Context: an optimization exercise on an open-source flow, tuned for small area. The choices shown serve that exercise and are no tape-out recipe.
At most, simulation tests tie the RTL to the original design; equivalence was not proved.
Some runs may be left out. An edit can pass the tests and still lose a function that they never use.
Function not checked in runs 7 and 8: the RTL went through the layout flow alone.
No activity file was given, so power comes from the tool's default toggle rates.

==> flow/design.v <==
module mac (
    input  [7:0]  a,
    input  [7:0]  w,
    input  [23:0] p,
    output [23:0] s
);
wire one0 = w[0];
wire two0 = w[1] & ~w[0];
wire neg0 = w[1];
wire one1, two1;
benc e1 (.hi(w[3]), .mid(w[2]), .lo(w[1]), .one(one1), .two(two1));
wire neg1 = w[3];
wire one2, two2;
benc e2 (.hi(w[5]), .mid(w[4]), .lo(w[3]), .one(one2), .two(two2));
wire neg2 = w[5];
wire one3, two3;
benc e3 (.hi(w[7]), .mid(w[6]), .lo(w[5]), .one(one3), .two(two3));
wire neg3 = w[7];
wire x0_0;
bpp0 p0_0 (.one(one0), .neg(neg0), .a1(a[0]), .x(x0_0));
wire x0_1;
bpp p0_1 (.one(one0), .two(two0), .neg(neg0), .a1(a[1]), .a0(a[0]), .x(x0_1));
wire x0_2;
bpp p0_2 (.one(one0), .two(two0), .neg(neg0), .a1(a[2]), .a0(a[1]), .x(x0_2));
wire x0_3;
bpp p0_3 (.one(one0), .two(two0), .neg(neg0), .a1(a[3]), .a0(a[2]), .x(x0_3));
wire x0_4;
bpp p0_4 (.one(one0), .two(two0), .neg(neg0), .a1(a[4]), .a0(a[3]), .x(x0_4));
wire x0_5;
bpp p0_5 (.one(one0), .two(two0), .neg(neg0), .a1(a[5]), .a0(a[4]), .x(x0_5));
wire x0_6;
bpp p0_6 (.one(one0), .two(two0), .neg(neg0), .a1(a[6]), .a0(a[5]), .x(x0_6));
wire x0_7;
bpp p0_7 (.one(one0), .two(two0), .neg(neg0), .a1(a[7]), .a0(a[6]), .x(x0_7));
wire x0_8;
bpp8 p0_8 (.one(one0), .two(two0), .neg(neg0), .a1(a[7]), .x(x0_8));
wire x1_0;
bpp0 p1_0 (.one(one1), .neg(neg1), .a1(a[0]), .x(x1_0));
wire x1_1;
bpp p1_1 (.one(one1), .two(two1), .neg(neg1), .a1(a[1]), .a0(a[0]), .x(x1_1));
wire x1_2;
bpp p1_2 (.one(one1), .two(two1), .neg(neg1), .a1(a[2]), .a0(a[1]), .x(x1_2));
wire x1_3;
bpp p1_3 (.one(one1), .two(two1), .neg(neg1), .a1(a[3]), .a0(a[2]), .x(x1_3));
wire x1_4;
bpp p1_4 (.one(one1), .two(two1), .neg(neg1), .a1(a[4]), .a0(a[3]), .x(x1_4));
wire x1_5;
bpp p1_5 (.one(one1), .two(two1), .neg(neg1), .a1(a[5]), .a0(a[4]), .x(x1_5));
wire x1_6;
bpp p1_6 (.one(one1), .two(two1), .neg(neg1), .a1(a[6]), .a0(a[5]), .x(x1_6));
wire x1_7;
bpp p1_7 (.one(one1), .two(two1), .neg(neg1), .a1(a[7]), .a0(a[6]), .x(x1_7));
wire x1_8;
bpp8 p1_8 (.one(one1), .two(two1), .neg(neg1), .a1(a[7]), .x(x1_8));
wire x2_0;
bpp0 p2_0 (.one(one2), .neg(neg2), .a1(a[0]), .x(x2_0));
wire x2_1;
bpp p2_1 (.one(one2), .two(two2), .neg(neg2), .a1(a[1]), .a0(a[0]), .x(x2_1));
wire x2_2;
bpp p2_2 (.one(one2), .two(two2), .neg(neg2), .a1(a[2]), .a0(a[1]), .x(x2_2));
wire x2_3;
bpp p2_3 (.one(one2), .two(two2), .neg(neg2), .a1(a[3]), .a0(a[2]), .x(x2_3));
wire x2_4;
bpp p2_4 (.one(one2), .two(two2), .neg(neg2), .a1(a[4]), .a0(a[3]), .x(x2_4));
wire x2_5;
bpp p2_5 (.one(one2), .two(two2), .neg(neg2), .a1(a[5]), .a0(a[4]), .x(x2_5));
wire x2_6;
bpp p2_6 (.one(one2), .two(two2), .neg(neg2), .a1(a[6]), .a0(a[5]), .x(x2_6));
wire x2_7;
bpp p2_7 (.one(one2), .two(two2), .neg(neg2), .a1(a[7]), .a0(a[6]), .x(x2_7));
wire x2_8;
bpp8 p2_8 (.one(one2), .two(two2), .neg(neg2), .a1(a[7]), .x(x2_8));
wire x3_0;
bpp0 p3_0 (.one(one3), .neg(neg3), .a1(a[0]), .x(x3_0));
wire x3_1;
bpp p3_1 (.one(one3), .two(two3), .neg(neg3), .a1(a[1]), .a0(a[0]), .x(x3_1));
wire x3_2;
bpp p3_2 (.one(one3), .two(two3), .neg(neg3), .a1(a[2]), .a0(a[1]), .x(x3_2));
wire x3_3;
bpp p3_3 (.one(one3), .two(two3), .neg(neg3), .a1(a[3]), .a0(a[2]), .x(x3_3));
wire x3_4;
bpp p3_4 (.one(one3), .two(two3), .neg(neg3), .a1(a[4]), .a0(a[3]), .x(x3_4));
wire x3_5;
bpp p3_5 (.one(one3), .two(two3), .neg(neg3), .a1(a[5]), .a0(a[4]), .x(x3_5));
wire x3_6;
bpp p3_6 (.one(one3), .two(two3), .neg(neg3), .a1(a[6]), .a0(a[5]), .x(x3_6));
wire x3_7;
bpp p3_7 (.one(one3), .two(two3), .neg(neg3), .a1(a[7]), .a0(a[6]), .x(x3_7));
wire x3_8;
bpp8 p3_8 (.one(one3), .two(two3), .neg(neg3), .a1(a[7]), .x(x3_8));
wire c0;
fa u0 (.a(neg0), .b(p[0]), .ci(x0_0), .s(s[0]), .co(c0));
wire c1;
fa u1 (.a(p[1]), .b(x0_1), .ci(c0), .s(s[1]), .co(c1));
wire s2, c2;
fa u2 (.a(neg1), .b(p[2]), .ci(x0_2), .s(s2), .co(c2));
wire c3;
fa u3 (.a(x1_0), .b(s2), .ci(c1), .s(s[2]), .co(c3));
wire s4, c4;
fa u4 (.a(p[3]), .b(x0_3), .ci(x1_1), .s(s4), .co(c4));
wire c5;
fa u5 (.a(c2), .b(s4), .ci(c3), .s(s[3]), .co(c5));
wire s6, c6;
fa u6 (.a(neg2), .b(p[4]), .ci(x0_4), .s(s6), .co(c6));
wire s7, c7;
fa u7 (.a(x1_2), .b(x2_0), .ci(c4), .s(s7), .co(c7));
wire c8;
fa u8 (.a(s6), .b(s7), .ci(c5), .s(s[4]), .co(c8));
wire s9, c9;
fa u9 (.a(p[5]), .b(x0_5), .ci(x1_3), .s(s9), .co(c9));
wire s10, c10;
fa u10 (.a(x2_1), .b(c6), .ci(s9), .s(s10), .co(c10));
wire c11;
fa u11 (.a(c7), .b(s10), .ci(c8), .s(s[5]), .co(c11));
wire s12, c12;
fa u12 (.a(neg3), .b(p[6]), .ci(x0_6), .s(s12), .co(c12));
wire s13, c13;
fa u13 (.a(x1_4), .b(x2_2), .ci(x3_0), .s(s13), .co(c13));
wire s14, c14;
fa u14 (.a(c9), .b(s12), .ci(s13), .s(s14), .co(c14));
wire c15;
fa u15 (.a(c10), .b(s14), .ci(c11), .s(s[6]), .co(c15));
wire s16, c16;
fa u16 (.a(p[7]), .b(x0_7), .ci(x1_5), .s(s16), .co(c16));
wire s17, c17;
fa u17 (.a(x2_3), .b(x3_1), .ci(c12), .s(s17), .co(c17));
wire s18, c18;
fa u18 (.a(c13), .b(s16), .ci(c14), .s(s18), .co(c18));
wire c19;
fa u19 (.a(s17), .b(s18), .ci(c15), .s(s[7]), .co(c19));
wire s20, c20;
fa u20 (.a(p[8]), .b(x0_8), .ci(x1_6), .s(s20), .co(c20));
wire s21, c21;
fa u21 (.a(x2_4), .b(x3_2), .ci(c16), .s(s21), .co(c21));
wire s22, c22;
fa u22 (.a(s20), .b(c17), .ci(s21), .s(s22), .co(c22));
wire c23;
fa u23 (.a(c18), .b(s22), .ci(c19), .s(s[8]), .co(c23));
wire s24, c24;
fa u24 (.a(p[9]), .b(x1_7), .ci(x2_5), .s(s24), .co(c24));
wire s25, c25;
fa u25 (.a(x3_3), .b(c20), .ci(s24), .s(s25), .co(c25));
wire s26, c26;
fa u26 (.a(c21), .b(s25), .ci(c22), .s(s26), .co(c26));
wire c27;
ha u27 (.a(s26), .b(c23), .s(s[9]), .co(c27));
wire s28, c28;
fa u28 (.a(p[10]), .b(x1_8), .ci(x2_6), .s(s28), .co(c28));
wire s29, c29;
fa u29 (.a(x3_4), .b(c24), .ci(s28), .s(s29), .co(c29));
wire s30, c30;
fa u30 (.a(c25), .b(s29), .ci(c26), .s(s30), .co(c30));
wire c31;
ha u31 (.a(s30), .b(c27), .s(s[10]), .co(c31));
wire s32, c32;
fa u32 (.a(p[11]), .b(x2_7), .ci(x3_5), .s(s32), .co(c32));
wire s33, c33;
fa u33 (.a(c28), .b(s32), .ci(c29), .s(s33), .co(c33));
wire c34;
fa u34 (.a(s33), .b(c30), .ci(c31), .s(s[11]), .co(c34));
wire s35, c35;
fa u35 (.a(p[12]), .b(x2_8), .ci(x3_6), .s(s35), .co(c35));
wire s36, c36;
fa u36 (.a(c32), .b(s35), .ci(c33), .s(s36), .co(c36));
wire c37;
ha u37 (.a(s36), .b(c34), .s(s[12]), .co(c37));
wire s38, c38;
fa u38 (.a(p[13]), .b(x3_7), .ci(c35), .s(s38), .co(c38));
wire c39;
fa u39 (.a(s38), .b(c36), .ci(c37), .s(s[13]), .co(c39));
wire s40, c40;
fa u40 (.a(p[14]), .b(x3_8), .ci(c38), .s(s40), .co(c40));
wire c41;
ha u41 (.a(s40), .b(c39), .s(s[14]), .co(c41));
wire c42;
fa u42 (.a(p[15]), .b(c40), .ci(c41), .s(s[15]), .co(c42));
wire c43;
ha u43 (.a(p[16]), .b(c42), .s(s[16]), .co(c43));
wire c44;
ha u44 (.a(p[17]), .b(c43), .s(s[17]), .co(c44));
wire c45;
ha u45 (.a(p[18]), .b(c44), .s(s[18]), .co(c45));
wire c46;
ha u46 (.a(p[19]), .b(c45), .s(s[19]), .co(c46));
wire c47;
ha u47 (.a(p[20]), .b(c46), .s(s[20]), .co(c47));
wire c48;
ha u48 (.a(p[21]), .b(c47), .s(s[21]), .co(c48));
wire c49;
ha u49 (.a(p[22]), .b(c48), .s(s[22]), .co(c49));
wire s50 = p[23] ^ c49;
assign s[23] = s50;   
endmodule
module mac_k (
    input  [7:0]  a,
    input  [7:0]  w,
    input  [23:0] p,
    output [23:0] s
);
wire one0 = w[0];
wire two0 = w[1] & ~w[0];
wire neg0 = w[1];
wire one1, two1;
benc e1 (.hi(w[3]), .mid(w[2]), .lo(w[1]), .one(one1), .two(two1));
wire neg1 = w[3];
wire one2, two2;
benc e2 (.hi(w[5]), .mid(w[4]), .lo(w[3]), .one(one2), .two(two2));
wire neg2 = w[5];
wire one3, two3;
benc e3 (.hi(w[7]), .mid(w[6]), .lo(w[5]), .one(one3), .two(two3));
wire neg3 = w[7];
wire x0_0;
bpp0 p0_0 (.one(one0), .neg(neg0), .a1(a[0]), .x(x0_0));
wire x0_1;
bpp p0_1 (.one(one0), .two(two0), .neg(neg0), .a1(a[1]), .a0(a[0]), .x(x0_1));
wire x0_2;
bpp p0_2 (.one(one0), .two(two0), .neg(neg0), .a1(a[2]), .a0(a[1]), .x(x0_2));
wire x0_3;
bpp p0_3 (.one(one0), .two(two0), .neg(neg0), .a1(a[3]), .a0(a[2]), .x(x0_3));
wire x0_4;
bpp p0_4 (.one(one0), .two(two0), .neg(neg0), .a1(a[4]), .a0(a[3]), .x(x0_4));
wire x0_5;
bpp p0_5 (.one(one0), .two(two0), .neg(neg0), .a1(a[5]), .a0(a[4]), .x(x0_5));
wire x0_6;
bpp p0_6 (.one(one0), .two(two0), .neg(neg0), .a1(a[6]), .a0(a[5]), .x(x0_6));
wire x0_7;
bpp p0_7 (.one(one0), .two(two0), .neg(neg0), .a1(a[7]), .a0(a[6]), .x(x0_7));
wire x0_8;
bpp8 p0_8 (.one(one0), .two(two0), .neg(neg0), .a1(a[7]), .x(x0_8));
wire x1_0;
bpp0 p1_0 (.one(one1), .neg(neg1), .a1(a[0]), .x(x1_0));
wire x1_1;
bpp p1_1 (.one(one1), .two(two1), .neg(neg1), .a1(a[1]), .a0(a[0]), .x(x1_1));
wire x1_2;
bpp p1_2 (.one(one1), .two(two1), .neg(neg1), .a1(a[2]), .a0(a[1]), .x(x1_2));
wire x1_3;
bpp p1_3 (.one(one1), .two(two1), .neg(neg1), .a1(a[3]), .a0(a[2]), .x(x1_3));
wire x1_4;
bpp p1_4 (.one(one1), .two(two1), .neg(neg1), .a1(a[4]), .a0(a[3]), .x(x1_4));
wire x1_5;
bpp p1_5 (.one(one1), .two(two1), .neg(neg1), .a1(a[5]), .a0(a[4]), .x(x1_5));
wire x1_6;
bpp p1_6 (.one(one1), .two(two1), .neg(neg1), .a1(a[6]), .a0(a[5]), .x(x1_6));
wire x1_7;
bpp p1_7 (.one(one1), .two(two1), .neg(neg1), .a1(a[7]), .a0(a[6]), .x(x1_7));
wire x1_8;
bpp8 p1_8 (.one(one1), .two(two1), .neg(neg1), .a1(a[7]), .x(x1_8));
wire x2_0;
bpp0 p2_0 (.one(one2), .neg(neg2), .a1(a[0]), .x(x2_0));
wire x2_1;
bpp p2_1 (.one(one2), .two(two2), .neg(neg2), .a1(a[1]), .a0(a[0]), .x(x2_1));
wire x2_2;
bpp p2_2 (.one(one2), .two(two2), .neg(neg2), .a1(a[2]), .a0(a[1]), .x(x2_2));
wire x2_3;
bpp p2_3 (.one(one2), .two(two2), .neg(neg2), .a1(a[3]), .a0(a[2]), .x(x2_3));
wire x2_4;
bpp p2_4 (.one(one2), .two(two2), .neg(neg2), .a1(a[4]), .a0(a[3]), .x(x2_4));
wire x2_5;
bpp p2_5 (.one(one2), .two(two2), .neg(neg2), .a1(a[5]), .a0(a[4]), .x(x2_5));
wire x2_6;
bpp p2_6 (.one(one2), .two(two2), .neg(neg2), .a1(a[6]), .a0(a[5]), .x(x2_6));
wire x2_7;
bpp p2_7 (.one(one2), .two(two2), .neg(neg2), .a1(a[7]), .a0(a[6]), .x(x2_7));
wire x2_8;
bpp8 p2_8 (.one(one2), .two(two2), .neg(neg2), .a1(a[7]), .x(x2_8));
wire x3_0;
bpp0 p3_0 (.one(one3), .neg(neg3), .a1(a[0]), .x(x3_0));
wire x3_1;
bpp p3_1 (.one(one3), .two(two3), .neg(neg3), .a1(a[1]), .a0(a[0]), .x(x3_1));
wire x3_2;
bpp p3_2 (.one(one3), .two(two3), .neg(neg3), .a1(a[2]), .a0(a[1]), .x(x3_2));
wire x3_3;
bpp p3_3 (.one(one3), .two(two3), .neg(neg3), .a1(a[3]), .a0(a[2]), .x(x3_3));
wire x3_4;
bpp p3_4 (.one(one3), .two(two3), .neg(neg3), .a1(a[4]), .a0(a[3]), .x(x3_4));
wire x3_5;
bpp p3_5 (.one(one3), .two(two3), .neg(neg3), .a1(a[5]), .a0(a[4]), .x(x3_5));
wire x3_6;
bpp p3_6 (.one(one3), .two(two3), .neg(neg3), .a1(a[6]), .a0(a[5]), .x(x3_6));
wire x3_7;
bpp p3_7 (.one(one3), .two(two3), .neg(neg3), .a1(a[7]), .a0(a[6]), .x(x3_7));
wire x3_8;
bpp8 p3_8 (.one(one3), .two(two3), .neg(neg3), .a1(a[7]), .x(x3_8));
wire c0;
fa u0 (.a(neg0), .b(p[0]), .ci(x0_0), .s(s[0]), .co(c0));
wire c1;
fa u1 (.a(p[1]), .b(x0_1), .ci(c0), .s(s[1]), .co(c1));
wire s2, c2;
fa u2 (.a(neg1), .b(p[2]), .ci(x0_2), .s(s2), .co(c2));
wire c3;
fa u3 (.a(x1_0), .b(s2), .ci(c1), .s(s[2]), .co(c3));
wire s4, c4;
fa u4 (.a(p[3]), .b(x0_3), .ci(x1_1), .s(s4), .co(c4));
wire c5;
fa u5 (.a(c2), .b(s4), .ci(c3), .s(s[3]), .co(c5));
wire s6, c6;
fa u6 (.a(neg2), .b(p[4]), .ci(x0_4), .s(s6), .co(c6));
wire s7, c7;
fa u7 (.a(x1_2), .b(x2_0), .ci(c4), .s(s7), .co(c7));
wire c8;
fa u8 (.a(s6), .b(s7), .ci(c5), .s(s[4]), .co(c8));
wire s9, c9;
fa u9 (.a(p[5]), .b(x0_5), .ci(x1_3), .s(s9), .co(c9));
wire s10, c10;
fa u10 (.a(x2_1), .b(c6), .ci(s9), .s(s10), .co(c10));
wire c11;
fa u11 (.a(c7), .b(s10), .ci(c8), .s(s[5]), .co(c11));
wire s12, c12;
fa u12 (.a(neg3), .b(p[6]), .ci(x0_6), .s(s12), .co(c12));
wire s13, c13;
fa u13 (.a(x1_4), .b(x2_2), .ci(x3_0), .s(s13), .co(c13));
wire s14, c14;
fa u14 (.a(c9), .b(s12), .ci(s13), .s(s14), .co(c14));
wire c15;
fa u15 (.a(c10), .b(s14), .ci(c11), .s(s[6]), .co(c15));
wire s16, c16;
fa u16 (.a(p[7]), .b(x0_7), .ci(x1_5), .s(s16), .co(c16));
wire s17, c17;
fa u17 (.a(x2_3), .b(x3_1), .ci(c12), .s(s17), .co(c17));
wire s18, c18;
fa u18 (.a(c13), .b(s16), .ci(c14), .s(s18), .co(c18));
wire c19;
fa u19 (.a(s17), .b(s18), .ci(c15), .s(s[7]), .co(c19));
wire s20, c20;
fa u20 (.a(p[8]), .b(x0_8), .ci(x1_6), .s(s20), .co(c20));
wire s21, c21;
fa u21 (.a(x2_4), .b(x3_2), .ci(c16), .s(s21), .co(c21));
wire s22, c22;
fa u22 (.a(s20), .b(c17), .ci(s21), .s(s22), .co(c22));
wire c23;
fa u23 (.a(c18), .b(s22), .ci(c19), .s(s[8]), .co(c23));
wire s24, c24;
fa u24 (.a(p[9]), .b(x1_7), .ci(x2_5), .s(s24), .co(c24));
wire s25, c25;
fa u25 (.a(x3_3), .b(c20), .ci(s24), .s(s25), .co(c25));
wire s26, c26;
fa u26 (.a(c21), .b(s25), .ci(c22), .s(s26), .co(c26));
wire c27;
ha u27 (.a(s26), .b(c23), .s(s[9]), .co(c27));
wire s28, c28;
fa u28 (.a(p[10]), .b(x1_8), .ci(x2_6), .s(s28), .co(c28));
wire s29, c29;
fa u29 (.a(x3_4), .b(c24), .ci(s28), .s(s29), .co(c29));
wire s30, c30;
fa u30 (.a(c25), .b(s29), .ci(c26), .s(s30), .co(c30));
wire c31;
ha u31 (.a(s30), .b(c27), .s(s[10]), .co(c31));
wire s32 = ~(p[11] ^ x2_7);
wire c32 = p[11] | x2_7;
wire s33, c33;
fa u33 (.a(x3_5), .b(s32), .ci(c28), .s(s33), .co(c33));
wire s34, c34;
fa u34 (.a(c29), .b(s33), .ci(c30), .s(s34), .co(c34));
wire c35;
ha u35 (.a(s34), .b(c31), .s(s[11]), .co(c35));
wire s36 = ~(p[12] ^ x2_8);
wire c36 = p[12] | x2_8;
wire s37, c37;
fa u37 (.a(x3_6), .b(c32), .ci(s36), .s(s37), .co(c37));
wire s38, c38;
fa u38 (.a(s37), .b(c33), .ci(c34), .s(s38), .co(c38));
wire c39;
ha u39 (.a(s38), .b(c35), .s(s[12]), .co(c39));
wire s40, c40;
fa u40 (.a(p[13]), .b(x3_7), .ci(c36), .s(s40), .co(c40));
wire s41, c41;
fa u41 (.a(c37), .b(s40), .ci(c38), .s(s41), .co(c41));
wire c42;
ha u42 (.a(s41), .b(c39), .s(s[13]), .co(c42));
wire s43 = ~(p[14] ^ x3_8);
wire c43 = p[14] | x3_8;
wire s44, c44;
fa u44 (.a(s43), .b(c40), .ci(c41), .s(s44), .co(c44));
wire c45;
ha u45 (.a(s44), .b(c42), .s(s[14]), .co(c45));
wire s46, c46;
fa u46 (.a(p[15]), .b(c43), .ci(c44), .s(s46), .co(c46));
wire c47;
ha u47 (.a(s46), .b(c45), .s(s[15]), .co(c47));
wire s48 = ~(p[16] ^ c46);
wire c48 = p[16] | c46;
wire c49;
ha u49 (.a(s48), .b(c47), .s(s[16]), .co(c49));
wire c50;
fa u50 (.a(p[17]), .b(c48), .ci(c49), .s(s[17]), .co(c50));
wire s51 = ~(p[18] ^ c50);
wire c51 = p[18] | c50;
assign s[18] = s51;   
wire s52 = ~(p[19] ^ c51);
wire c52 = p[19] | c51;
assign s[19] = s52;   
wire s53 = ~(p[20] ^ c52);
wire c53 = p[20] | c52;
assign s[20] = s53;   
wire s54 = ~(p[21] ^ c53);
wire c54 = p[21] | c53;
assign s[21] = s54;   
wire s55 = ~(p[22] ^ c54);
wire c55 = p[22] | c54;
assign s[22] = s55;   
wire s56 = ~(p[23] ^ c55);
wire c56 = p[23] | c55;
assign s[23] = s56;   
endmodule
module fa (input a, input b, input ci, output s, output co);
assign s = a ^ b ^ ci;
assign co = (a & b) | (a & ci) | (b & ci);
endmodule
module ha (input a, input b, output s, output co);
assign s = a ^ b;
assign co = a & b;
endmodule
module benc (input hi, input mid, input lo, output one, output two);
assign one = mid ^ lo;
assign two = (hi & ~mid & ~lo) | (~hi & mid & lo);
endmodule
module bpp (input one, input two, input neg, input a1, input a0, output x);
assign x = ((one & a1) | (two & a0)) ^ neg;
endmodule
module bpp0 (input one, input neg, input a1, output x);
assign x = (one & a1) ^ neg;
endmodule
module bpp8 (input one, input two, input neg, input a1, output x);
assign x = ~(((one | two) & a1) ^ neg);
endmodule
module systolic(
    input CLK,
    input [8*8-1:0] i_Data_I_In,
    input [4*8-1:0] i_Data_W_In,
    input [4-1:0] i_EN_W_In,
    input [3-1:0] i_EN_ID_In,
    input [4*24-1:0] i_Psum_In,
    output [4*24-1:0] o_Psum_Out,
    input  [4*16-1:0] i_Addr_P_In,
    input  [4*1-1:0] i_Valid_P_In,
    output [4*16-1:0] o_Addr_P_Out,
    output [4*1-1:0] o_Valid_P_Out
);
reg [8*8*3-1:0]  i_q;     
reg [8*7*4-1:0]  w_q;     
reg [7*4-1:0]    e_q;     
reg [3*7-1:0]    id_q;    
reg [8*8*4-1:0]  wb_q;    
reg [24*8*4-1:0] p_q;     
reg [16*8*4-1:0] a_q;     
reg [8*4-1:0]    v_q;     
genvar c, r;
generate
    for (r = 0; r < 8 - 1; r = r + 1) begin : idp
        if (r == 0) begin : g0
            always @(posedge CLK) id_q[2:0] <= i_EN_ID_In;
        end else begin : gn
            always @(posedge CLK) id_q[3*r +: 3] <= id_q[3*(r-1) +: 3];
        end
    end
    for (c = 0; c < 4; c = c + 1) begin : col
        for (r = 0; r < 8; r = r + 1) begin : row
            wire [7:0]  a_in;
            wire [7:0]  w_in;
            wire        e_in;
            wire [2:0]  id_in;
            wire [23:0] p_in;
            wire [15:0] ad_in;
            wire        v_in;
            wire [23:0] sum;
            if (c == 0) begin : g_a0
                assign a_in = i_Data_I_In[8*r +: 8];
            end else begin : g_an
                assign a_in = i_q[8*(8*(c-1)+r) +: 8];
            end
            if (r == 0) begin : g_r0
                assign w_in  = i_Data_W_In[8*c +: 8];
                assign e_in  = i_EN_W_In[c];
                assign id_in = i_EN_ID_In;
                assign p_in  = i_Psum_In[24*c +: 24];
                assign ad_in = i_Addr_P_In[16*c +: 16];
                assign v_in  = i_Valid_P_In[c];
            end else begin : g_rn
                assign w_in  = w_q[8*(7*c+r-1) +: 8];
                assign e_in  = e_q[7*c+r-1];
                assign id_in = id_q[3*(r-1) +: 3];
                assign p_in  = p_q[24*(8*c+r-1) +: 24];
                assign ad_in = a_q[16*(8*c+r-1) +: 16];
                assign v_in  = v_q[8*c+r-1];
            end
            if (r == 8 - 1) begin : g_last
                mac_k u_mac (.a(a_in), .w(wb_q[8*(8*c+r) +: 8]), .p(p_in), .s(sum));
            end else begin : g_mid
                mac u_mac (.a(a_in), .w(wb_q[8*(8*c+r) +: 8]), .p(p_in), .s(sum));
                always @(posedge CLK) begin
                    w_q[8*(7*c+r) +: 8] <= w_in;
                    e_q[7*c+r] <= e_in;
                end
            end
            if (c < 4 - 1) begin : g_i
                always @(posedge CLK) i_q[8*(8*c+r) +: 8] <= a_in;
            end
            always @(posedge CLK) begin
                if (e_in && (id_in == r))
                    wb_q[8*(8*c+r) +: 8] <= w_in;
                p_q[24*(8*c+r) +: 24] <= sum;
                a_q[16*(8*c+r) +: 16] <= ad_in;
                v_q[8*c+r] <= v_in;
            end
        end
        assign o_Psum_Out[24*c +: 24]  = p_q[24*(8*c+7) +: 24];
        assign o_Addr_P_Out[16*c +: 16] = a_q[16*(8*c+7) +: 16];
        assign o_Valid_P_Out[c]         = v_q[8*c+7];
    end
endgenerate
endmodule
==> flow/run.sh <==
#!/bin/bash
# synth_recipe.tcl (not shown) runs the flow's synth.tcl, then flattens the netlist and writes it again
# the make line also repeats each setting of config.mk as NAME=value (left out here)
make -C /OpenROAD-flow-scripts/flow DESIGN_CONFIG=/design/flow/config.mk WORK_HOME=/design/flow/orfs CLKGATE_MAP_FILE= SYNTH_SCRIPT=/design/flow/synth_recipe.tcl finish
==> flow/config.mk <==
export PLATFORM = sky130hd
export DESIGN_NAME = systolic
export DESIGN_NICKNAME = systolic
export VERILOG_FILES = /design/flow/design.v
export SDC_FILE = /design/flow/constraint.sdc
export NUM_CORES = 4
export LEC_CHECK = 0
export CAP_MARGIN = 20
export CORE_MARGIN = 2
export CORE_UTILIZATION = 45
export PLACE_DENSITY = 0.6
export SLEW_MARGIN = 20
export SYNTH_HIERARCHICAL = 1
export SYNTH_MINIMUM_KEEP_SIZE = 0
==> flow/constraint.sdc <==
create_clock -name core_clock -period 8.0 [get_ports {CLK}]
set_input_delay 1.6000 -clock core_clock [delete_from_list [all_inputs] [get_ports {CLK}]]
set_output_delay 1.6000 -clock core_clock [all_outputs]
set_load 0.01 [all_outputs]
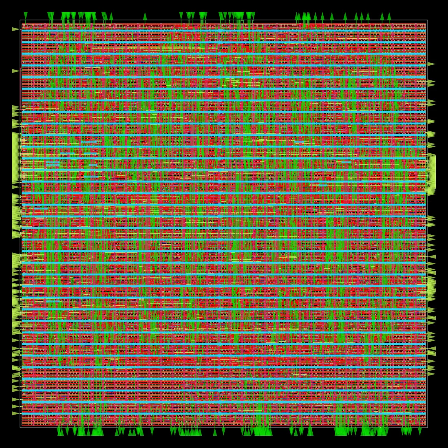
run_1/chip.png
total number of placement rows: 173
DIE AREA: 228000 µm²
Layout Cells excl Fill: 10900
core utilization of the finished layout: 0.544

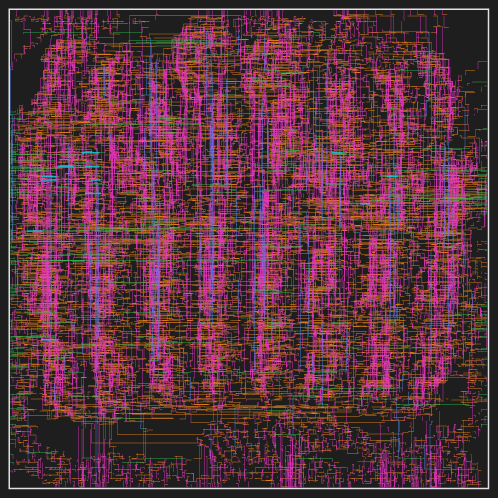
run_1/wires.png
Scale: 1 px per µm.
metal 1: drawn in orange, wire length 99.9 mm. metal 4: drawn in blue, wire length 9330 µm. metal 5: drawn in cyan, wire length 149 µm. metal 2: drawn in magenta, wire length 105 mm. metal 3: drawn in green, wire length 9880 µm.
average wire length per cell after detail routing: 20.5 µm
WL final: 224 mm
GRT Overall Usage: 0.197

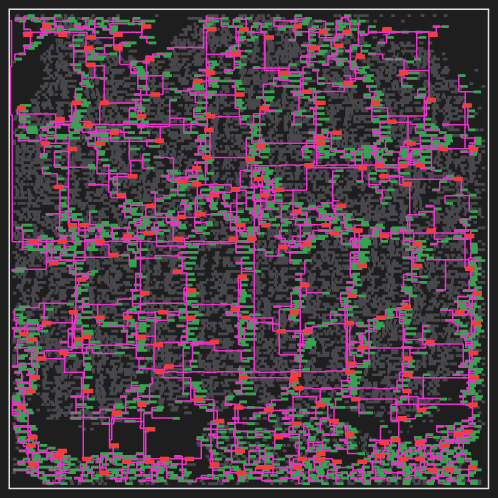
run_1/clk_routes.png
Scale: 1 px per µm.
clock drivers: drawn in red, count 211. flip-flops: drawn in green, count 2033. clock wires: drawn in magenta, length 24.7 mm.
There are 212 routed clock nets. Position of the flops: spread over the die.
clock network power: 0.0104 W
insertion delay of the later-clocked pin in the worst-skew pair: 860 ps
clock skew: 59.6 ps
part of the power in the clock network: 0.239

==> run 1: report_power, final <==
group	total (W)	switching [W]	internal [W]
combinational	0.0183	0.00922	0.00906
sequential	0.0148	0.00157	0.0132
clock	0.0104	0.00429	0.00608
total	0.0434	0.0151	0.0283
==> run 1: layout make-up <==
cell class | count | area share
antenna | 7 | 0.000145
clock buffer | 287 | 0.0519
clock inverter | 113 | 0.0116
inverter | 108 | 0.00335
multi-input combinational | 4408 | 0.473
sequential | 2033 | 0.357
tap | 2975 | 0.0307
timing repair buffer | 1005 | 0.0718
==> run 1: worst paths after layout <==
| path | endpoint | slack [ps] | cells after the start |
|---|---|---|---|
| worst min register to register | w_q[38] | 300 | 0 |
| worst max-delay path | p_q[71] | 110 | 26 |
| worst max register to register | p_q[527] | 250 | 26 |
| worst min-delay path | w_q[38] | 300 | 0 |
==> run 1: flip-flops by register name, summed over array words and instances, names as in the netlist <==
| signal | count |
|---|---|
| p_q | 768 |
| a_q | 512 |
| wb_q | 256 |
| w_q | 224 |
| i_q | 192 |
| v_q | 32 |
| e_q | 28 |
| id_q | 21 |
==> run 1: metal layers <==
| metal | vias up | track usage | share of wire |
|---|---|---|---|
| li1 | 25100 | - | - |
| met1 | 27000 | 0.260 | 0.45 |
| met2 | 961 | 0.320 | 0.47 |
| met3 | 373 | 0.0364 | 0.044 |
| met4 | 24 | 0.0781 | 0.042 |
| met5 | - | 0 | 0.00067 |
==> run 1: per-module statistics from Yosys, one instance, submodules excluded <==
module    flip-flops and latches  cells  copies in the design
systolic                    2033   2129                     1
mac_k                          0     44                     4
benc                           0      4                    96
mac                            0      3                    28
bpp                            0      2                   896
fa                             0      1                  1248
bpp8                           0      2                   128
bpp0                           0      2                   128
ha                             0      1                   340
==> run 1: per-stage QoR <==
step	hold slack [ps]	cell area [µm²]	setup WS, ps
after floorplan	310	102000	-180
after global placement	309	113000	-868
after detailed placement	312	113000	-906
after CTS	290	121000	9.98
after global routing	298	121000	-45.5
final	302	121000	110
==> run 1: cell families (layout without fill, tap and decap cells) <==
logic type | Yosys count | count (layout) | share of synthesized area
AND/OR/NAND/NOR | 384 | 384 | 0.0196
flip-flops | 2033 | 2033 | 0.429
other | 0 | 7 | 0
buffers and inverters | 224 | 1513 | 0.0126
AO/OA/AOI/OAI | 1120 | 1120 | 0.134
adder cells (fa/ha/maj) | 1624 | 1624 | 0.294
XOR/XNOR | 1280 | 1280 | 0.111
==> results.txt, run 1 <==
Logic synthesis
In this run, distinct cell masters in the synthesized netlist total 19. In this run, synthesis inferred 256 flip-flops with an integrated enable. Of all flip-flops after synthesis, the portion carrying an async set or reset was 0. The flip-flop and latch count after synthesis is 2033.

A synthesized cell averages 15.1 µm². For this run, the register share of the synthesized area comes to 0.429. Sorting the synthesized cells by how often they occur yields sky130_fd_sc_hd__dfxtp_1, sky130_fd_sc_hd__fa_1, sky130_fd_sc_hd__xnor2_1. The post-synthesis net count is 8557. sky130_fd_sc_hd__dfxtp_1 is the most common cell in the netlist. During synthesis, Yosys emitted a total of 7 warnings. The most used flip-flop cell after synthesis is sky130_fd_sc_hd__dfxtp_1. The biggest area consumer among synthesized cells is sky130_fd_sc_hd__dfxtp_1. The mapped netlist covers 101000 µm². Sorting the synthesized cells by area gives the leading types as sky130_fd_sc_hd__dfxtp_1, sky130_fd_sc_hd__fa_1, sky130_fd_sc_hd__a22oi_2, sky130_fd_sc_hd__xnor2_1, sky130_fd_sc_hd__edfxtp_1. Synthesis produced 6665 cells. The area share of the largest cell type after synthesis is 0.352.

Clock network
The number of gates given a new drive strength after cts is 1. The number of H-tree levels is 4. For this design, the CTS-stage hold fixing added 0 buffers. The buffer count from post-CTS setup fixing is 0. After clock tree synthesis, the clock-pin slew on the worst setup and hold paths is 60 ps. The cell sitting at the root of the clock tree is a sky130_fd_sc_hd__clkbuf_16.

Clock tree synthesis inserted a total of 211 buffers. The number of sinks on the clock net is 2033. In this run the deepest clock path goes through 3 buffers. The TritonCTS clock tree is done.

Routing
The post-route antenna net violation count is 0. The first-pass iteration count of the detailed router is 5. In the routed design, unresolved DRC markers number 0. For this block, the initial DRC count from the detailed router was 2368. The average vias per placed instance is 4.89. The total via count in the routed design is 53500.

Layout
Leaving out fill and tap cells, the most frequent cell in the layout is sky130_fd_sc_hd__dfxtp_1. From synthesis to final layout, the design area changed by 20.0%. Leaving out fill and tap cells, the most frequent cells in the layout are sky130_fd_sc_hd__dfxtp_1, sky130_fd_sc_hd__fa_1, sky130_fd_sc_hd__xnor2_1. The footprint of the multi-input gates is 57300 µm². Of the cells placed in the final design, the portion with a size suffix greater than 1 is 0.293. Counting the fill cells in the layout gives 18400.

The net count of the finished layout is 9659. Registers take 43300 µm².

Pwr
Total power for the finished layout comes to 0.0434 W. The power per unit of standard cell area is 359 nW/µm². IR analysis of the VDD net gives a maximum drop of 0.213 mV. For this design the static power due to leakage is 45.5 nW.

Worst setup path
The slowest stage cell on the critical path is sky130_fd_sc_hd__clkdlybuf4s50_1. STA classifies the critical path startpoint as a primary input. The delay of the slowest cell on the worst path is 510 ps. The most used cell along the critical path is sky130_fd_sc_hd__fa_2. The category of the most critical setup path is in -> reg. The worst flop-to-flop path startpoint is wb_q[169]. STA classifies the critical path endpoint as a register. Along the worst path, the maximum fanout reaches 2. At the worst endpoint, the required time is 8700 ps. The number of buffers and inverters on the critical path is 1. In this design, the largest share of critical-path delay is due to adder cells.

Tracing the worst setup path back leads to its startpoint at i_Data_I_In[18]. The arrival time of data at the critical path endpoint is 8590 ps.

GRT
The number of global-route vias before repair is 58500. The initial antenna violation count is 25. The maximum number of pins on one net before global-route repair is 18. The global-route congestion overflow total is 0. The global-route wire length before repair is 347 mm.

Placed design
The HPWL after detailed placement is 183 mm. During placement, the flow inserted port buffers numbering 431. The congestion estimate from routability-driven global placement came to 0.913. The number of cells in the design after placement is 10500.

Job
The number of violations of the max-capacitance limit is 0.

STA
The worst path needs 7890 ps of the cycle, external delays included. The part of the cycle the worst path needs is 0.986. The highest clock frequency the design can meet is 127 MHz. After routing, the total negative slack on setup checks comes to 0 ps. The hold violation count in the final report is 0.

The relative max-transition margin is 0.292. The worst-margin pin slew is 1060 ps. The total setup violations reported at the end of the flow is 0. The final count of pins violating max slew came to 0. Setup repair after global routing could not meet its margin everywhere.

Status
The flow ran to the end and the layout has no timing, DRC or antenna violations.

Hold path
The startpoint of the worst hold path is w_q[30]. The min-delay analysis places its worst path in the category reg -> reg.

Floorplanning
After floorplanning, the core was sized to cover 223000 µm². The number of primary I/O pins is 432. From bottom edge to top edge, the die measures 478 µm. The horizontal extent of the die is 478 µm. The initial core utilization is 0.454.
## Run 2: what changed since run 1
--- a/flow/config.mk
+++ b/flow/config.mk
@@ -7,8 +7,10 @@
 export LEC_CHECK = 0
 export CAP_MARGIN = 20
 export CORE_MARGIN = 2
-export CORE_UTILIZATION = 45
-export PLACE_DENSITY = 0.6
+export CORE_UTILIZATION = 55
+export CTS_BUF_LIST = sky130_fd_sc_hd__clkbuf_4 sky130_fd_sc_hd__clkbuf_8
+export CTS_CLUSTER_SIZE = 30
+export PLACE_DENSITY = 0.7
 export SLEW_MARGIN = 20
 export SYNTH_HIERARCHICAL = 1
 export SYNTH_MINIMUM_KEEP_SIZE = 0
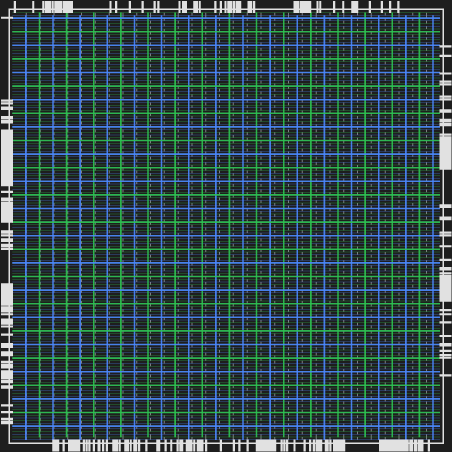
run_2/power_grid.png
Scale: 1 px per µm. Pins as bars on the die edge. Tap cells in gray.
VSS: drawn in blue. VDD: drawn in green.
432 signal pins sit on the boundary. 31 straps on met5. The core has 157 rows. 31 straps on met4.
maximum resistive drop on vdd: 0.196 mV
Core Area: 183000 µm²
Die H: 432 µm

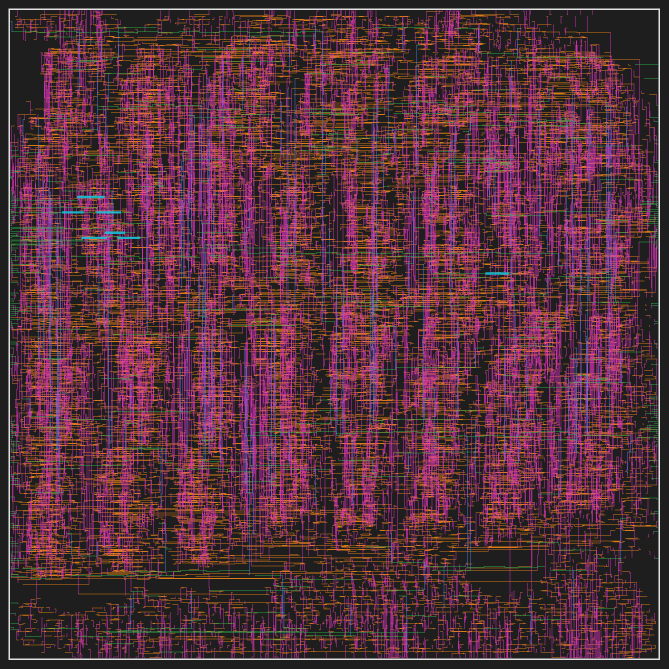
run_2/wires.png
Scale: 1.5 px per µm.
metal 5: drawn in cyan, wire length 99.4 µm. metal 4: drawn in blue, wire length 8820 µm. metal 3: drawn in green, wire length 8100 µm. metal 1: drawn in orange, wire length 94.9 mm. metal 2: drawn in magenta, wire length 115 mm.
number of vias after detailed routing: 54600
GRT Overall Usage: 0.246
WL final: 227 mm
average wire length per cell after detail routing: 21.5 µm

==> results.txt, run 2 <==
STA
The time the worst path needs with I/O delays and setup is 7800 ps (-94.1 ps). The relative max-transition margin is 0.293 (+0.000849). Setup repair after global routing could not meet its margin everywhere. The hold violation count in the final report came to 0 (unchanged). The worst-margin pin slew came to 1060 ps (-1.27 ps). The final setup skew is 71.6 ps (+12.0 ps). The total setup violations reported at the end of the flow was 0 (unchanged).

The final count of pins violating max slew is 0 (unchanged). The highest clock frequency the design can meet is 128 MHz (+1.2%).

GRT
The global-route congestion overflow total is 0 (unchanged). The global routing's busiest layer is met2. The global-route met1 utilization was 0.307 (+0.0471). The number of global-route vias before repair is 60000 (+2.5%). The initial antenna violation count is 16 (-36%). The maximum number of pins on one net before global-route repair is 17 (-1). The global-route wire length before repair was 350 mm (+1.1%).

Worst setup path
The minimum setup slack among reg-to-reg paths is 230 ps (-20 ps). The arrival time of data at the critical path endpoint is 8690 ps (+100 ps). The maximum fanout along the worst path is 2 (unchanged). The worst register-to-register path begins at wb_q[224]. The data required time of the critical path is 8900 ps (+200 ps). The worst setup path is launched from a primary input. The worst setup path is captured at a register.

Hold path
The startpoint identified for the worst hold timing path is a_q[408]. The cell depth of the worst hold path is 0 (unchanged). The worst hold path belongs to the class reg -> reg. The end point of the most critical hold path is a_q[424].

Floorplanning
The area of the die is 187000 µm² (-18%). The well tap count came to 2385 (-20%). The number of primary I/O pins is 432 (unchanged).

The initial core utilization was 0.553 (+0.0989).

Layout
The net count of the finished layout was 9778 (+1.2%). The fraction of final layout cells sized beyond drive strength 1 was 0.311 (+0.0177). The area added between synthesis and finish is 18.8%.

The footprint of the multi-input gates came to 57200 µm² (-0.11%). The top cell types in the final layout, fill and taps aside, are sky130_fd_sc_hd__dfxtp_1, sky130_fd_sc_hd__fa_1, sky130_fd_sc_hd__xnor2_1. The sequential portion of the cell area is 0.361 (+0.00356).

The layout multi-input combinational cell count is 4408 (unchanged). The core occupancy in the finished layout is 0.656 (+0.112). The clock buffer and inverter area fraction after layout is 0.0620 (-0.00145).

Leaving out fill and tap cells, the most frequent cell in the layout is sky130_fd_sc_hd__dfxtp_1. More flip-flops sit in one register than any other, and that register is p_q. The non-clock inverter count in the final layout is 108 (unchanged). The number of flip-flops and latches is 2033 (unchanged). The count of plain and timing-repair buffers in the layout is 993 (-1.2%).

The final instance area is 120000 µm² (-0.99%). The non-clock buffer contribution to total cell area came to 0.0714 (-0.000474). The flip-flop count of the largest register after layout is 768 (unchanged). The register cell area after layout is 43300 µm² (unchanged).

Pwr
The clock network power consumption is 0.00983 W (-5%). The portion of total power attributed to the clock network is 0.225 (-0.014). The switching power of the nets is 0.0154 W (+2.2%). The reported combinational group power is 0.0189 W (+3%). Per report_power, the top consumer among the power groups is combinational cells. The combinational share of power is 0.434 (+0.013).

The power per unit of standard cell area is 364 nW/µm² (+1.5%). The proportion of power drawn by flip-flops and latches was 0.341 (about the same).

Placed design
The count of input and output buffers is 431 (unchanged). The final weighted congestion in routability-driven placement came to 0.925 (+1.2%). The number of cells in the design after placement is 9889 (-5.9%). The pre-CTS worst setup slack is -865 ps (+40.9 ps).

Logic synthesis
Summed over all instances, the cell type with the most area after synthesis is sky130_fd_sc_hd__dfxtp_1. The flip-flop and latch count after synthesis is 2033 (unchanged). The post-synthesis net count was 8557 (unchanged). The proportion of synthesized chip area in sequential cells came to 0.429 (unchanged). The cell count after synthesis is 6665 (unchanged). Counting instances in the post-synthesis netlist gives the leading cell types as sky130_fd_sc_hd__dfxtp_1, sky130_fd_sc_hd__fa_1, sky130_fd_sc_hd__xnor2_1. The cell with the most instances after synthesis is sky130_fd_sc_hd__dfxtp_1.

The area share of the largest cell type after synthesis was 0.352 (unchanged). The average instance area after synthesis is 15.1 µm² (unchanged). The proportion of synthesized flip-flops having asynchronous set or reset is 0 (unchanged). The netlist area before placement is 101000 µm² (unchanged). The number of enable flip-flop cells after synthesis was 256 (unchanged).

Routing
The first-pass iteration count of the detailed router is 5 (unchanged). The wire length on met2 is 115 mm (+9.4%). The initial detailed-routing violation count is 2337 (-1.3%). Routed signal wires occupy layers up through met5. The met3 routed wirelength came to 8.10 mm (-18%). The average vias per placed instance came to 5.18 (+5.9%). The post-route antenna net violation count is 0 (unchanged).

The number of design rule violations left after detail routing was 0 (unchanged). The sum of routed wire segments on met1 is 94.9 mm (-5.1%).

Clock network
The cts-stage hold buffer count was 0 (unchanged). The number of H-tree levels was 5 (+1). The latest clock arrival within the worst-skew pair is 1050 ps (+190 ps). The number of sinks on the clock net is 2033 (unchanged). The maximum root-to-sink buffer count was 4 (+1). The number of buffers added by the clock tree synthesis step is 342 (+62%). The clock edge transition at the registers on the reported setup and hold paths came to 60 ps (about the same).

Status
The flow ran to the end and the layout has no timing, DRC or antenna violations.
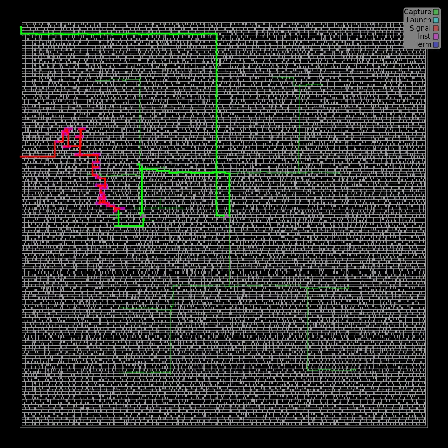
run_2/worst_path.png
Layout Cells excl Fill: 10500
final setup margin: 204 ps
Final TNS setup: 0 ps

[run 2: cell counts after synthesis]
No cell type changed its count.
[run 2: worst max path at each step]
stage,start,endpoint,slack [ps]
global route,wb_q[105],p_q[335],-80
floorplan,i_Data_I_In[32],p_q[119],-180
global placement,i_Psum_In[48],p_q[407],-820
detailed placement,i_Psum_In[48],p_q[407],-860
CTS,wb_q[145],p_q[455],30
finish,i_Data_I_In[8],p_q[47],200
[run 2: cell families after synthesis]
group           synth area share
fa+ha+maj                  0.294
buf+inv                   0.0126
simple gates              0.0196
flops                      0.429
xor+xnor                   0.111
compound gates             0.134
[run 2: worst max-delay path: stages]
cell                              delay [ps]
sky130_fd_sc_hd__clkdlybuf4s50_1         480
sky130_fd_sc_hd__nand2_1                  90
sky130_fd_sc_hd__xnor2_2                 180
sky130_fd_sc_hd__fa_2                    360
sky130_fd_sc_hd__fa_2                    360
sky130_fd_sc_hd__fa_2                    370
sky130_fd_sc_hd__fa_2                    350
sky130_fd_sc_hd__fa_2                    360
sky130_fd_sc_hd__fa_2                    370
sky130_fd_sc_hd__fa_2                    350
sky130_fd_sc_hd__fa_2                    350
sky130_fd_sc_hd__fa_2                    340
sky130_fd_sc_hd__ha_1                    190
sky130_fd_sc_hd__ha_2                    180
sky130_fd_sc_hd__fa_2                    330
sky130_fd_sc_hd__ha_2                    180
sky130_fd_sc_hd__fa_1                    360
sky130_fd_sc_hd__ha_2                    180
sky130_fd_sc_hd__fa_2                    330
sky130_fd_sc_hd__ha_2                    170
sky130_fd_sc_hd__ha_1                    180
sky130_fd_sc_hd__ha_1                    180
sky130_fd_sc_hd__ha_1                    180
sky130_fd_sc_hd__ha_1                    180
sky130_fd_sc_hd__ha_1                    180
sky130_fd_sc_hd__ha_1                    180
sky130_fd_sc_hd__xor2_1                  150
[run 2: what timing repair did]
item                       in CTS  in global routing
pin swaps                       0                 13
setup endpoints to repair       2                 36
resized for setup               2                 60
buffers inserted                0                 38
[run 2: Yosys stat by module (local to each module, per instance)]
module | flops+latches | area, µm²
systolic | 2033 | 44100
mac_k | 0 | 274
benc | 0 | 31.3
mac | 0 | 22.5
bpp | 0 | 21.3
fa | 0 | 20.0
bpp8 | 0 | 17.5
bpp0 | 0 | 12.5
ha | 0 | 12.5
## Run 3: what changed since run 2
==> flow/flow/run.sh (new file) <==
#!/bin/bash
# Own layout flow: the standard synthesis, then area recovery on its netlist
# (flow/downsize.py puts combinational cells that abc sized up back to drive 1;
# registers are untouched), then the standard layout from floorplan to finish.
# Each step writes its full output to its own log file in this folder.
set -euo pipefail
R=orfs/results/$FLOW_PLATFORM/systolic/base
bash standard.sh synth > synth.log 2>&1
python3 flow/downsize.py $R/1_2_yosys.v \
  $FLOW_HOME/platforms/$FLOW_PLATFORM/lib/sky130_fd_sc_hd__tt_025C_1v80.lib > downsize.log 2>&1
rm -f $R/1_synth.odb
bash standard.sh finish > layout.log 2>&1
==> flow/flow/downsize.py (new file) <==
#!/usr/bin/env python3
"""Area recovery on the synthesised netlist: every combinational cell that abc
sized up (drive strength 2 or more) goes back to its drive-1 variant when the
library has one.  Flip-flops, buffers and adder cells are left as they are; the
layout's own repair steps size cells up again where timing needs it."""
import re
import sys

net, lib = sys.argv[1], sys.argv[2]
cells = set(re.findall(r'cell\s*\(\s*"?(sky130_fd_sc_hd__\w+?)"?\s*\)', open(lib).read()))
keep = re.compile(r"sky130_fd_sc_hd__(df|edf|sdf|dl|buf|clk|fa_|ha_|conb|tap|fill|decap|diode)")
text = open(net).read()
count = {}


def sub(m):
    name = m.group(0)
    if keep.match(name):
        return name
    base, drive = m.group(1), m.group(2)
    small = f"{base}_1"
    if drive not in ("1", "0") and small in cells:
        count[name] = count.get(name, 0) + 1
        return small
    return name


text = re.sub(r"\b(sky130_fd_sc_hd__\w+?)_(\d+)\b", sub, text)
open(net, "w").write(text)
for k, v in sorted(count.items()):
    print(f"{k} -> _1: {v}")
==> flow/standard.sh (new file) <==
#!/bin/bash
# synth_recipe.tcl (not shown) runs the flow's synth.tcl, then flattens the netlist and writes it again
# the make line also repeats each setting of config.mk as NAME=value (left out here)
make -C /OpenROAD-flow-scripts/flow DESIGN_CONFIG=/design/flow/config.mk WORK_HOME=/design/flow/orfs CLKGATE_MAP_FILE= SYNTH_SCRIPT=/design/flow/synth_recipe.tcl "${@:-finish}"
==> flow/config.mk (replaced) <==
export PLATFORM = sky130hd
export DESIGN_NAME = systolic
export DESIGN_NICKNAME = systolic
export VERILOG_FILES = /design/flow/design.v
export SDC_FILE = /design/flow/constraint.sdc
export NUM_CORES = 4
export LEC_CHECK = 0
export CAP_MARGIN = 20
export CORE_MARGIN = 2
export CORE_UTILIZATION = 45
export PLACE_DENSITY = 0.6
export SLEW_MARGIN = 20
export SYNTH_HIERARCHICAL = 1
export SYNTH_MINIMUM_KEEP_SIZE = 0
removed: flow/run.sh
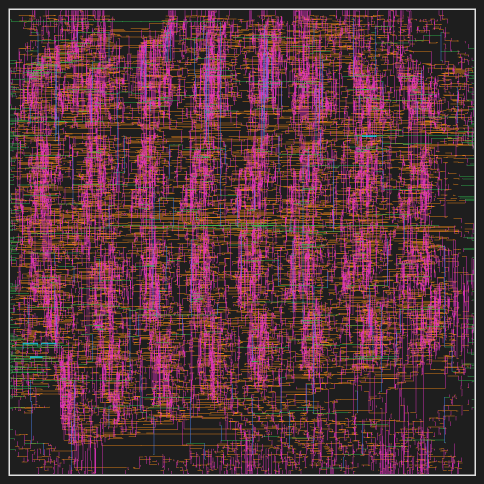
run_3/wires.png
Scale: 1 px per µm.
metal 3: drawn in green, wire length 8010 µm. metal 1: drawn in orange, wire length 92.0 mm. metal 4: drawn in blue, wire length 4550 µm. metal 2: drawn in magenta, wire length 93.5 mm. metal 5: drawn in cyan, wire length 51.5 µm.
GRT Overall Usage: 0.185
average wire length per cell after detail routing: 18.6 µm
number of vias after detailed routing: 52600
WL final: 198 mm

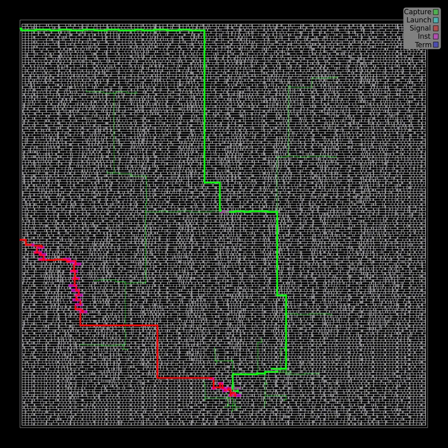
run_3/worst_path.png
core utilization of the finished layout: 0.546
min Tclk post-route: 7890 ps
Layout Cells excl Fill: 10700
final setup margin: 109 ps

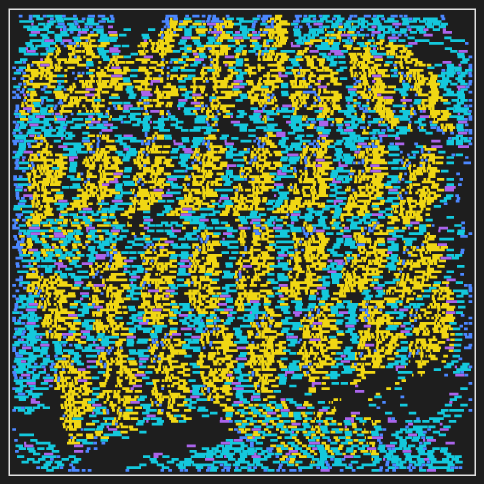
run_3/placement_by_type.png
Scale: 1 px per µm.
clock drivers and dummy loads: drawn in purple, cells 402. remaining buffers and delay cells: drawn in blue, cells 911. sequential cells: drawn in cyan, cells 2033. combinational and other logic: drawn in yellow, cells 4516.
total number of placement rows: 168
Seq area share: 0.377
post-route standard cell area excluding fillers: 115000 µm²

==> results.txt, run 3 <==
Layout
In the final layout, the registers with the most flip-flops are p_q (768), a_q (512), wb_q (256). The net count of the finished layout is 9567 (-2.2%). The commonest non-fill, non-tap cell in the layout is sky130_fd_sc_hd__dfxtp_1. The register with the most flip-flops is p_q. The register cell area after layout is 43300 µm² (about the same). Leaving out fill and tap cells, the most frequent cells in the layout are sky130_fd_sc_hd__dfxtp_1, sky130_fd_sc_hd__fa_1, sky130_fd_sc_hd__xnor2_1. The area added between synthesis and finish is 20.3%.

The flip-flop count of the largest register after layout was 768 (unchanged). The number of inserted filler cells in the final layout is 17400. The footprint of the multi-input gates is 51900 µm² (-9.3%). The fraction of final layout cells sized beyond drive strength 1 came to 0.144 (-0.167).

Worst setup path
The number of buffers and inverters on the critical path is 1 (unchanged). The minimum setup slack among reg-to-reg paths was 220 ps (about the same). The maximum fanout along the worst path is 1 (-1). The slowest stage cell on the critical path is sky130_fd_sc_hd__fa_2. The arrival time of data at the critical path endpoint was 8630 ps (-60 ps). The data required time of the critical path is 8740 ps (-160 ps). The critical path is of the in -> reg type. The cell family contributing the most delay on the critical path is adder cells. The cell that appears most often on the critical path is sky130_fd_sc_hd__fa_2. The delay of the slowest cell on the worst path is 470 ps (about the same). The category of the worst setup path launch point is a primary input. STA classifies the critical path endpoint as a register.

Clock network
The clock edge transition at the registers on the reported setup and hold paths was 60 ps (about the same). The number of buffers added by the clock tree synthesis step is 213 (-38%). The number of gates given a new drive strength after cts came to 7 (+5).

The maximum root-to-sink buffer count is 3 (-1). The number of sinks on the clock net is 2033 (unchanged). The cts-stage hold buffer count came to 0 (unchanged). The number of H-tree levels is 4 (-1). The TritonCTS clock tree is done. The latest clock arrival within the worst-skew pair is 860 ps (-190 ps).

The buffer count from post-CTS setup fixing was 0 (unchanged). In this run the clock root is driven by a sky130_fd_sc_hd__clkbuf_16.

Logic synthesis
The cell count after synthesis is 6665 (unchanged). The post-synthesis net count is 8557 (unchanged). The netlist area before placement is 95400 µm² (-5.5%).

The Yosys step of the flow raised 7 warnings. The average instance area after synthesis is 14.3 µm² (-5.5%).

Placed design
The count of input and output buffers was 431 (unchanged). The number of cells in the design after placement is 10200 (+3.5%). The final weighted congestion in routability-driven placement was 0.888 (-4.0%). Summed over all nets, the half-perimeter wirelength after detailed placement is 159 mm.

GRT
The global-route congestion overflow total was 0 (unchanged). The number of global-route vias before repair is 56600 (-5.5%). The initial antenna violation count was 13 (-3). The maximum number of pins on one net before global-route repair is 17 (unchanged). The global-route wire length before repair was 318 mm (-9.4%).

Floorplanning
The number of primary I/O pins is 432 (unchanged). From left edge to right edge, the die measures 464 µm. The initial core utilization is 0.454 (-0.0988).

The die extent in y is 464 µm (+7.4%). The area of the die is 216000 µm² (+15%). The area of the core is 210000 µm² (+15%).

STA
The final setup skew was 43.8 ps (-27.8 ps). The worst-margin pin slew is 1000 ps (-54.4 ps). The setup TNS came to 0 ps (unchanged). Dividing the final minimum period by the clock period gives 0.986. The hold violation count in the final report is 0 (unchanged). The total setup violations reported at the end of the flow is 0 (unchanged). The highest clock frequency the design can meet is 127 MHz (-1.2%). The relative max-transition margin is 0.329 (+0.0364). The final count of pins violating max slew is 0 (unchanged). The final hold slack is 300 ps.

Routing
The number of design rule violations left after detail routing came to 0 (unchanged). The initial detailed-routing violation count is 2882 (+23%). The average vias per placed instance was 4.93 (-4.8%). The first-pass iteration count of the detailed router is 6 (+1). The post-route antenna net violation count was 0 (unchanged).

Pwr
The worst vdd rail ir drop was 0.238 mV (+21%). The clock network power consumption is 0.0104 W (+6%). The power per unit of standard cell area is 371 nW/µm² (+1.9%). The proportion of power drawn by flip-flops and latches is 0.344 (+0.003). The portion of total power attributed to the clock network is 0.244 (+0.019). The switching power of the nets was 0.0144 W (-6.3%).

The internal portion of total power is 0.0281 W. The proportion of total power due to net switching is 0.339. The reported combinational group power is 0.0175 W (-7%). The analysis attributes to cell leakage a power of 44.5 nW. The sequential cell power is 0.0146 W. The dominant power group in this design is combinational cells.

The combinational share of power is 0.412 (-0.022).

Status
The flow ran to the end and the layout has no timing, DRC or antenna violations.

Hold path
The tightest min-delay check is of the reg -> reg type.

Job
The number of violations of the max-capacitance limit is 0.
## run 3: final cells by class
cell class              instances  area share
multi-input cells            4408       0.453
flip-flops and latches       2033       0.377
repair buffers                911      0.0696
clock buffers                 288      0.0532
well taps                    2805      0.0306
clock inverters               114      0.0134
inverters                     108     0.00353
diodes                          3   0.0000654
## run 3: worst register-to-register path, cell delays in order, from the launching register on
cell and delay (ps):
sky130_fd_sc_hd__edfxtp_1 480, sky130_fd_sc_hd__nor2b_2 210, sky130_fd_sc_hd__a22oi_2 100, sky130_fd_sc_hd__xnor2_2 150
sky130_fd_sc_hd__fa_1 520, sky130_fd_sc_hd__fa_2 380, sky130_fd_sc_hd__fa_1 390, sky130_fd_sc_hd__fa_1 390
sky130_fd_sc_hd__fa_1 400, sky130_fd_sc_hd__fa_1 410, sky130_fd_sc_hd__fa_2 350, sky130_fd_sc_hd__fa_1 380
sky130_fd_sc_hd__ha_1 200, sky130_fd_sc_hd__ha_1 190, sky130_fd_sc_hd__fa_1 370, sky130_fd_sc_hd__ha_1 210
sky130_fd_sc_hd__fa_1 360, sky130_fd_sc_hd__ha_1 220, sky130_fd_sc_hd__fa_2 460, sky130_fd_sc_hd__ha_2 220
sky130_fd_sc_hd__ha_1 180, sky130_fd_sc_hd__ha_1 190, sky130_fd_sc_hd__ha_1 190, sky130_fd_sc_hd__ha_1 190
sky130_fd_sc_hd__ha_1 190, sky130_fd_sc_hd__ha_1 190, sky130_fd_sc_hd__xor2_1 170
## run 3: worst paths after layout
kind,from,end,cells after the start
worst max-delay path,i_Psum_In[48],p_q[407],25
worst max register to register,wb_q[104],p_q[335],26
worst min-delay path,a_q[483],a_q[499],0
worst min register to register,a_q[483],a_q[499],0
## run 3: per-layer routing
metal | vias to the layer above | GRT usage | wire length (µm)
met5 | - | 0 | 51
met4 | 8 | 0.0526 | 4550
met3 | 295 | 0.0300 | 8010
met2 | 1069 | 0.301 | 93500
met1 | 26400 | 0.255 | 92000
li1 | 24900 | - | -
## run 3: per-stage QoR
step	power (W)	cell area, µm²	setup slack [ps]
3_5_place_dp	0.0327	106000	-996
4_1_cts	0.0436	114000	-11.5
6_report	0.0426	115000	109
5_1_grt	0.0469	115000	-35.1
3_3_place_gp	0.0325	106000	-916
2_1_floorplan	0.0261	96000	-286
## Run 4: what changed since run 3
==> flow/flow/run.sh (replaced) <==
#!/bin/bash
# Own layout flow: the standard synthesis, then area recovery on its netlist
# (flow/downsize.py puts combinational cells that abc sized up back to drive 1;
# registers are untouched), then the standard layout from floorplan to finish,
# with a clock tree built from larger sink clusters and without dummy loads.
# Each step writes its full output to its own log file in this folder.
set -euo pipefail
R=orfs/results/$FLOW_PLATFORM/systolic/base
bash standard.sh synth > synth.log 2>&1
python3 flow/downsize.py $R/1_2_yosys.v \
  $FLOW_HOME/platforms/$FLOW_PLATFORM/lib/sky130_fd_sc_hd__tt_025C_1v80.lib > downsize.log 2>&1
rm -f $R/1_synth.odb
bash standard.sh \
  CTS_ARGS="-sink_clustering_enable -repair_clock_nets -dont_use_dummy_load -sink_clustering_size 24 -sink_clustering_max_diameter 120" \
  finish > layout.log 2>&1
--- a/flow/config.mk
+++ b/flow/config.mk
@@ -7,8 +7,8 @@
 export LEC_CHECK = 0
 export CAP_MARGIN = 20
 export CORE_MARGIN = 2
-export CORE_UTILIZATION = 45
-export PLACE_DENSITY = 0.6
+export CORE_UTILIZATION = 55
+export PLACE_DENSITY = 0.7
 export SLEW_MARGIN = 20
 export SYNTH_HIERARCHICAL = 1
 export SYNTH_MINIMUM_KEEP_SIZE = 0
==> results.txt, run 4 <==
Status
The run finished with no timing, DRC or antenna violations.

Clock network
The latest clock arrival within the worst-skew pair is 740 ps (-120 ps). The maximum root-to-sink buffer count is 3 (unchanged). TritonCTS built the clock tree. The master cell of the clock root buffer is sky130_fd_sc_hd__clkbuf_16.

The number of buffers added by the clock tree synthesis step was 94 (-56%).

Placed design
The final weighted congestion in routability-driven placement is 0.904 (+1.8%). The HPWL after detailed placement came to 153 mm (-3.5%). The post-place instance area is 106000 µm² (-0.63%).

Pwr
The worst vdd rail ir drop is 0.232 mV (-2.4%). The total power consumption of the routed design is 0.0373 W (-12%).

Layout
The fraction of final layout cells sized beyond drive strength 1 is 0.118 (-0.0263). The footprint of the multi-input gates is 52100 µm² (+0.33%). From synthesis to final layout, the design area changed by 14.2%. The largest registers in the layout are p_q (768), a_q (512), wb_q (256). The flip-flop count of the largest register after layout is 768 (unchanged). In the layout the commonest cells are sky130_fd_sc_hd__dfxtp_1, sky130_fd_sc_hd__fa_1, sky130_fd_sc_hd__xnor2_1.

The register cell area after layout was 43300 µm² (about the same).

Worst setup path
The maximum fanout along the worst path was 1 (unchanged). The arrival time of data at the critical path endpoint came to 8520 ps (-110 ps). The launch point of the critical path is i_Psum_In[72]. The category of the most critical setup path is in -> reg. The data required time of the critical path came to 8630 ps (-110 ps).

The category of the worst setup path launch point is a primary input.

GRT
The global-route wire length before repair is 301 mm (-5.3%). The maximum number of pins on one net before global-route repair is 25 (+8).

Routing
The initial detailed-routing violation count is 3241 (+12%). The number of design rule violations left after detail routing is 0 (unchanged). The wire length per cell is 19.2 µm (+3.5%).

Floorplanning
The horizontal extent of the die is 420 µm (-9.5%). The number of primary I/O pins was 432 (unchanged).

STA
The time the worst path needs with I/O delays and setup is 7890 ps (-2.96 ps). The final setup skew is 36.1 ps (-7.69 ps). The smallest setup slack after layout is 112 ps (+2.96 ps). The worst-margin pin slew is 1000 ps (+0.740 ps).

The hold violation count in the final report is 0 (unchanged). The part of the cycle the worst path needs was 0.986 (about the same).

Hold path
The type of the worst min-delay path is reg -> reg. The startpoint of the worst hold path is a_q[301].

Logic synthesis
The average instance area after synthesis is 14.3 µm² (unchanged).
run 4: worst paths after layout:
| kind | slack, ps | depth (start not counted) | to |
|---|---|---|---|
| setup / recovery | 110 | 25 | p_q[599] |
| hold / removal | 320 | 0 | a_q[317] |
| setup reg to reg | 210 | 26 | p_q[527] |
| hold reg to reg | 320 | 0 | a_q[317] |
run 4: final cells by class:
class	instances	share of cell area
multi-input combinational	4408	0.478
clock buffer	94	0.0216
inverter	108	0.00372
timing repair buffer	902	0.0725
sequential	2033	0.397
tap	2310	0.0265
antenna	1	0.0000230
run 4: timing repair:
action,CTS,global route
setup buffers,0,31
endpoints found under the setup margin,6,61
pin swaps,4,119
resized for setup,6,188
run 4: power breakdown:
part	leakage (nW)	switching [W]	internal, W	total, W
Combinational	23.3	0.00879	0.00883	0.0176
Sequential	17.3	0.00142	0.0132	0.0146
Clock	1.16	0.00300	0.00210	0.00510
Total	41.8	0.0132	0.0241	0.0373
run 4: per-stage QoR:
stage / TNS (ps) / hold WS (ps) / std cells / utilization
CTS: -61.5 / 312 / 9824 / 0.628
floorplan: -1540 / 310 / 6665 / -
detailed placement: -28950 / 312 / 9730 / 0.615
global placement: -26220 / 310 / 9730 / 0.615
global route: -128 / 330 / 9855 / 0.634
finish: 0 / 319 / 9856 / 0.634
run 4: metal layers:
layer	vias to the layer above	wire (µm)	global-route usage
met2	1085	92400	0.363
met4	4	4630	0.0530
met1	26400	84900	0.292
met3	240	7470	0.0307
met5	-	23	0
li1	24400	-	-
run 4: worst max-delay path: cells and delay by family:
kind       cells  cell delay (ps)
xor+xnor       1              150
fa+ha+maj     23             6350
buf+inv        1              440
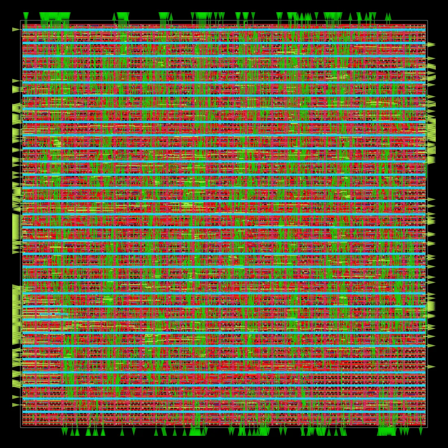
run_4/chip.png
Die H: 420 µm
DIE AREA: 177000 µm²
WL final: 189 mm
core utilization of the finished layout: 0.634

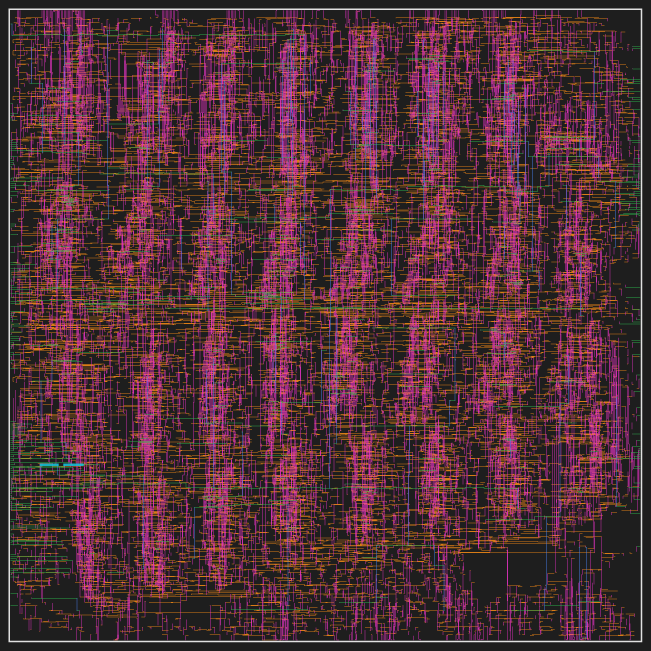
run_4/wires.png
Scale: 1.5 px per µm.
GRT Overall Usage: 0.215
number of vias after detailed routing: 52100

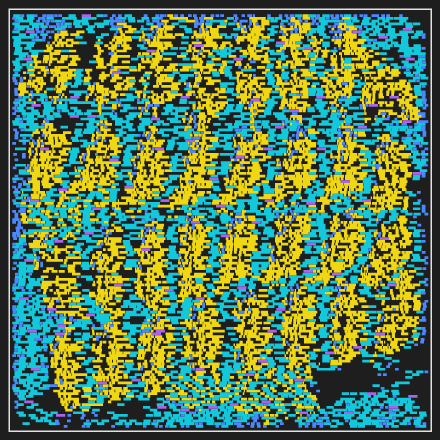
run_4/placement_by_type.png
Scale: 1 px per µm.
remaining buffers and delay cells: drawn in blue, cells 902. combinational and other logic: drawn in yellow, cells 4516. sequential cells: drawn in cyan, cells 2033. clock drivers: drawn in purple, cells 94.
Seq area share: 0.397
post-route standard cell area excluding fillers: 109000 µm²
Core Area: 172000 µm²
total number of placement rows: 152

## Run 5: what changed since run 4
--- a/flow/flow/run.sh
+++ b/flow/flow/run.sh
@@ -2,7 +2,7 @@
 # Own layout flow: the standard synthesis, then area recovery on its netlist
 # (flow/downsize.py puts combinational cells that abc sized up back to drive 1;
 # registers are untouched), then the standard layout from floorplan to finish,
-# with a clock tree built from larger sink clusters and without dummy loads.
+# with a clock tree built from larger sink clusters and without dummy loads, and drive-1 port buffers.
 # Each step writes its full output to its own log file in this folder.
 set -euo pipefail
 R=orfs/results/$FLOW_PLATFORM/systolic/base
@@ -12,4 +12,5 @@
 rm -f $R/1_synth.odb
 bash standard.sh \
   CTS_ARGS="-sink_clustering_enable -repair_clock_nets -dont_use_dummy_load -sink_clustering_size 24 -sink_clustering_max_diameter 120" \
+  BUFFER_PORTS_ARGS="-buffer_cell sky130_fd_sc_hd__buf_1" \
   finish > layout.log 2>&1
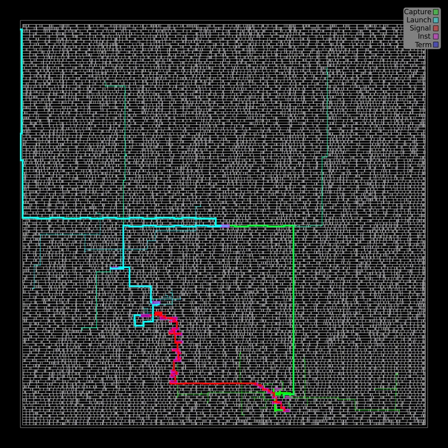
run_5/worst_path.png
min Tclk post-route: 7780 ps
core utilization of the finished layout: 0.615
final setup margin: 223 ps
Layout Cells excl Fill: 9852

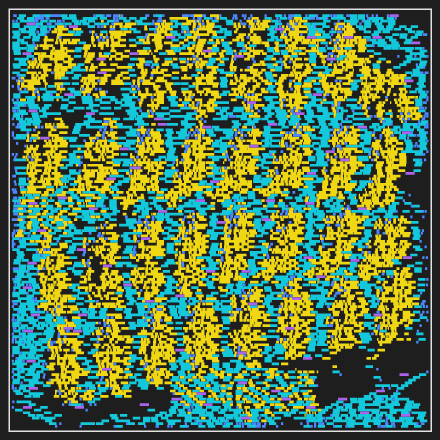
run_5/placement_by_type.png
Scale: 1 px per µm.
post-route standard cell area excluding fillers: 106000 µm²
Seq area share: 0.409

==> results.txt, run 5 <==
Status
The run finished with no timing, DRC or antenna violations.

Routing
Once detail routing completed, the nets flagged for antenna violations numbered 0. The wire length per cell is 18.8 µm (-2.1%). The initial detailed-routing violation count was 2810 (-13%). The final routed wirelength across all metal layers is 185 mm (-2.1%).

The total via count in the routed design came to 51900 (-0.49%). Before antenna repair, the detailed router went through 7 iterations. In the routed layout, each cell is associated on average with a via count of 5.26. The number of design rule violations left after detail routing is 0 (unchanged).

Placed design
The HPWL after detailed placement was 151 mm (-1.2%). The final weighted congestion in routability-driven placement was 0.919 (+1.7%). Prior to clock tree synthesis, the placed netlist has a worst setup slack of -569 ps.

The post-place instance area was 103000 µm² (-2.6%).

Layout
The top cell types in the final layout, fill and taps aside, are sky130_fd_sc_hd__dfxtp_1, sky130_fd_sc_hd__fa_1, sky130_fd_sc_hd__xnor2_1. The fraction of final layout cells sized beyond drive strength 1 is 0.103 (-0.0146). The register cell area after layout is 43300 µm² (about the same). The area added between synthesis and finish is 10.8%.

The net count of the finished layout is 9433. The footprint of the multi-input gates was 51600 µm² (-0.91%). The flip-flop count of the largest register after layout came to 768 (unchanged). More flip-flops sit in one register than any other, and that register is p_q. The largest registers in the layout are p_q (768), a_q (512), wb_q (256).

STA
The part of the cycle the worst path needs came to 0.972 (-0.0139). The relative max-transition margin is 0.343. Setup repair after global routing could not meet its margin everywhere. Setup violations remaining at the end of the flow were counted as 0. The final count of pins violating max slew is 0. The worst-margin pin slew is 983 ps (-21.6 ps). The hold violation count in the final report is 0 (unchanged).

Clock network
The number of buffers added by the clock tree synthesis step was 95 (+1.1%). TritonCTS built the clock tree. CTS saw 2033 sinks.

The master cell of the clock root buffer is sky130_fd_sc_hd__clkbuf_16. The maximum root-to-sink buffer count was 3 (unchanged).

GRT
The global-route met1 utilization is 0.290 (-0.00181). The initial antenna violation count was 7. The met2 routing resource usage after global routing is 0.356 (-0.00772). After global routing the overflow that remains totals 0.

The overall track demand over capacity in global routing is 0.211 (-0.00332). The global-route wire length before repair was 296 mm (-1.6%). The maximum number of pins on one net before global-route repair is 25 (unchanged). The met3 layer usage reported by global route is 0.0247 (-0.00605). The global routing's busiest layer is met2.

Worst setup path
By startpoint and endpoint, the worst setup path is classified as reg -> reg. The number of buffers and inverters on the critical path is 0 (-1). STA classifies the critical path startpoint as a register.

The largest single stage delay on the critical path is 500 ps. The path depth of the worst reg2reg path is 26 (unchanged). The minimum setup slack among reg-to-reg paths is 220 ps (about the same).

The kind of cell with the highest combined delay along the critical path is adder cells. The maximum fanout along the worst path is 6 (+5). The worst flop-to-flop path startpoint is wb_q[209].

The worst register-to-register path ends at p_q[647]. The arrival time of data at the critical path endpoint is 8440 ps (-80 ps). The data required time of the critical path is 8660 ps (+30 ps). The slowest stage of the critical path is the sky130_fd_sc_hd__edfxtp_1 cell.

Logic synthesis
The number of nets handed over by synthesis was 8557. The count of warnings emitted by yosys is 7. The average instance area after synthesis is 14.3 µm² (unchanged).

Summing every instance area after synthesis gives 95400 µm².

Floorplanning
The die extent in y was 420 µm (unchanged). The area of the core is 172000 µm² (unchanged). The initial core utilization is 0.555. The area of the die was 177000 µm² (unchanged). The total number of placement rows is 152 (unchanged). The horizontal extent of the die came to 420 µm (unchanged). The number of primary I/O pins is 432 (unchanged).

Hold path
The startpoint of the worst hold path is a_q[449]. The end point of the most critical hold path is a_q[465]. The cell depth of the worst hold path is 0 (unchanged). The type of the worst min-delay path is reg -> reg.

Pwr
Summed over all cells, the static leakage comes to 40.4 nW. The worst vdd rail ir drop is 0.236 mV (+1.9%). The power per unit of standard cell area is 347 nW/µm².
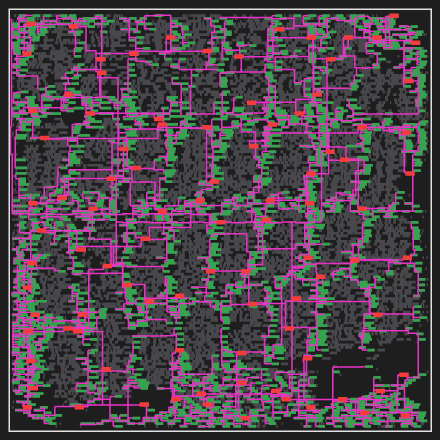
run_5/clk_routes.png
Scale: 1 px per µm.
clock wires: drawn in magenta, length 20.2 mm. flip-flops: drawn in green, count 2033. clock drivers: drawn in red, count 95.
There are 96 routed clock nets. Position of the flops: spread over the die.
insertion delay of the later-clocked pin in the worst-skew pair: 760 ps
clock skew: 60.9 ps

-- run 5: worst max path at each step --
| stage | startpoint | cells past startpoint | endpoint |
|---|---|---|---|
| after floorplan | i_Data_I_In[32] | 27 | p_q[119] |
| final | wb_q[209] | 26 | p_q[647] |
| after global routing | wb_q[113] | 27 | p_q[359] |
| after global placement | i_Data_I_In[32] | 27 | p_q[119] |
| after detailed placement | i_Data_I_In[32] | 27 | p_q[119] |
| after CTS | wb_q[105] | 26 | p_q[335] |
-- run 5: what timing repair did --
action,CTS,global route
gates resized for setup,2,48
pin swaps,0,10
buffers inserted,0,29
endpoints found under the setup margin,2,34
-- run 5: worst reg2reg max path, delay by kind of cell (launching register included) --
kind	cells	cell delay (ps)
xor gates and xnor gates	2	310
and+or+nand+nor	1	210
DFF	1	500
adders and majority gates	22	6520
AOI/OAI and AO/OA	1	190
-- run 5: stage by stage --
stage	hold slack (ps)	power, W	TNS [ps]	instances
2_1_floorplan	310	0.0261	-1540	6665
3_3_place_gp	310	0.0316	-8690	9725
4_1_cts	263	0.0376	0	9820
5_1_grt	264	0.0407	-227	9849
3_5_place_dp	312	0.0321	-10980	9725
6_report	269	0.0367	0	9852
-- run 5: power by group --
part	switching (W)	leakage [nW]	internal [W]
Combinational	0.00875	21.9	0.00824
Sequential	0.00140	17.3	0.0132
Clock	0.00299	1.17	0.00212
-- run 5: per-layer routing --
layer,routed length [µm],vias to the layer above
met3,7090,263
met1,83800,26100
met4,4680,6
met5,42,-
li1,-,24400
met2,89800,1044
-- run 5: layout make-up --
class / count / share of cell area
multi-input combinational: 4408 / 0.489
clock buffer: 95 / 0.0225
tap: 2310 / 0.0273
timing repair buffer: 895 / 0.0484
antenna: 3 / 0.0000710
sequential: 2033 / 0.409
inverter: 108 / 0.00384
## Run 6: what changed since run 5
--- a/flow/design.v
+++ b/flow/design.v
@@ -1,6 +1,184 @@
-module mac (
+module mac_o (
     input  [7:0]  a,
     input  [7:0]  w,
+    input  [15:0] p,
+    output        co,    
+    output [15:0] s
+);
+wire one0 = w[0];
+wire two0 = w[1] & ~w[0];
+wire neg0 = w[1];
+wire one1, two1;
+benc e1 (.hi(w[3]), .mid(w[2]), .lo(w[1]), .one(one1), .two(two1));
+wire neg1 = w[3];
+wire one2, two2;
+benc e2 (.hi(w[5]), .mid(w[4]), .lo(w[3]), .one(one2), .two(two2));
+wire neg2 = w[5];
+wire one3, two3;
+benc e3 (.hi(w[7]), .mid(w[6]), .lo(w[5]), .one(one3), .two(two3));
+wire neg3 = w[7];
+wire x0_0;
+bpp0 p0_0 (.one(one0), .neg(neg0), .a1(a[0]), .x(x0_0));
+wire x0_1;
+bpp p0_1 (.one(one0), .two(two0), .neg(neg0), .a1(a[1]), .a0(a[0]), .x(x0_1));
+wire x0_2;
+bpp p0_2 (.one(one0), .two(two0), .neg(neg0), .a1(a[2]), .a0(a[1]), .x(x0_2));
+wire x0_3;
+bpp p0_3 (.one(one0), .two(two0), .neg(neg0), .a1(a[3]), .a0(a[2]), .x(x0_3));
+wire x0_4;
+bpp p0_4 (.one(one0), .two(two0), .neg(neg0), .a1(a[4]), .a0(a[3]), .x(x0_4));
+wire x0_5;
+bpp p0_5 (.one(one0), .two(two0), .neg(neg0), .a1(a[5]), .a0(a[4]), .x(x0_5));
+wire x0_6;
+bpp p0_6 (.one(one0), .two(two0), .neg(neg0), .a1(a[6]), .a0(a[5]), .x(x0_6));
+wire x0_7;
+bpp p0_7 (.one(one0), .two(two0), .neg(neg0), .a1(a[7]), .a0(a[6]), .x(x0_7));
+wire x0_8;
+bpp8 p0_8 (.one(one0), .two(two0), .neg(neg0), .a1(a[7]), .x(x0_8));
+wire x1_0;
+bpp0 p1_0 (.one(one1), .neg(neg1), .a1(a[0]), .x(x1_0));
+wire x1_1;
+bpp p1_1 (.one(one1), .two(two1), .neg(neg1), .a1(a[1]), .a0(a[0]), .x(x1_1));
+wire x1_2;
+bpp p1_2 (.one(one1), .two(two1), .neg(neg1), .a1(a[2]), .a0(a[1]), .x(x1_2));
+wire x1_3;
+bpp p1_3 (.one(one1), .two(two1), .neg(neg1), .a1(a[3]), .a0(a[2]), .x(x1_3));
+wire x1_4;
+bpp p1_4 (.one(one1), .two(two1), .neg(neg1), .a1(a[4]), .a0(a[3]), .x(x1_4));
+wire x1_5;
+bpp p1_5 (.one(one1), .two(two1), .neg(neg1), .a1(a[5]), .a0(a[4]), .x(x1_5));
+wire x1_6;
+bpp p1_6 (.one(one1), .two(two1), .neg(neg1), .a1(a[6]), .a0(a[5]), .x(x1_6));
+wire x1_7;
+bpp p1_7 (.one(one1), .two(two1), .neg(neg1), .a1(a[7]), .a0(a[6]), .x(x1_7));
+wire x1_8;
+bpp8 p1_8 (.one(one1), .two(two1), .neg(neg1), .a1(a[7]), .x(x1_8));
+wire x2_0;
+bpp0 p2_0 (.one(one2), .neg(neg2), .a1(a[0]), .x(x2_0));
+wire x2_1;
+bpp p2_1 (.one(one2), .two(two2), .neg(neg2), .a1(a[1]), .a0(a[0]), .x(x2_1));
+wire x2_2;
+bpp p2_2 (.one(one2), .two(two2), .neg(neg2), .a1(a[2]), .a0(a[1]), .x(x2_2));
+wire x2_3;
+bpp p2_3 (.one(one2), .two(two2), .neg(neg2), .a1(a[3]), .a0(a[2]), .x(x2_3));
+wire x2_4;
+bpp p2_4 (.one(one2), .two(two2), .neg(neg2), .a1(a[4]), .a0(a[3]), .x(x2_4));
+wire x2_5;
+bpp p2_5 (.one(one2), .two(two2), .neg(neg2), .a1(a[5]), .a0(a[4]), .x(x2_5));
+wire x2_6;
+bpp p2_6 (.one(one2), .two(two2), .neg(neg2), .a1(a[6]), .a0(a[5]), .x(x2_6));
+wire x2_7;
+bpp p2_7 (.one(one2), .two(two2), .neg(neg2), .a1(a[7]), .a0(a[6]), .x(x2_7));
+wire x2_8;
+bpp8 p2_8 (.one(one2), .two(two2), .neg(neg2), .a1(a[7]), .x(x2_8));
+wire x3_0;
+bpp0 p3_0 (.one(one3), .neg(neg3), .a1(a[0]), .x(x3_0));
+wire x3_1;
+bpp p3_1 (.one(one3), .two(two3), .neg(neg3), .a1(a[1]), .a0(a[0]), .x(x3_1));
+wire x3_2;
+bpp p3_2 (.one(one3), .two(two3), .neg(neg3), .a1(a[2]), .a0(a[1]), .x(x3_2));
+wire x3_3;
+bpp p3_3 (.one(one3), .two(two3), .neg(neg3), .a1(a[3]), .a0(a[2]), .x(x3_3));
+wire x3_4;
+bpp p3_4 (.one(one3), .two(two3), .neg(neg3), .a1(a[4]), .a0(a[3]), .x(x3_4));
+wire x3_5;
+bpp p3_5 (.one(one3), .two(two3), .neg(neg3), .a1(a[5]), .a0(a[4]), .x(x3_5));
+wire x3_6;
+bpp p3_6 (.one(one3), .two(two3), .neg(neg3), .a1(a[6]), .a0(a[5]), .x(x3_6));
+wire x3_7;
+bpp p3_7 (.one(one3), .two(two3), .neg(neg3), .a1(a[7]), .a0(a[6]), .x(x3_7));
+wire x3_8;
+bpp8 p3_8 (.one(one3), .two(two3), .neg(neg3), .a1(a[7]), .x(x3_8));
+wire c0;
+fa u0 (.a(neg0), .b(p[0]), .ci(x0_0), .s(s[0]), .co(c0));
+wire c1;
+fa u1 (.a(p[1]), .b(x0_1), .ci(c0), .s(s[1]), .co(c1));
+wire s2, c2;
+fa u2 (.a(neg1), .b(p[2]), .ci(x0_2), .s(s2), .co(c2));
+wire c3;
+fa u3 (.a(x1_0), .b(s2), .ci(c1), .s(s[2]), .co(c3));
+wire s4, c4;
+fa u4 (.a(p[3]), .b(x0_3), .ci(x1_1), .s(s4), .co(c4));
+wire c5;
+fa u5 (.a(c2), .b(s4), .ci(c3), .s(s[3]), .co(c5));
+wire s6, c6;
+fa u6 (.a(neg2), .b(p[4]), .ci(x0_4), .s(s6), .co(c6));
+wire s7, c7;
+fa u7 (.a(x1_2), .b(x2_0), .ci(c4), .s(s7), .co(c7));
+wire c8;
+fa u8 (.a(s6), .b(s7), .ci(c5), .s(s[4]), .co(c8));
+wire s9, c9;
+fa u9 (.a(p[5]), .b(x0_5), .ci(x1_3), .s(s9), .co(c9));
+wire s10, c10;
+fa u10 (.a(x2_1), .b(c6), .ci(s9), .s(s10), .co(c10));
+wire c11;
+fa u11 (.a(c7), .b(s10), .ci(c8), .s(s[5]), .co(c11));
+wire s12, c12;
+fa u12 (.a(neg3), .b(p[6]), .ci(x0_6), .s(s12), .co(c12));
+wire s13, c13;
+fa u13 (.a(x1_4), .b(x2_2), .ci(x3_0), .s(s13), .co(c13));
+wire s14, c14;
+fa u14 (.a(c9), .b(s12), .ci(s13), .s(s14), .co(c14));
+wire c15;
+fa u15 (.a(c10), .b(s14), .ci(c11), .s(s[6]), .co(c15));
+wire s16, c16;
+fa u16 (.a(p[7]), .b(x0_7), .ci(x1_5), .s(s16), .co(c16));
+wire s17, c17;
+fa u17 (.a(x2_3), .b(x3_1), .ci(c12), .s(s17), .co(c17));
+wire s18, c18;
+fa u18 (.a(c13), .b(s16), .ci(c14), .s(s18), .co(c18));
+wire c19;
+fa u19 (.a(s17), .b(s18), .ci(c15), .s(s[7]), .co(c19));
+wire s20, c20;
+fa u20 (.a(p[8]), .b(x0_8), .ci(x1_6), .s(s20), .co(c20));
+wire s21, c21;
+fa u21 (.a(x2_4), .b(x3_2), .ci(c16), .s(s21), .co(c21));
+wire s22, c22;
+fa u22 (.a(s20), .b(c17), .ci(s21), .s(s22), .co(c22));
+wire c23;
+fa u23 (.a(c18), .b(s22), .ci(c19), .s(s[8]), .co(c23));
+wire s24, c24;
+fa u24 (.a(p[9]), .b(x1_7), .ci(x2_5), .s(s24), .co(c24));
+wire s25, c25;
+fa u25 (.a(x3_3), .b(c20), .ci(s24), .s(s25), .co(c25));
+wire s26, c26;
+fa u26 (.a(c21), .b(s25), .ci(c22), .s(s26), .co(c26));
+wire c27;
+ha u27 (.a(s26), .b(c23), .s(s[9]), .co(c27));
+wire s28, c28;
+fa u28 (.a(p[10]), .b(x1_8), .ci(x2_6), .s(s28), .co(c28));
+wire s29, c29;
+fa u29 (.a(x3_4), .b(c24), .ci(s28), .s(s29), .co(c29));
+wire s30, c30;
+fa u30 (.a(c25), .b(s29), .ci(c26), .s(s30), .co(c30));
+wire c31;
+ha u31 (.a(s30), .b(c27), .s(s[10]), .co(c31));
+wire s32, c32;
+fa u32 (.a(p[11]), .b(x2_7), .ci(x3_5), .s(s32), .co(c32));
+wire s33, c33;
+fa u33 (.a(c28), .b(s32), .ci(c29), .s(s33), .co(c33));
+wire c34;
+fa u34 (.a(s33), .b(c30), .ci(c31), .s(s[11]), .co(c34));
+wire s35, c35;
+fa u35 (.a(p[12]), .b(x2_8), .ci(x3_6), .s(s35), .co(c35));
+wire s36, c36;
+fa u36 (.a(c32), .b(s35), .ci(c33), .s(s36), .co(c36));
+wire c37;
+ha u37 (.a(s36), .b(c34), .s(s[12]), .co(c37));
+wire s38, c38;
+fa u38 (.a(p[13]), .b(x3_7), .ci(c35), .s(s38), .co(c38));
+wire c39;
+fa u39 (.a(s38), .b(c36), .ci(c37), .s(s[13]), .co(c39));
+wire s40, c40;
+fa u40 (.a(p[14]), .b(x3_8), .ci(c38), .s(s40), .co(c40));
+wire c41;
+ha u41 (.a(s40), .b(c39), .s(s[14]), .co(c41));
+fa u42 (.a(p[15]), .b(c40), .ci(c41), .s(s[15]), .co(co));
+endmodule
+module mac_i (
+    input  [7:0]  a,
+    input  [7:0]  w,
+    input         ci,    
     input  [23:0] p,
     output [23:0] s
 );
@@ -175,7 +353,7 @@
 wire c42;
 fa u42 (.a(p[15]), .b(c40), .ci(c41), .s(s[15]), .co(c42));
 wire c43;
-ha u43 (.a(p[16]), .b(c42), .s(s[16]), .co(c43));
+fa u43 (.a(p[16]), .b(ci), .ci(c42), .s(s[16]), .co(c43));
 wire c44;
 ha u44 (.a(p[17]), .b(c43), .s(s[17]), .co(c44));
 wire c45;
@@ -191,9 +369,10 @@
 wire s50 = p[23] ^ c49;
 assign s[23] = s50;   
 endmodule
-module mac_k (
+module mac_i_k (
     input  [7:0]  a,
     input  [7:0]  w,
+    input         ci,    
     input  [23:0] p,
     output [23:0] s
 );
@@ -377,10 +556,10 @@
 fa u46 (.a(p[15]), .b(c43), .ci(c44), .s(s46), .co(c46));
 wire c47;
 ha u47 (.a(s46), .b(c45), .s(s[15]), .co(c47));
-wire s48 = ~(p[16] ^ c46);
-wire c48 = p[16] | c46;
+wire s48 = ~(p[16] ^ ci);
+wire c48 = p[16] | ci;
 wire c49;
-ha u49 (.a(s48), .b(c47), .s(s[16]), .co(c49));
+fa u49 (.a(s48), .b(c46), .ci(c47), .s(s[16]), .co(c49));
 wire c50;
 fa u50 (.a(p[17]), .b(c48), .ci(c49), .s(s[17]), .co(c50));
 wire s51 = ~(p[18] ^ c50);
@@ -444,6 +623,7 @@
 reg [24*8*4-1:0] p_q;     
 reg [16*8*4-1:0] a_q;     
 reg [8*4-1:0]    v_q;     
+reg [8*4-1:0]    d_q;     
 genvar c, r;
 generate
     for (r = 0; r < 8 - 1; r = r + 1) begin : idp
@@ -483,10 +663,43 @@
                 assign ad_in = a_q[16*(8*c+r-1) +: 16];
                 assign v_in  = v_q[8*c+r-1];
             end
-            if (r == 8 - 1) begin : g_last
-                mac_k u_mac (.a(a_in), .w(wb_q[8*(8*c+r) +: 8]), .p(p_in), .s(sum));
-            end else begin : g_mid
-                mac u_mac (.a(a_in), .w(wb_q[8*(8*c+r) +: 8]), .p(p_in), .s(sum));
+            if (r == 0) begin : g_m0
+                wire co;
+                mac_o u_mac (.a(a_in), .w(wb_q[8*(8*c+r) +: 8]), .p(p_in[15:0]), .s(sum[15:0]), .co(co));
+                assign sum[23:16] = p_in[23:16];
+                always @(posedge CLK) d_q[8*c+r] <= co;
+            end
+            if (r == 1) begin : g_m1
+                mac_i u_mac (.a(a_in), .w(wb_q[8*(8*c+r) +: 8]), .ci(d_q[8*c+r-1]), .p(p_in), .s(sum));
+            end
+            if (r == 2) begin : g_m2
+                wire co;
+                mac_o u_mac (.a(a_in), .w(wb_q[8*(8*c+r) +: 8]), .p(p_in[15:0]), .s(sum[15:0]), .co(co));
+                assign sum[23:16] = p_in[23:16];
+                always @(posedge CLK) d_q[8*c+r] <= co;
+            end
+            if (r == 3) begin : g_m3
+                mac_i u_mac (.a(a_in), .w(wb_q[8*(8*c+r) +: 8]), .ci(d_q[8*c+r-1]), .p(p_in), .s(sum));
+            end
+            if (r == 4) begin : g_m4
+                wire co;
+                mac_o u_mac (.a(a_in), .w(wb_q[8*(8*c+r) +: 8]), .p(p_in[15:0]), .s(sum[15:0]), .co(co));
+                assign sum[23:16] = p_in[23:16];
+                always @(posedge CLK) d_q[8*c+r] <= co;
+            end
+            if (r == 5) begin : g_m5
+                mac_i u_mac (.a(a_in), .w(wb_q[8*(8*c+r) +: 8]), .ci(d_q[8*c+r-1]), .p(p_in), .s(sum));
+            end
+            if (r == 6) begin : g_m6
+                wire co;
+                mac_o u_mac (.a(a_in), .w(wb_q[8*(8*c+r) +: 8]), .p(p_in[15:0]), .s(sum[15:0]), .co(co));
+                assign sum[23:16] = p_in[23:16];
+                always @(posedge CLK) d_q[8*c+r] <= co;
+            end
+            if (r == 7) begin : g_m7
+                mac_i_k u_mac (.a(a_in), .w(wb_q[8*(8*c+r) +: 8]), .ci(d_q[8*c+r-1]), .p(p_in), .s(sum));
+            end
+            if (r < 8 - 1) begin : g_wp
                 always @(posedge CLK) begin
                     w_q[8*(7*c+r) +: 8] <= w_in;
                     e_q[7*c+r] <= e_in;
--- a/flow/config.mk
+++ b/flow/config.mk
@@ -8,6 +8,7 @@
 export CAP_MARGIN = 20
 export CORE_MARGIN = 2
 export CORE_UTILIZATION = 55
+export GPL_TIMING_DRIVEN = 0
 export PLACE_DENSITY = 0.7
 export SLEW_MARGIN = 20
 export SYNTH_HIERARCHICAL = 1
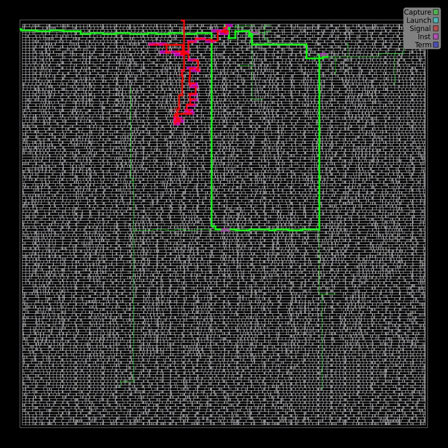
run_6/worst_path.png
min Tclk post-route: 7880 ps
final setup margin: 118 ps
Layout Cells excl Fill: 9494

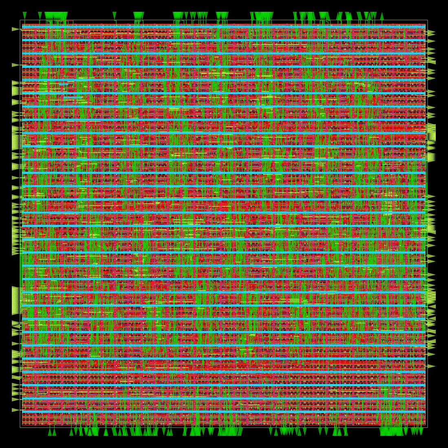
run_6/chip.png
die width: 418 µm
core utilization of the finished layout: 0.615
total number of placement rows: 151
DIE AREA: 175000 µm²

==> results.txt, run 6 <==
Worst setup path
The most critical setup path has its startpoint at i_Data_I_In[24]. The minimum setup slack among reg-to-reg paths is 140 ps (-80 ps). The number of logic stages on the critical path including buffering was 28 (+7.7%). The slowest stage cell on the critical path is sky130_fd_sc_hd__fa_2. The category of the worst setup path launch point is a primary input. The arrival time of data at the critical path endpoint was 8510 ps (+70 ps). The path depth of the worst reg2reg path is 27 (+3.8%). The cell family contributing the most delay on the critical path is adder cells. The critical path endpoint is p_q[95].

The maximum fanout along the worst path is 9 (+3). Among the stages of the critical path, the cell type that occurs most often is sky130_fd_sc_hd__fa_2. The category of the most critical setup path is in -> reg. The endpoint identified for the worst register-to-register timing path is p_q[623]. The worst flop-to-flop path startpoint is wb_q[200]. The data required time of the critical path is 8630 ps (-30 ps).

STA classifies the critical path endpoint as a register. The delay of the slowest cell on the worst path is 390 ps (-110 ps). The number of buffers and inverters on the critical path is 2 (+2).

Clock network
Clock-pin slew was measured on the worst setup and hold paths at 90 ps. The maximum root-to-sink buffer count was 3 (unchanged). The latest clock arrival within the worst-skew pair is 750 ps (about the same). TritonCTS built the clock tree. In this run the clock root is driven by a sky130_fd_sc_hd__clkbuf_16. The H-tree was split into 3 levels.

The number of buffers added by the clock tree synthesis step is 96 (+1.1%). The number of sinks on the clock net was 2049 (+0.79%).

STA
The total setup violations reported at the end of the flow is 0 (unchanged). The highest clock frequency the design can meet is 127 MHz. The setup TNS is 0 ps (unchanged). The hold violation count in the final report was 0 (unchanged).

The final setup skew is 48.0 ps (-12.9 ps). The relative max-transition margin came to 0.476 (+0.133). The worst-margin pin slew is 783 ps (-200 ps). Setup repair after global routing could not meet its margin everywhere.

The final count of pins violating max slew is 0 (unchanged). The part of the cycle the worst path needs is 0.985 (+0.0132).

Pwr
The proportion of total power due to net switching came to 0.357 (-0.00160). The switching power of the nets is 0.0132 W (+0.35%). The internal portion of total power is 0.0238 W (+1.0%).

The static power due to leakage came to 39.0 nW (-3.7%). The proportion of power drawn by flip-flops and latches is 0.398 (about the same). The power per unit of standard cell area is 354 nW/µm² (+2.2%). The combinational share of power was 0.464 (about the same). The portion of total power attributed to the clock network is 0.138 (about the same). The worst vdd rail ir drop is 0.197 mV (-17%).

Status
The run finished with no timing, DRC or antenna violations.

Floorplanning
The number of primary I/O pins was 432 (unchanged). The initial core utilization is 0.555 (about the same).

Layout
The register with the most flip-flops is p_q. The net count of the finished layout is 9057 (-4.0%). The flip-flop count of the largest register after layout came to 768 (unchanged). The fraction of final layout cells sized beyond drive strength 1 is 0.0991 (-0.00409).

The commonest non-fill, non-tap cell in the layout is sky130_fd_sc_hd__dfxtp_1. The number of inserted filler cells in the final layout is 12900. The register cell area after layout is 43600 µm² (+0.77%). In the final layout, the registers with the most flip-flops are p_q (768), a_q (512), wb_q (256). The footprint of the multi-input gates is 51100 µm² (-1.1%). The area added between synthesis and finish was 10.8% (about the same). The library cells used most frequently in the layout, excluding fill and tap cells, are sky130_fd_sc_hd__dfxtp_1, sky130_fd_sc_hd__fa_1, sky130_fd_sc_hd__xnor2_1.

Routing
The number of design rule violations left after detail routing came to 0 (unchanged). The initial detailed-routing violation count is 2601 (-7.4%). The post-route antenna net violation count is 0 (unchanged).

The final routed wirelength across all metal layers is 184 mm (-0.89%). The average vias per placed instance is 5.32 (+1.1%). The total via count in the routed design was 50500 (-2.6%). The wire length per cell is 19.4 µm (+2.8%). The first-pass iteration count of the detailed router is 6 (-1).

Job
Max-cap violations in this run came to 0.

GRT
The number of global-route vias before repair is 52600. The overall track demand over capacity in global routing is 0.208 (-0.00319). The maximum number of pins on one net before global-route repair was 25 (unchanged). The global-route wire length before repair is 288 mm (-2.6%). The global-route congestion overflow total was 0 (unchanged).

The initial antenna violation count came to 4 (-3).

Placed design
The final weighted congestion in routability-driven placement is 0.885 (-3.7%). Port buffering added 431 buffers. The HPWL after detailed placement is 144 mm (-4.6%). The post-place instance area is 99200 µm² (-3.6%). The number of cells in the design after placement is 9191 (-5.5%).

Logic synthesis
The netlist area before placement is 94200 µm² (-1.3%). The average instance area after synthesis is 14.4 µm² (+0.65%). The count of warnings emitted by yosys came to 7 (unchanged). The cell count after synthesis is 6537. The post-synthesis net count came to 8317 (-2.8%).

Hold path
The path class of the tightest hold or removal check is reg -> reg.
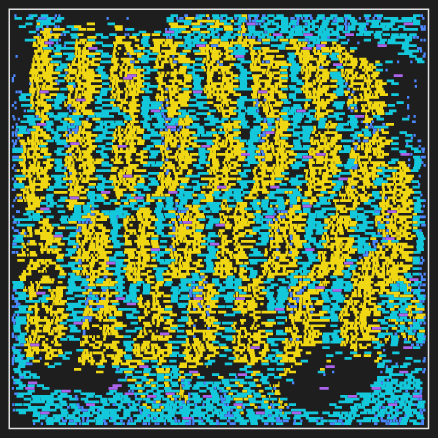
run_6/placement_by_type.png
Scale: 1 px per µm.
sequential cells: drawn in cyan, cells 2049. combinational and other logic: drawn in yellow, cells 4388. remaining buffers and delay cells: drawn in blue, cells 742. clock drivers: drawn in purple, cells 96.
Core Area: 170000 µm²
post-route standard cell area excluding fillers: 104000 µm²
Seq area share: 0.418

[run 6: changes by cell type in the layout (fill, tap and decap cells not counted), moves of 16 or more]
| cell | before | now |
|---|---|---|
| sky130_fd_sc_hd__ha_4 | 19 | 43 |
| sky130_fd_sc_hd__o22ai_1 | 96 | 79 |
| sky130_fd_sc_hd__buf_1 | 431 | 415 |
| sky130_fd_sc_hd__ha_2 | 37 | 18 |
| sky130_fd_sc_hd__buf_4 | 463 | 293 |
| sky130_fd_sc_hd__ha_1 | 320 | 187 |
| sky130_fd_sc_hd__xor2_1 | 256 | 218 |
[run 6: through the flow]
| step | hold WS, ps | setup slack, ps | total power (W) |
|---|---|---|---|
| final | 266 | 118 | 0.0370 |
| after global routing | 272 | -34.4 | 0.0410 |
| after CTS | 266 | -96.2 | 0.0376 |
| after detailed placement | 312 | -948 | 0.0319 |
| after global placement | 309 | -905 | 0.0314 |
| after floorplan | 310 | -180 | 0.0261 |
[run 6: worst min path at each step]
stage	start	endpoint	slack (ps)	cells past startpoint
after floorplan	a_q[84]	a_q[100]	310	0
after global placement	a_q[82]	a_q[98]	310	0
after detailed placement	a_q[105]	a_q[121]	310	0
after CTS	a_q[282]	a_q[298]	270	0
after global routing	a_q[282]	a_q[298]	270	0
final	a_q[282]	a_q[298]	270	0
[run 6: timing repair]
| action | 4_1_cts | 5_1_grt |
|---|---|---|
| setup buffers | 120 | 86 |
| setup endpoints to repair | 59 | 35 |
| hold buffers | 0 | 0 |
| pin swaps | 22 | 73 |
| gates resized for setup | 120 | 150 |
[run 6: power by group through the flow]
stage               Clock, W  Combinational [W]  Sequential (W)
global placement           0             0.0164          0.0150
CTS                  0.00535             0.0175          0.0148
detailed placement         0             0.0169          0.0150
floorplan                  0             0.0115          0.0146
global route         0.00568             0.0204          0.0149
finish               0.00511             0.0171          0.0147
[run 6: metal layers]
metal,vias to the layer above,GRT usage,routed length (µm)
met4,4,0.0538,4200
met2,1078,0.360,91800
met1,25600,0.281,80900
li1,23600,-,-
met3,211,0.0222,6810
met5,-,0,23
[run 6: layout make-up]
class	instances	share of cell area
multi-input combinational	4280	0.490
sequential	2049	0.418
timing repair buffer	642	0.0316
tap	2218	0.0266
clock buffer	96	0.0230
buffer	100	0.00720
inverter	108	0.00389
antenna	1	0.0000240
## Run 7: large edit since run 6, in outline
flow/design.v: 724 -> 912 lines; modules unchanged: 6
  mac_o15: new, 177 lines
  mac_o19_i16: new, 186 lines
  mac_o15_i20: new, 187 lines
  mac_i16_k: new, 212 lines
  systolic: edited, 120 -> 129 lines
  removed: mac_o, mac_i, mac_i_k
==> module systolic as of run 7 <==
module systolic(
    input CLK,
    input [8*8-1:0] i_Data_I_In,
    input [4*8-1:0] i_Data_W_In,
    input [4-1:0] i_EN_W_In,
    input [3-1:0] i_EN_ID_In,
    input [4*24-1:0] i_Psum_In,
    output [4*24-1:0] o_Psum_Out,
    input  [4*16-1:0] i_Addr_P_In,
    input  [4*1-1:0] i_Valid_P_In,
    output [4*16-1:0] o_Addr_P_Out,
    output [4*1-1:0] o_Valid_P_Out
);
reg [8*8*3-1:0]  i_q;     
reg [8*7*4-1:0]  w_q;     
reg [7*4-1:0]    e_q;     
reg [3*7-1:0]    id_q;    
reg [8*8*4-1:0]  wb_q;    
reg [24*8*4-1:0] p_q;     
reg [16*8*4-1:0] a_q;     
reg [8*4-1:0]    v_q;     
reg [8*4-1:0]    d_q;     
genvar c, r;
generate
    for (r = 0; r < 8 - 1; r = r + 1) begin : idp
        if (r == 0) begin : g0
            always @(posedge CLK) id_q[2:0] <= i_EN_ID_In;
        end else begin : gn
            always @(posedge CLK) id_q[3*r +: 3] <= id_q[3*(r-1) +: 3];
        end
    end
    for (c = 0; c < 4; c = c + 1) begin : col
        for (r = 0; r < 8; r = r + 1) begin : row
            wire [7:0]  a_in;
            wire [7:0]  w_in;
            wire        e_in;
            wire [2:0]  id_in;
            wire [23:0] p_in;
            wire [15:0] ad_in;
            wire        v_in;
            wire [23:0] sum;
            if (c == 0) begin : g_a0
                assign a_in = i_Data_I_In[8*r +: 8];
            end else begin : g_an
                assign a_in = i_q[8*(8*(c-1)+r) +: 8];
            end
            if (r == 0) begin : g_r0
                assign w_in  = i_Data_W_In[8*c +: 8];
                assign e_in  = i_EN_W_In[c];
                assign id_in = i_EN_ID_In;
                assign p_in  = i_Psum_In[24*c +: 24];
                assign ad_in = i_Addr_P_In[16*c +: 16];
                assign v_in  = i_Valid_P_In[c];
            end else begin : g_rn
                assign w_in  = w_q[8*(7*c+r-1) +: 8];
                assign e_in  = e_q[7*c+r-1];
                assign id_in = id_q[3*(r-1) +: 3];
                assign p_in  = p_q[24*(8*c+r-1) +: 24];
                assign ad_in = a_q[16*(8*c+r-1) +: 16];
                assign v_in  = v_q[8*c+r-1];
            end
            if (r == 0) begin : g_m0
                wire co;
                mac_o15 u_mac (.a(a_in), .w(wb_q[8*(8*c+r) +: 8]), .p(p_in), .co(co), .y0(sum[15:0]));
                always @(posedge CLK) d_q[8*c+r] <= co;
                assign sum[23:16] = p_in[23:16];
            end
            if (r == 1) begin : g_m1
                wire co;
                mac_o19_i16 u_mac (.a(a_in), .w(wb_q[8*(8*c+r) +: 8]), .p(p_in), .ci(d_q[8*c+r-1]), .co(co), .y0(sum[19:0]));
                always @(posedge CLK) d_q[8*c+r] <= co;
                assign sum[23:20] = p_in[23:20];
            end
            if (r == 2) begin : g_m2
                wire co;
                mac_o15_i20 u_mac (.a(a_in), .w(wb_q[8*(8*c+r) +: 8]), .p(p_in), .ci(d_q[8*c+r-1]), .co(co), .y0(sum[15:0]), .y1(sum[23:20]));
                always @(posedge CLK) d_q[8*c+r] <= co;
                assign sum[19:16] = p_in[19:16];
            end
            if (r == 3) begin : g_m3
                wire co;
                mac_o19_i16 u_mac (.a(a_in), .w(wb_q[8*(8*c+r) +: 8]), .p(p_in), .ci(d_q[8*c+r-1]), .co(co), .y0(sum[19:0]));
                always @(posedge CLK) d_q[8*c+r] <= co;
                assign sum[23:20] = p_in[23:20];
            end
            if (r == 4) begin : g_m4
                wire co;
                mac_o15_i20 u_mac (.a(a_in), .w(wb_q[8*(8*c+r) +: 8]), .p(p_in), .ci(d_q[8*c+r-1]), .co(co), .y0(sum[15:0]), .y1(sum[23:20]));
                always @(posedge CLK) d_q[8*c+r] <= co;
                assign sum[19:16] = p_in[19:16];
            end
            if (r == 5) begin : g_m5
                wire co;
                mac_o19_i16 u_mac (.a(a_in), .w(wb_q[8*(8*c+r) +: 8]), .p(p_in), .ci(d_q[8*c+r-1]), .co(co), .y0(sum[19:0]));
                always @(posedge CLK) d_q[8*c+r] <= co;
                assign sum[23:20] = p_in[23:20];
            end
            if (r == 6) begin : g_m6
                wire co;
                mac_o15_i20 u_mac (.a(a_in), .w(wb_q[8*(8*c+r) +: 8]), .p(p_in), .ci(d_q[8*c+r-1]), .co(co), .y0(sum[15:0]), .y1(sum[23:20]));
                always @(posedge CLK) d_q[8*c+r] <= co;
                assign sum[19:16] = p_in[19:16];
            end
            if (r == 7) begin : g_m7
                mac_i16_k u_mac (.a(a_in), .w(wb_q[8*(8*c+r) +: 8]), .p(p_in), .ci(d_q[8*c+r-1]), .y0(sum[23:0]));
            end
            if (r < 8 - 1) begin : g_wp
                always @(posedge CLK) begin
                    w_q[8*(7*c+r) +: 8] <= w_in;
                    e_q[7*c+r] <= e_in;
                end
            end
            if (c < 4 - 1) begin : g_i
                always @(posedge CLK) i_q[8*(8*c+r) +: 8] <= a_in;
            end
            always @(posedge CLK) begin
                if (e_in && (id_in == r))
                    wb_q[8*(8*c+r) +: 8] <= w_in;
                p_q[24*(8*c+r) +: 24] <= sum;
                a_q[16*(8*c+r) +: 16] <= ad_in;
                v_q[8*c+r] <= v_in;
            end
        end
        assign o_Psum_Out[24*c +: 24]  = p_q[24*(8*c+7) +: 24];
        assign o_Addr_P_Out[16*c +: 16] = a_q[16*(8*c+7) +: 16];
        assign o_Valid_P_Out[c]         = v_q[8*c+7];
    end
endgenerate
endmodule
==> results.txt, run 7 <==
Status
The run finished with no timing, DRC or antenna violations.

Clock network
The buffer count from post-CTS setup fixing is 45 (-63%). In this run the clock root is driven by a sky130_fd_sc_hd__clkbuf_16. The latest clock arrival within the worst-skew pair is 760 ps (about the same). The clock edge transition at the registers on the reported setup and hold paths is 80 ps (about the same). The number of buffers added by the clock tree synthesis step is 95 (-1.0%). The number of gates given a new drive strength after cts is 5 (-96%). The cts-stage hold buffer count is 0 (unchanged). The number of sinks on the clock net is 2061 (+0.59%). The number of H-tree levels is 3 (unchanged). The maximum root-to-sink buffer count is 3 (unchanged).

The TritonCTS clock tree is done.

STA
The final setup skew is 58.3 ps (+10.3 ps). The part of the cycle the worst path needs is 0.978 (-0.00743). The total setup violations reported at the end of the flow is 0 (unchanged). The relative max-transition margin is 0.475 (-0.000963). The final count of pins violating max slew is 0 (unchanged). The final hold slack came to 305 ps (+38.6 ps). The hold violation count in the final report is 0 (unchanged).

Setup repair after global routing could not meet its margin everywhere. The highest clock frequency the design can meet came to 128 MHz (+0.76%). The worst-margin pin slew was 784 ps (+1.44 ps).

Pwr
The proportion of total power due to net switching is 0.350 (-0.00674). The internal portion of total power was 0.0231 W (-2.9%). The combinational share of power is 0.442 (-0.022). The proportion of power drawn by flip-flops and latches is 0.414 (+0.016). The static power due to leakage came to 38.6 nW (-0.91%).

The switching power of the nets came to 0.0124 W (-5.7%). The power per unit of standard cell area is 347 nW/µm² (-2.1%). The portion of total power attributed to the clock network came to 0.144 (+0.006).

Worst setup path
By startpoint and endpoint, the worst setup path is classified as in -> reg. The arrival time of data at the critical path endpoint was 8440 ps (-70 ps). The launch point of the critical path is i_Data_I_In[26]. The maximum fanout along the worst path is 9 (unchanged). The worst register-to-register path begins at wb_q[72].

The endpoint type of the worst setup path is a register. The critical path endpoint is p_q[91]. The worst setup path is launched from a primary input. The path depth of the worst reg2reg path is 22 (-19%). The minimum setup slack among reg-to-reg paths is 270 ps (+130 ps). The capture point of the worst reg-to-reg path is p_q[235].

The data required time of the critical path came to 8620 ps (about the same).

Logic synthesis
The count of warnings emitted by yosys is 7 (unchanged). The post-synthesis net count was 8329 (+0.14%). The netlist area before placement is 94400 µm² (+0.26%).

The cell count after synthesis is 6549 (+0.18%). The average instance area after synthesis is 14.4 µm² (about the same).

Layout
The commonest non-fill, non-tap cell in the layout is sky130_fd_sc_hd__dfxtp_1. The flip-flop count of the largest register after layout is 768 (unchanged). The register with the most flip-flops is p_q. In the final layout, the registers with the most flip-flops are p_q (768), a_q (512), wb_q (256).

The fraction of final layout cells sized beyond drive strength 1 is 0.0544 (-0.0447). The top cell types in the final layout, fill and taps aside, are sky130_fd_sc_hd__dfxtp_1, sky130_fd_sc_hd__fa_1, sky130_fd_sc_hd__xnor2_1. The area added between synthesis and finish is 8.45%. The net count of the finished layout is 8974 (-0.92%).

Floorplanning
The area of the die is 175000 µm² (+0.25%). The initial core utilization is 0.552 (-0.00286). The total number of placement rows was 152 (+0.66%). The number of primary I/O pins is 432 (unchanged).

GRT
The maximum number of pins on one net before global-route repair is 25 (unchanged). The global-route wire length before repair was 279 mm (-3.2%). The global-route congestion overflow total is 0 (unchanged). The initial antenna violation count is 0 (-4). The number of global-route vias before repair came to 52300 (-0.45%).

The overall track demand over capacity in global routing came to 0.198 (-0.0102).

Routing
The wire length per cell is 18.3 µm (-5.3%). The post-route antenna net violation count is 0 (unchanged). The initial detailed-routing violation count is 2504 (-3.7%). The total via count in the routed design is 49700 (-1.6%). The number of design rule violations left after detail routing is 0 (unchanged).

The average vias per placed instance was 5.27 (-0.88%). The first-pass iteration count of the detailed router was 5 (-1).

Placed design
The count of input and output buffers is 431 (unchanged). The HPWL after detailed placement was 136 mm (-5.9%). The number of cells in the design after placement is 9218 (+0.29%). The final weighted congestion in routability-driven placement is 0.876 (-0.97%).

Hold path
The path class of the tightest hold or removal check is reg -> reg. The startpoint of the worst hold path is a_q[472]. The cell depth of the worst hold path came to 0 (unchanged).

The path with the worst hold slack has its endpoint at a_q[488].

Job
The number of violations of the max-capacitance limit came to 0 (unchanged).
==> run 7: critical path, stage by stage <==
cell	delay, ps
sky130_fd_sc_hd__buf_1	330
sky130_fd_sc_hd__a22oi_1	180
sky130_fd_sc_hd__xnor2_1	220
sky130_fd_sc_hd__fa_1	470
sky130_fd_sc_hd__fa_1	420
sky130_fd_sc_hd__fa_1	400
sky130_fd_sc_hd__fa_1	390
sky130_fd_sc_hd__fa_1	400
sky130_fd_sc_hd__fa_2	360
sky130_fd_sc_hd__fa_2	350
sky130_fd_sc_hd__fa_1	370
sky130_fd_sc_hd__ha_1	190
sky130_fd_sc_hd__ha_1	190
sky130_fd_sc_hd__fa_1	360
sky130_fd_sc_hd__ha_1	200
sky130_fd_sc_hd__fa_1	390
sky130_fd_sc_hd__ha_1	210
sky130_fd_sc_hd__fa_1	380
sky130_fd_sc_hd__fa_1	390
sky130_fd_sc_hd__ha_1	200
sky130_fd_sc_hd__ha_1	180
sky130_fd_sc_hd__ha_1	260
==> run 7: power by group through the flow <==
stage	clock network [W]	logic [W]	registers, W
final	0.00512	0.0157	0.0147
after global routing	0.00572	0.0190	0.0149
after CTS	0.00535	0.0162	0.0148
after detailed placement	0	0.0159	0.0150
after global placement	0	0.0154	0.0150
after floorplan	0	0.0112	0.0146
==> run 7: metal layers <==
| layer | track usage | routed length (µm) | part of all wire |
|---|---|---|---|
| met5 | 0 | 0 | 0 |
| met4 | 0.0410 | 2560 | 0.015 |
| met3 | 0.0228 | 7510 | 0.043 |
| met2 | 0.329 | 82000 | 0.47 |
| met1 | 0.282 | 80600 | 0.47 |
==> run 7: through the flow <==
stage                     worst slack [ps]  power, W  setup TNS (ps)  area (µm²)   util
final                                  177    0.0355               0      102000  0.599
after global routing                 -75.5    0.0396           -75.5      102000  0.599
after CTS                             7.66    0.0363               0      102000  0.594
after detailed placement             -1100    0.0309          -15360       98900  0.579
after global placement                -975    0.0304          -13110       98800  0.578
after floorplan                      -32.4    0.0258           -32.4       94400      -
==> run 7: final cells by class <==
| cell class | instances | area [µm²] |
|---|---|---|
| tap | 2233 | 2790 |
| antenna | 1 | 2.50 |
| sequential | 2061 | 43800 |
| buffer | 100 | 751 |
| clock buffer | 95 | 2380 |
| multi-input combinational | 4280 | 49700 |
| timing repair buffer | 548 | 2510 |
| fill | 13400 | 68600 |
| inverter | 108 | 405 |
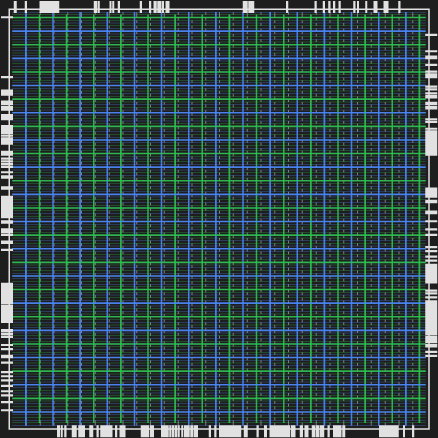
run_7/power_grid.png
Scale: 1 px per µm. Pins as bars on the die edge. Tap cells in gray.
VDD: drawn in green. VSS: drawn in blue.
30 straps on met4. The core has 152 rows. 432 signal pins sit on the boundary. 2233 tap cells.
Die H: 418 µm
maximum resistive drop on vdd: 0.220 mV
Core Area: 171000 µm²
die width: 418 µm

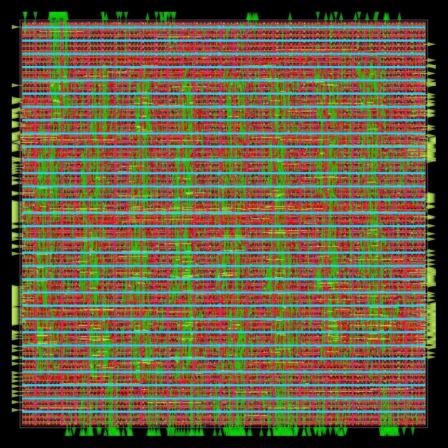
run_7/chip.png
post-route standard cell area excluding fillers: 102000 µm²
WL final: 173 mm

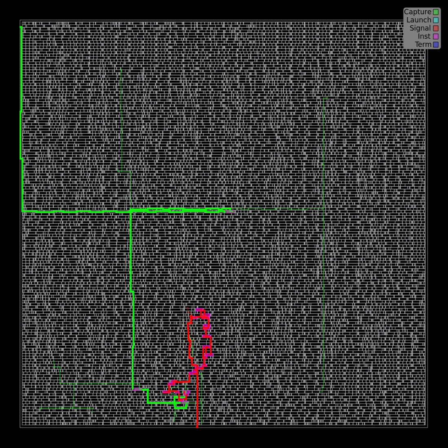
run_7/worst_path.png
core utilization of the finished layout: 0.599
Layout Cells excl Fill: 9426
final setup margin: 177 ps
min Tclk post-route: 7820 ps

run_7/placement_by_type.png
Scale: 1 px per µm.
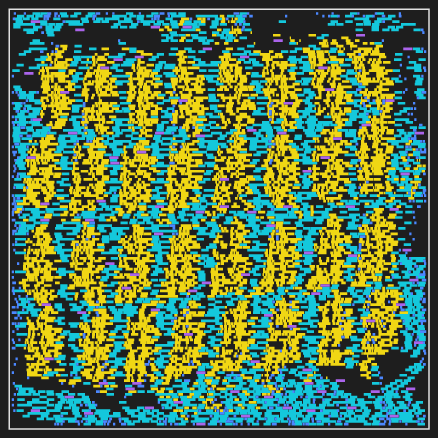

## Run 8: what changed since run 7
--- a/flow/config.mk
+++ b/flow/config.mk
@@ -8,7 +8,7 @@
 export CAP_MARGIN = 20
 export CORE_MARGIN = 2
 export CORE_UTILIZATION = 55
-export GPL_TIMING_DRIVEN = 0
+export GPL_TIMING_DRIVEN = 1
 export PLACE_DENSITY = 0.7
 export SLEW_MARGIN = 20
 export SYNTH_HIERARCHICAL = 1
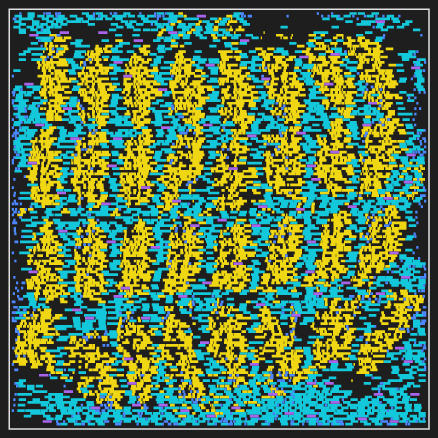
run_8/placement_by_type.png
Scale: 1 px per µm.
Seq area share: 0.429
total number of placement rows: 152
post-route standard cell area excluding fillers: 102000 µm²
core utilization of the finished layout: 0.598

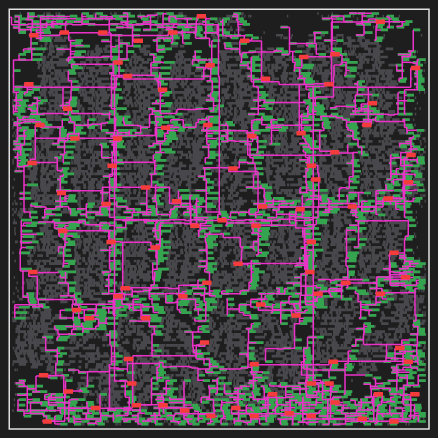
run_8/clk_routes.png
Scale: 1 px per µm.
clock drivers: drawn in red, count 95. clock wires: drawn in magenta, length 20.1 mm. flip-flops: drawn in green, count 2061.
There are 96 routed clock nets.
clock network power: 0.00511 W
insertion delay of the later-clocked pin in the worst-skew pair: 770 ps
part of the power in the clock network: 0.144
clock skew: 65.7 ps

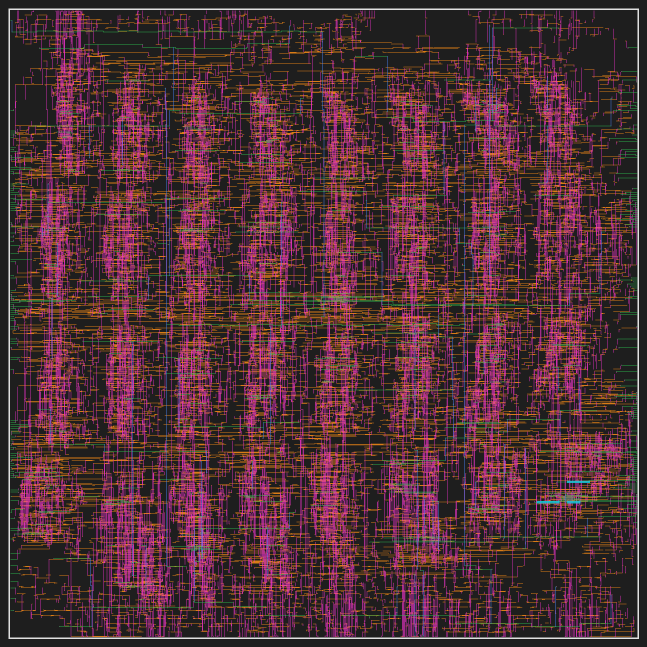
run_8/wires.png
Scale: 1.5 px per µm.
metal 5: drawn in cyan, wire length 35.0 µm. metal 3: drawn in green, wire length 7890 µm. metal 2: drawn in magenta, wire length 86.8 mm. metal 4: drawn in blue, wire length 3150 µm. metal 1: drawn in orange, wire length 81.8 mm.
GRT Overall Usage: 0.207
number of vias after detailed routing: 49900

==> results.txt, run 8 <==
Placed design
The HPWL after detailed placement is 144 mm (+6.1%). The final weighted congestion in routability-driven placement is 0.911 (+3.9%).

Pwr
The switching power of the nets came to 0.0126 W (+1.0%). The proportion of power drawn by flip-flops and latches came to 0.413 (about the same). The static power due to leakage is 38.6 nW (about the same).

The combinational share of power is 0.443 (about the same). The total power consumption of the routed design was 0.0356 W (+0.22%).

STA
The highest clock frequency the design can meet is 129 MHz (+1.1%). The final count of pins violating max slew is 0 (unchanged). The hold violation count in the final report is 0 (unchanged). The time the worst path needs with I/O delays and setup is 7740 ps (-87.0 ps). The worst-margin pin slew came to 958 ps (+174 ps). The final hold slack is 275 ps (-29.4 ps). The relative max-transition margin was 0.359 (-0.116).

The part of the cycle the worst path needs came to 0.967 (-0.0109).

Worst setup path
The worst setup path is of the in -> reg kind. The path depth of the worst reg2reg path is 22 (unchanged). The launch point of the critical path is i_Data_I_In[8].

The critical path endpoint is p_q[43]. STA classifies the critical path startpoint as a primary input. The data required time of the critical path is 8610 ps (about the same).

Status
The flow ran to the end and the layout has no timing, DRC or antenna violations.

Layout
Leaving out fill and tap cells, the most frequent cells in the layout are sky130_fd_sc_hd__dfxtp_1, sky130_fd_sc_hd__fa_1, sky130_fd_sc_hd__xnor2_1. The flip-flop count of the largest register after layout was 768 (unchanged). The fraction of final layout cells sized beyond drive strength 1 is 0.0479 (-0.00648). The net count of the finished layout was 8986 (+0.13%). The area growth from synthesis to layout is 8.30%. The number of inserted filler cells in the final layout is 13500 (+0.46%).

Floorplanning
The die extent in y is 418 µm (unchanged). The horizontal extent of the die was 418 µm (unchanged). The initial core utilization is 0.552 (unchanged).

Hold path
The end point of the most critical hold path is a_q[504]. The type of the worst min-delay path is reg -> reg.

Clock network
The number of sinks on the clock net was 2061 (unchanged). The clock edge transition at the registers on the reported setup and hold paths is 80 ps (about the same). The maximum root-to-sink buffer count is 3 (unchanged).

Routing
The post-route antenna net violation count is 0 (unchanged). The wire length per cell is 19.0 µm (+3.9%). The number of design rule violations left after detail routing came to 0 (unchanged).

GRT
The maximum number of pins on one net before global-route repair was 25 (unchanged). The global-route wire length before repair is 289 mm (+3.5%). The initial antenna violation count is 5 (+5). The global-route congestion overflow total is 0 (unchanged).

Logic synthesis
The netlist area before placement came to 94400 µm² (unchanged). The cell count after synthesis is 6549 (unchanged). The post-synthesis net count was 8329 (unchanged).
==> run 8: area by class of cell <==
type | instances | share of cell area
Multi-Input combinational cell | 4280 | 0.484
Sequential cell | 2061 | 0.429
Timing Repair Buffer | 660 | 0.0326
Tap cell | 2233 | 0.0273
Clock buffer | 95 | 0.0233
Inverter | 108 | 0.00397
Antenna cell | 2 | 0.0000490
==> run 8: power by group through the flow <==
| stage | combinational, W | clock (W) | sequential, W |
|---|---|---|---|
| CTS | 0.0163 | 0.00535 | 0.0148 |
| floorplan | 0.0112 | 0 | 0.0146 |
| finish | 0.0158 | 0.00511 | 0.0147 |
| global placement | 0.0156 | 0 | 0.0150 |
| detailed placement | 0.0160 | 0 | 0.0150 |
| global route | 0.0190 | 0.00571 | 0.0150 |
==> run 8: critical path, stage by stage <==
cell and delay, ps:
sky130_fd_sc_hd__buf_1 90, sky130_fd_sc_hd__nand2_1 70, sky130_fd_sc_hd__xnor2_1 140, sky130_fd_sc_hd__fa_2 350, sky130_fd_sc_hd__fa_1 400, sky130_fd_sc_hd__fa_1 390, sky130_fd_sc_hd__fa_1 390, sky130_fd_sc_hd__fa_1 390
sky130_fd_sc_hd__fa_1 400, sky130_fd_sc_hd__fa_2 360, sky130_fd_sc_hd__fa_2 350, sky130_fd_sc_hd__fa_1 370, sky130_fd_sc_hd__ha_1 190, sky130_fd_sc_hd__ha_1 200, sky130_fd_sc_hd__fa_1 380, sky130_fd_sc_hd__ha_1 210
sky130_fd_sc_hd__fa_1 360, sky130_fd_sc_hd__ha_1 210, sky130_fd_sc_hd__fa_1 390, sky130_fd_sc_hd__fa_1 440, sky130_fd_sc_hd__ha_1 210, sky130_fd_sc_hd__ha_1 180, sky130_fd_sc_hd__ha_1 260
==> run 8: repair_timing <==
item | in CTS | in global routing
buffers inserted | 0 | 5
endpoints found under the setup margin | 0 | 6
gates resized for setup | 0 | 4
==> run 8: through the flow <==
step                setup WS, ps  cell area (µm²)
finish                       264           102000
global placement            -556            99800
detailed placement          -634            99800
global route               -5.87           102000
CTS                          150           102000
floorplan                  -32.4            94400
==> run 8: metal layers <==
layer | part of all wire | wire length, µm | vias up | GRT usage
li1 | - | - | 23500 | -
met5 | 0.00019 | 34 | - | 0
met2 | 0.48 | 86800 | 1045 | 0.348
met4 | 0.018 | 3150 | 6 | 0.0483
met3 | 0.044 | 7890 | 183 | 0.0262
met1 | 0.46 | 81800 | 25200 | 0.289

==> notes/layouts.md <==
Pictures saved along the way, in no particular order.

Routed clock nets over the placement.
Scale: 1 px per µm.
Plate I
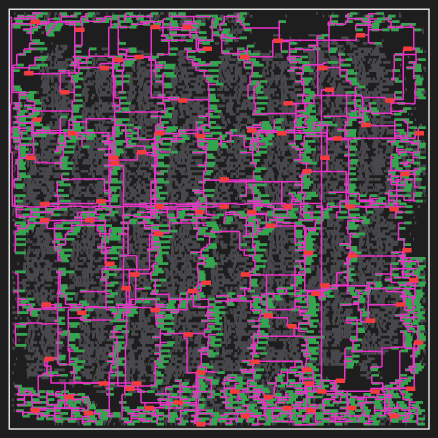
Plate II
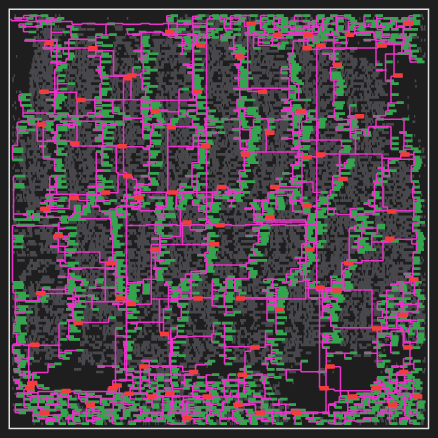
Plate III
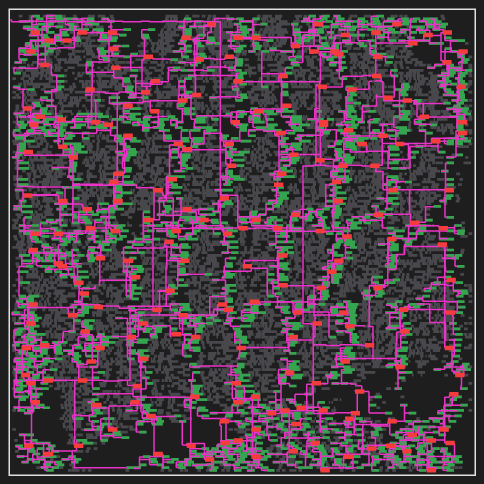
Plate IV
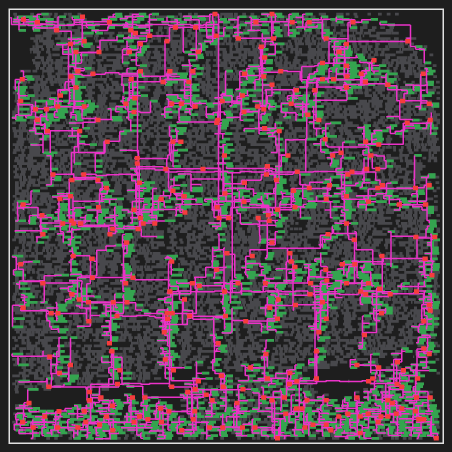
Plate V
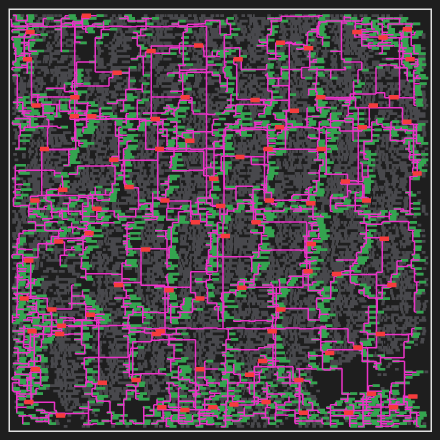
Plate III -> run 3
Plate I -> run 7
Plate IV -> run 2
Plate II -> run 6
Plate V -> run 4
Of these, largest die: Plate III

Key to Plate V:
clock drivers: drawn in red, count 94. flip-flops: drawn in green, count 2033. clock wires: drawn in magenta, length 20.2 mm.
Position of the flops: spread over the die. There are 95 routed clock nets.


## Gallery

Floorplan with the power grid.
Scale: 1 px per µm. Pins as bars on the die edge. Tap cells in gray.
panel A
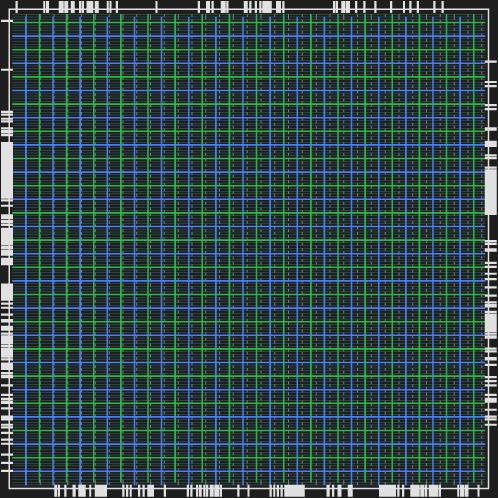
panel B
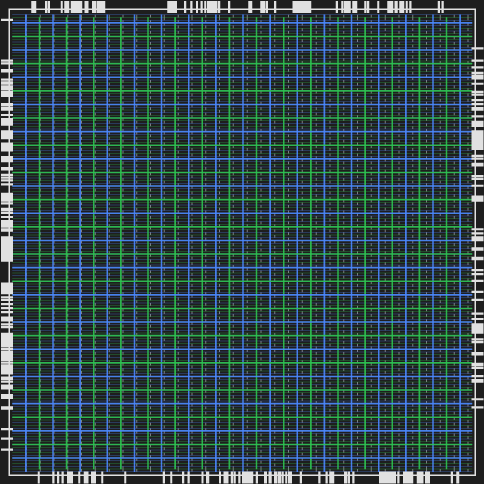
panel C
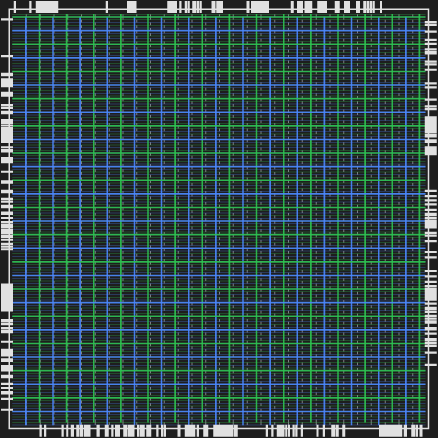
panel B: run 3
panel A: run 1
panel C: run 6
- smallest die: panel C

-- re-timing with driven ports --
How much do the figures lean on ideal ports? The routed layouts below were timed once more, with nothing changed but the port constraints. Step 1 assumes that a clkbuf_16 drives the clock port and a buf_2 every other input. Step 2 times the ports against the registers' clock, not the clock port: input delays grow and output delays shrink by t, the midpoint of the rising clock arrivals with the driver on. a / b / c = no drivers / after step 1 / after step 2; a / b = the first two.
run	t (ns)	slack for setup (ns)	worst setup path after step 2
run 1	0.931	0.110 / 0.095 / -0.837	input to register
run 2	1.105	0.204 / 0.213 / -0.892	input to register
run 3	0.943	0.109 / 0.173 / -0.770	input to register
run 4	0.815	0.112 / 0.140 / -0.675	input to register
run 5	0.800	0.223 / 0.223 / -0.483	input to register
run 6	0.815	0.118 / 0.138 / -0.677	input to register
run 7	0.829	0.177 / 0.204 / -0.625	input to register
run 8	0.823	0.264 / 0.311 / -0.512	input to register
Met with ideal ports but missed after step 2: setup timing in every run listed. The setup slack of run 2, which loses most, moves by +0.009 ns with the drivers and by -1.096 ns with both steps.
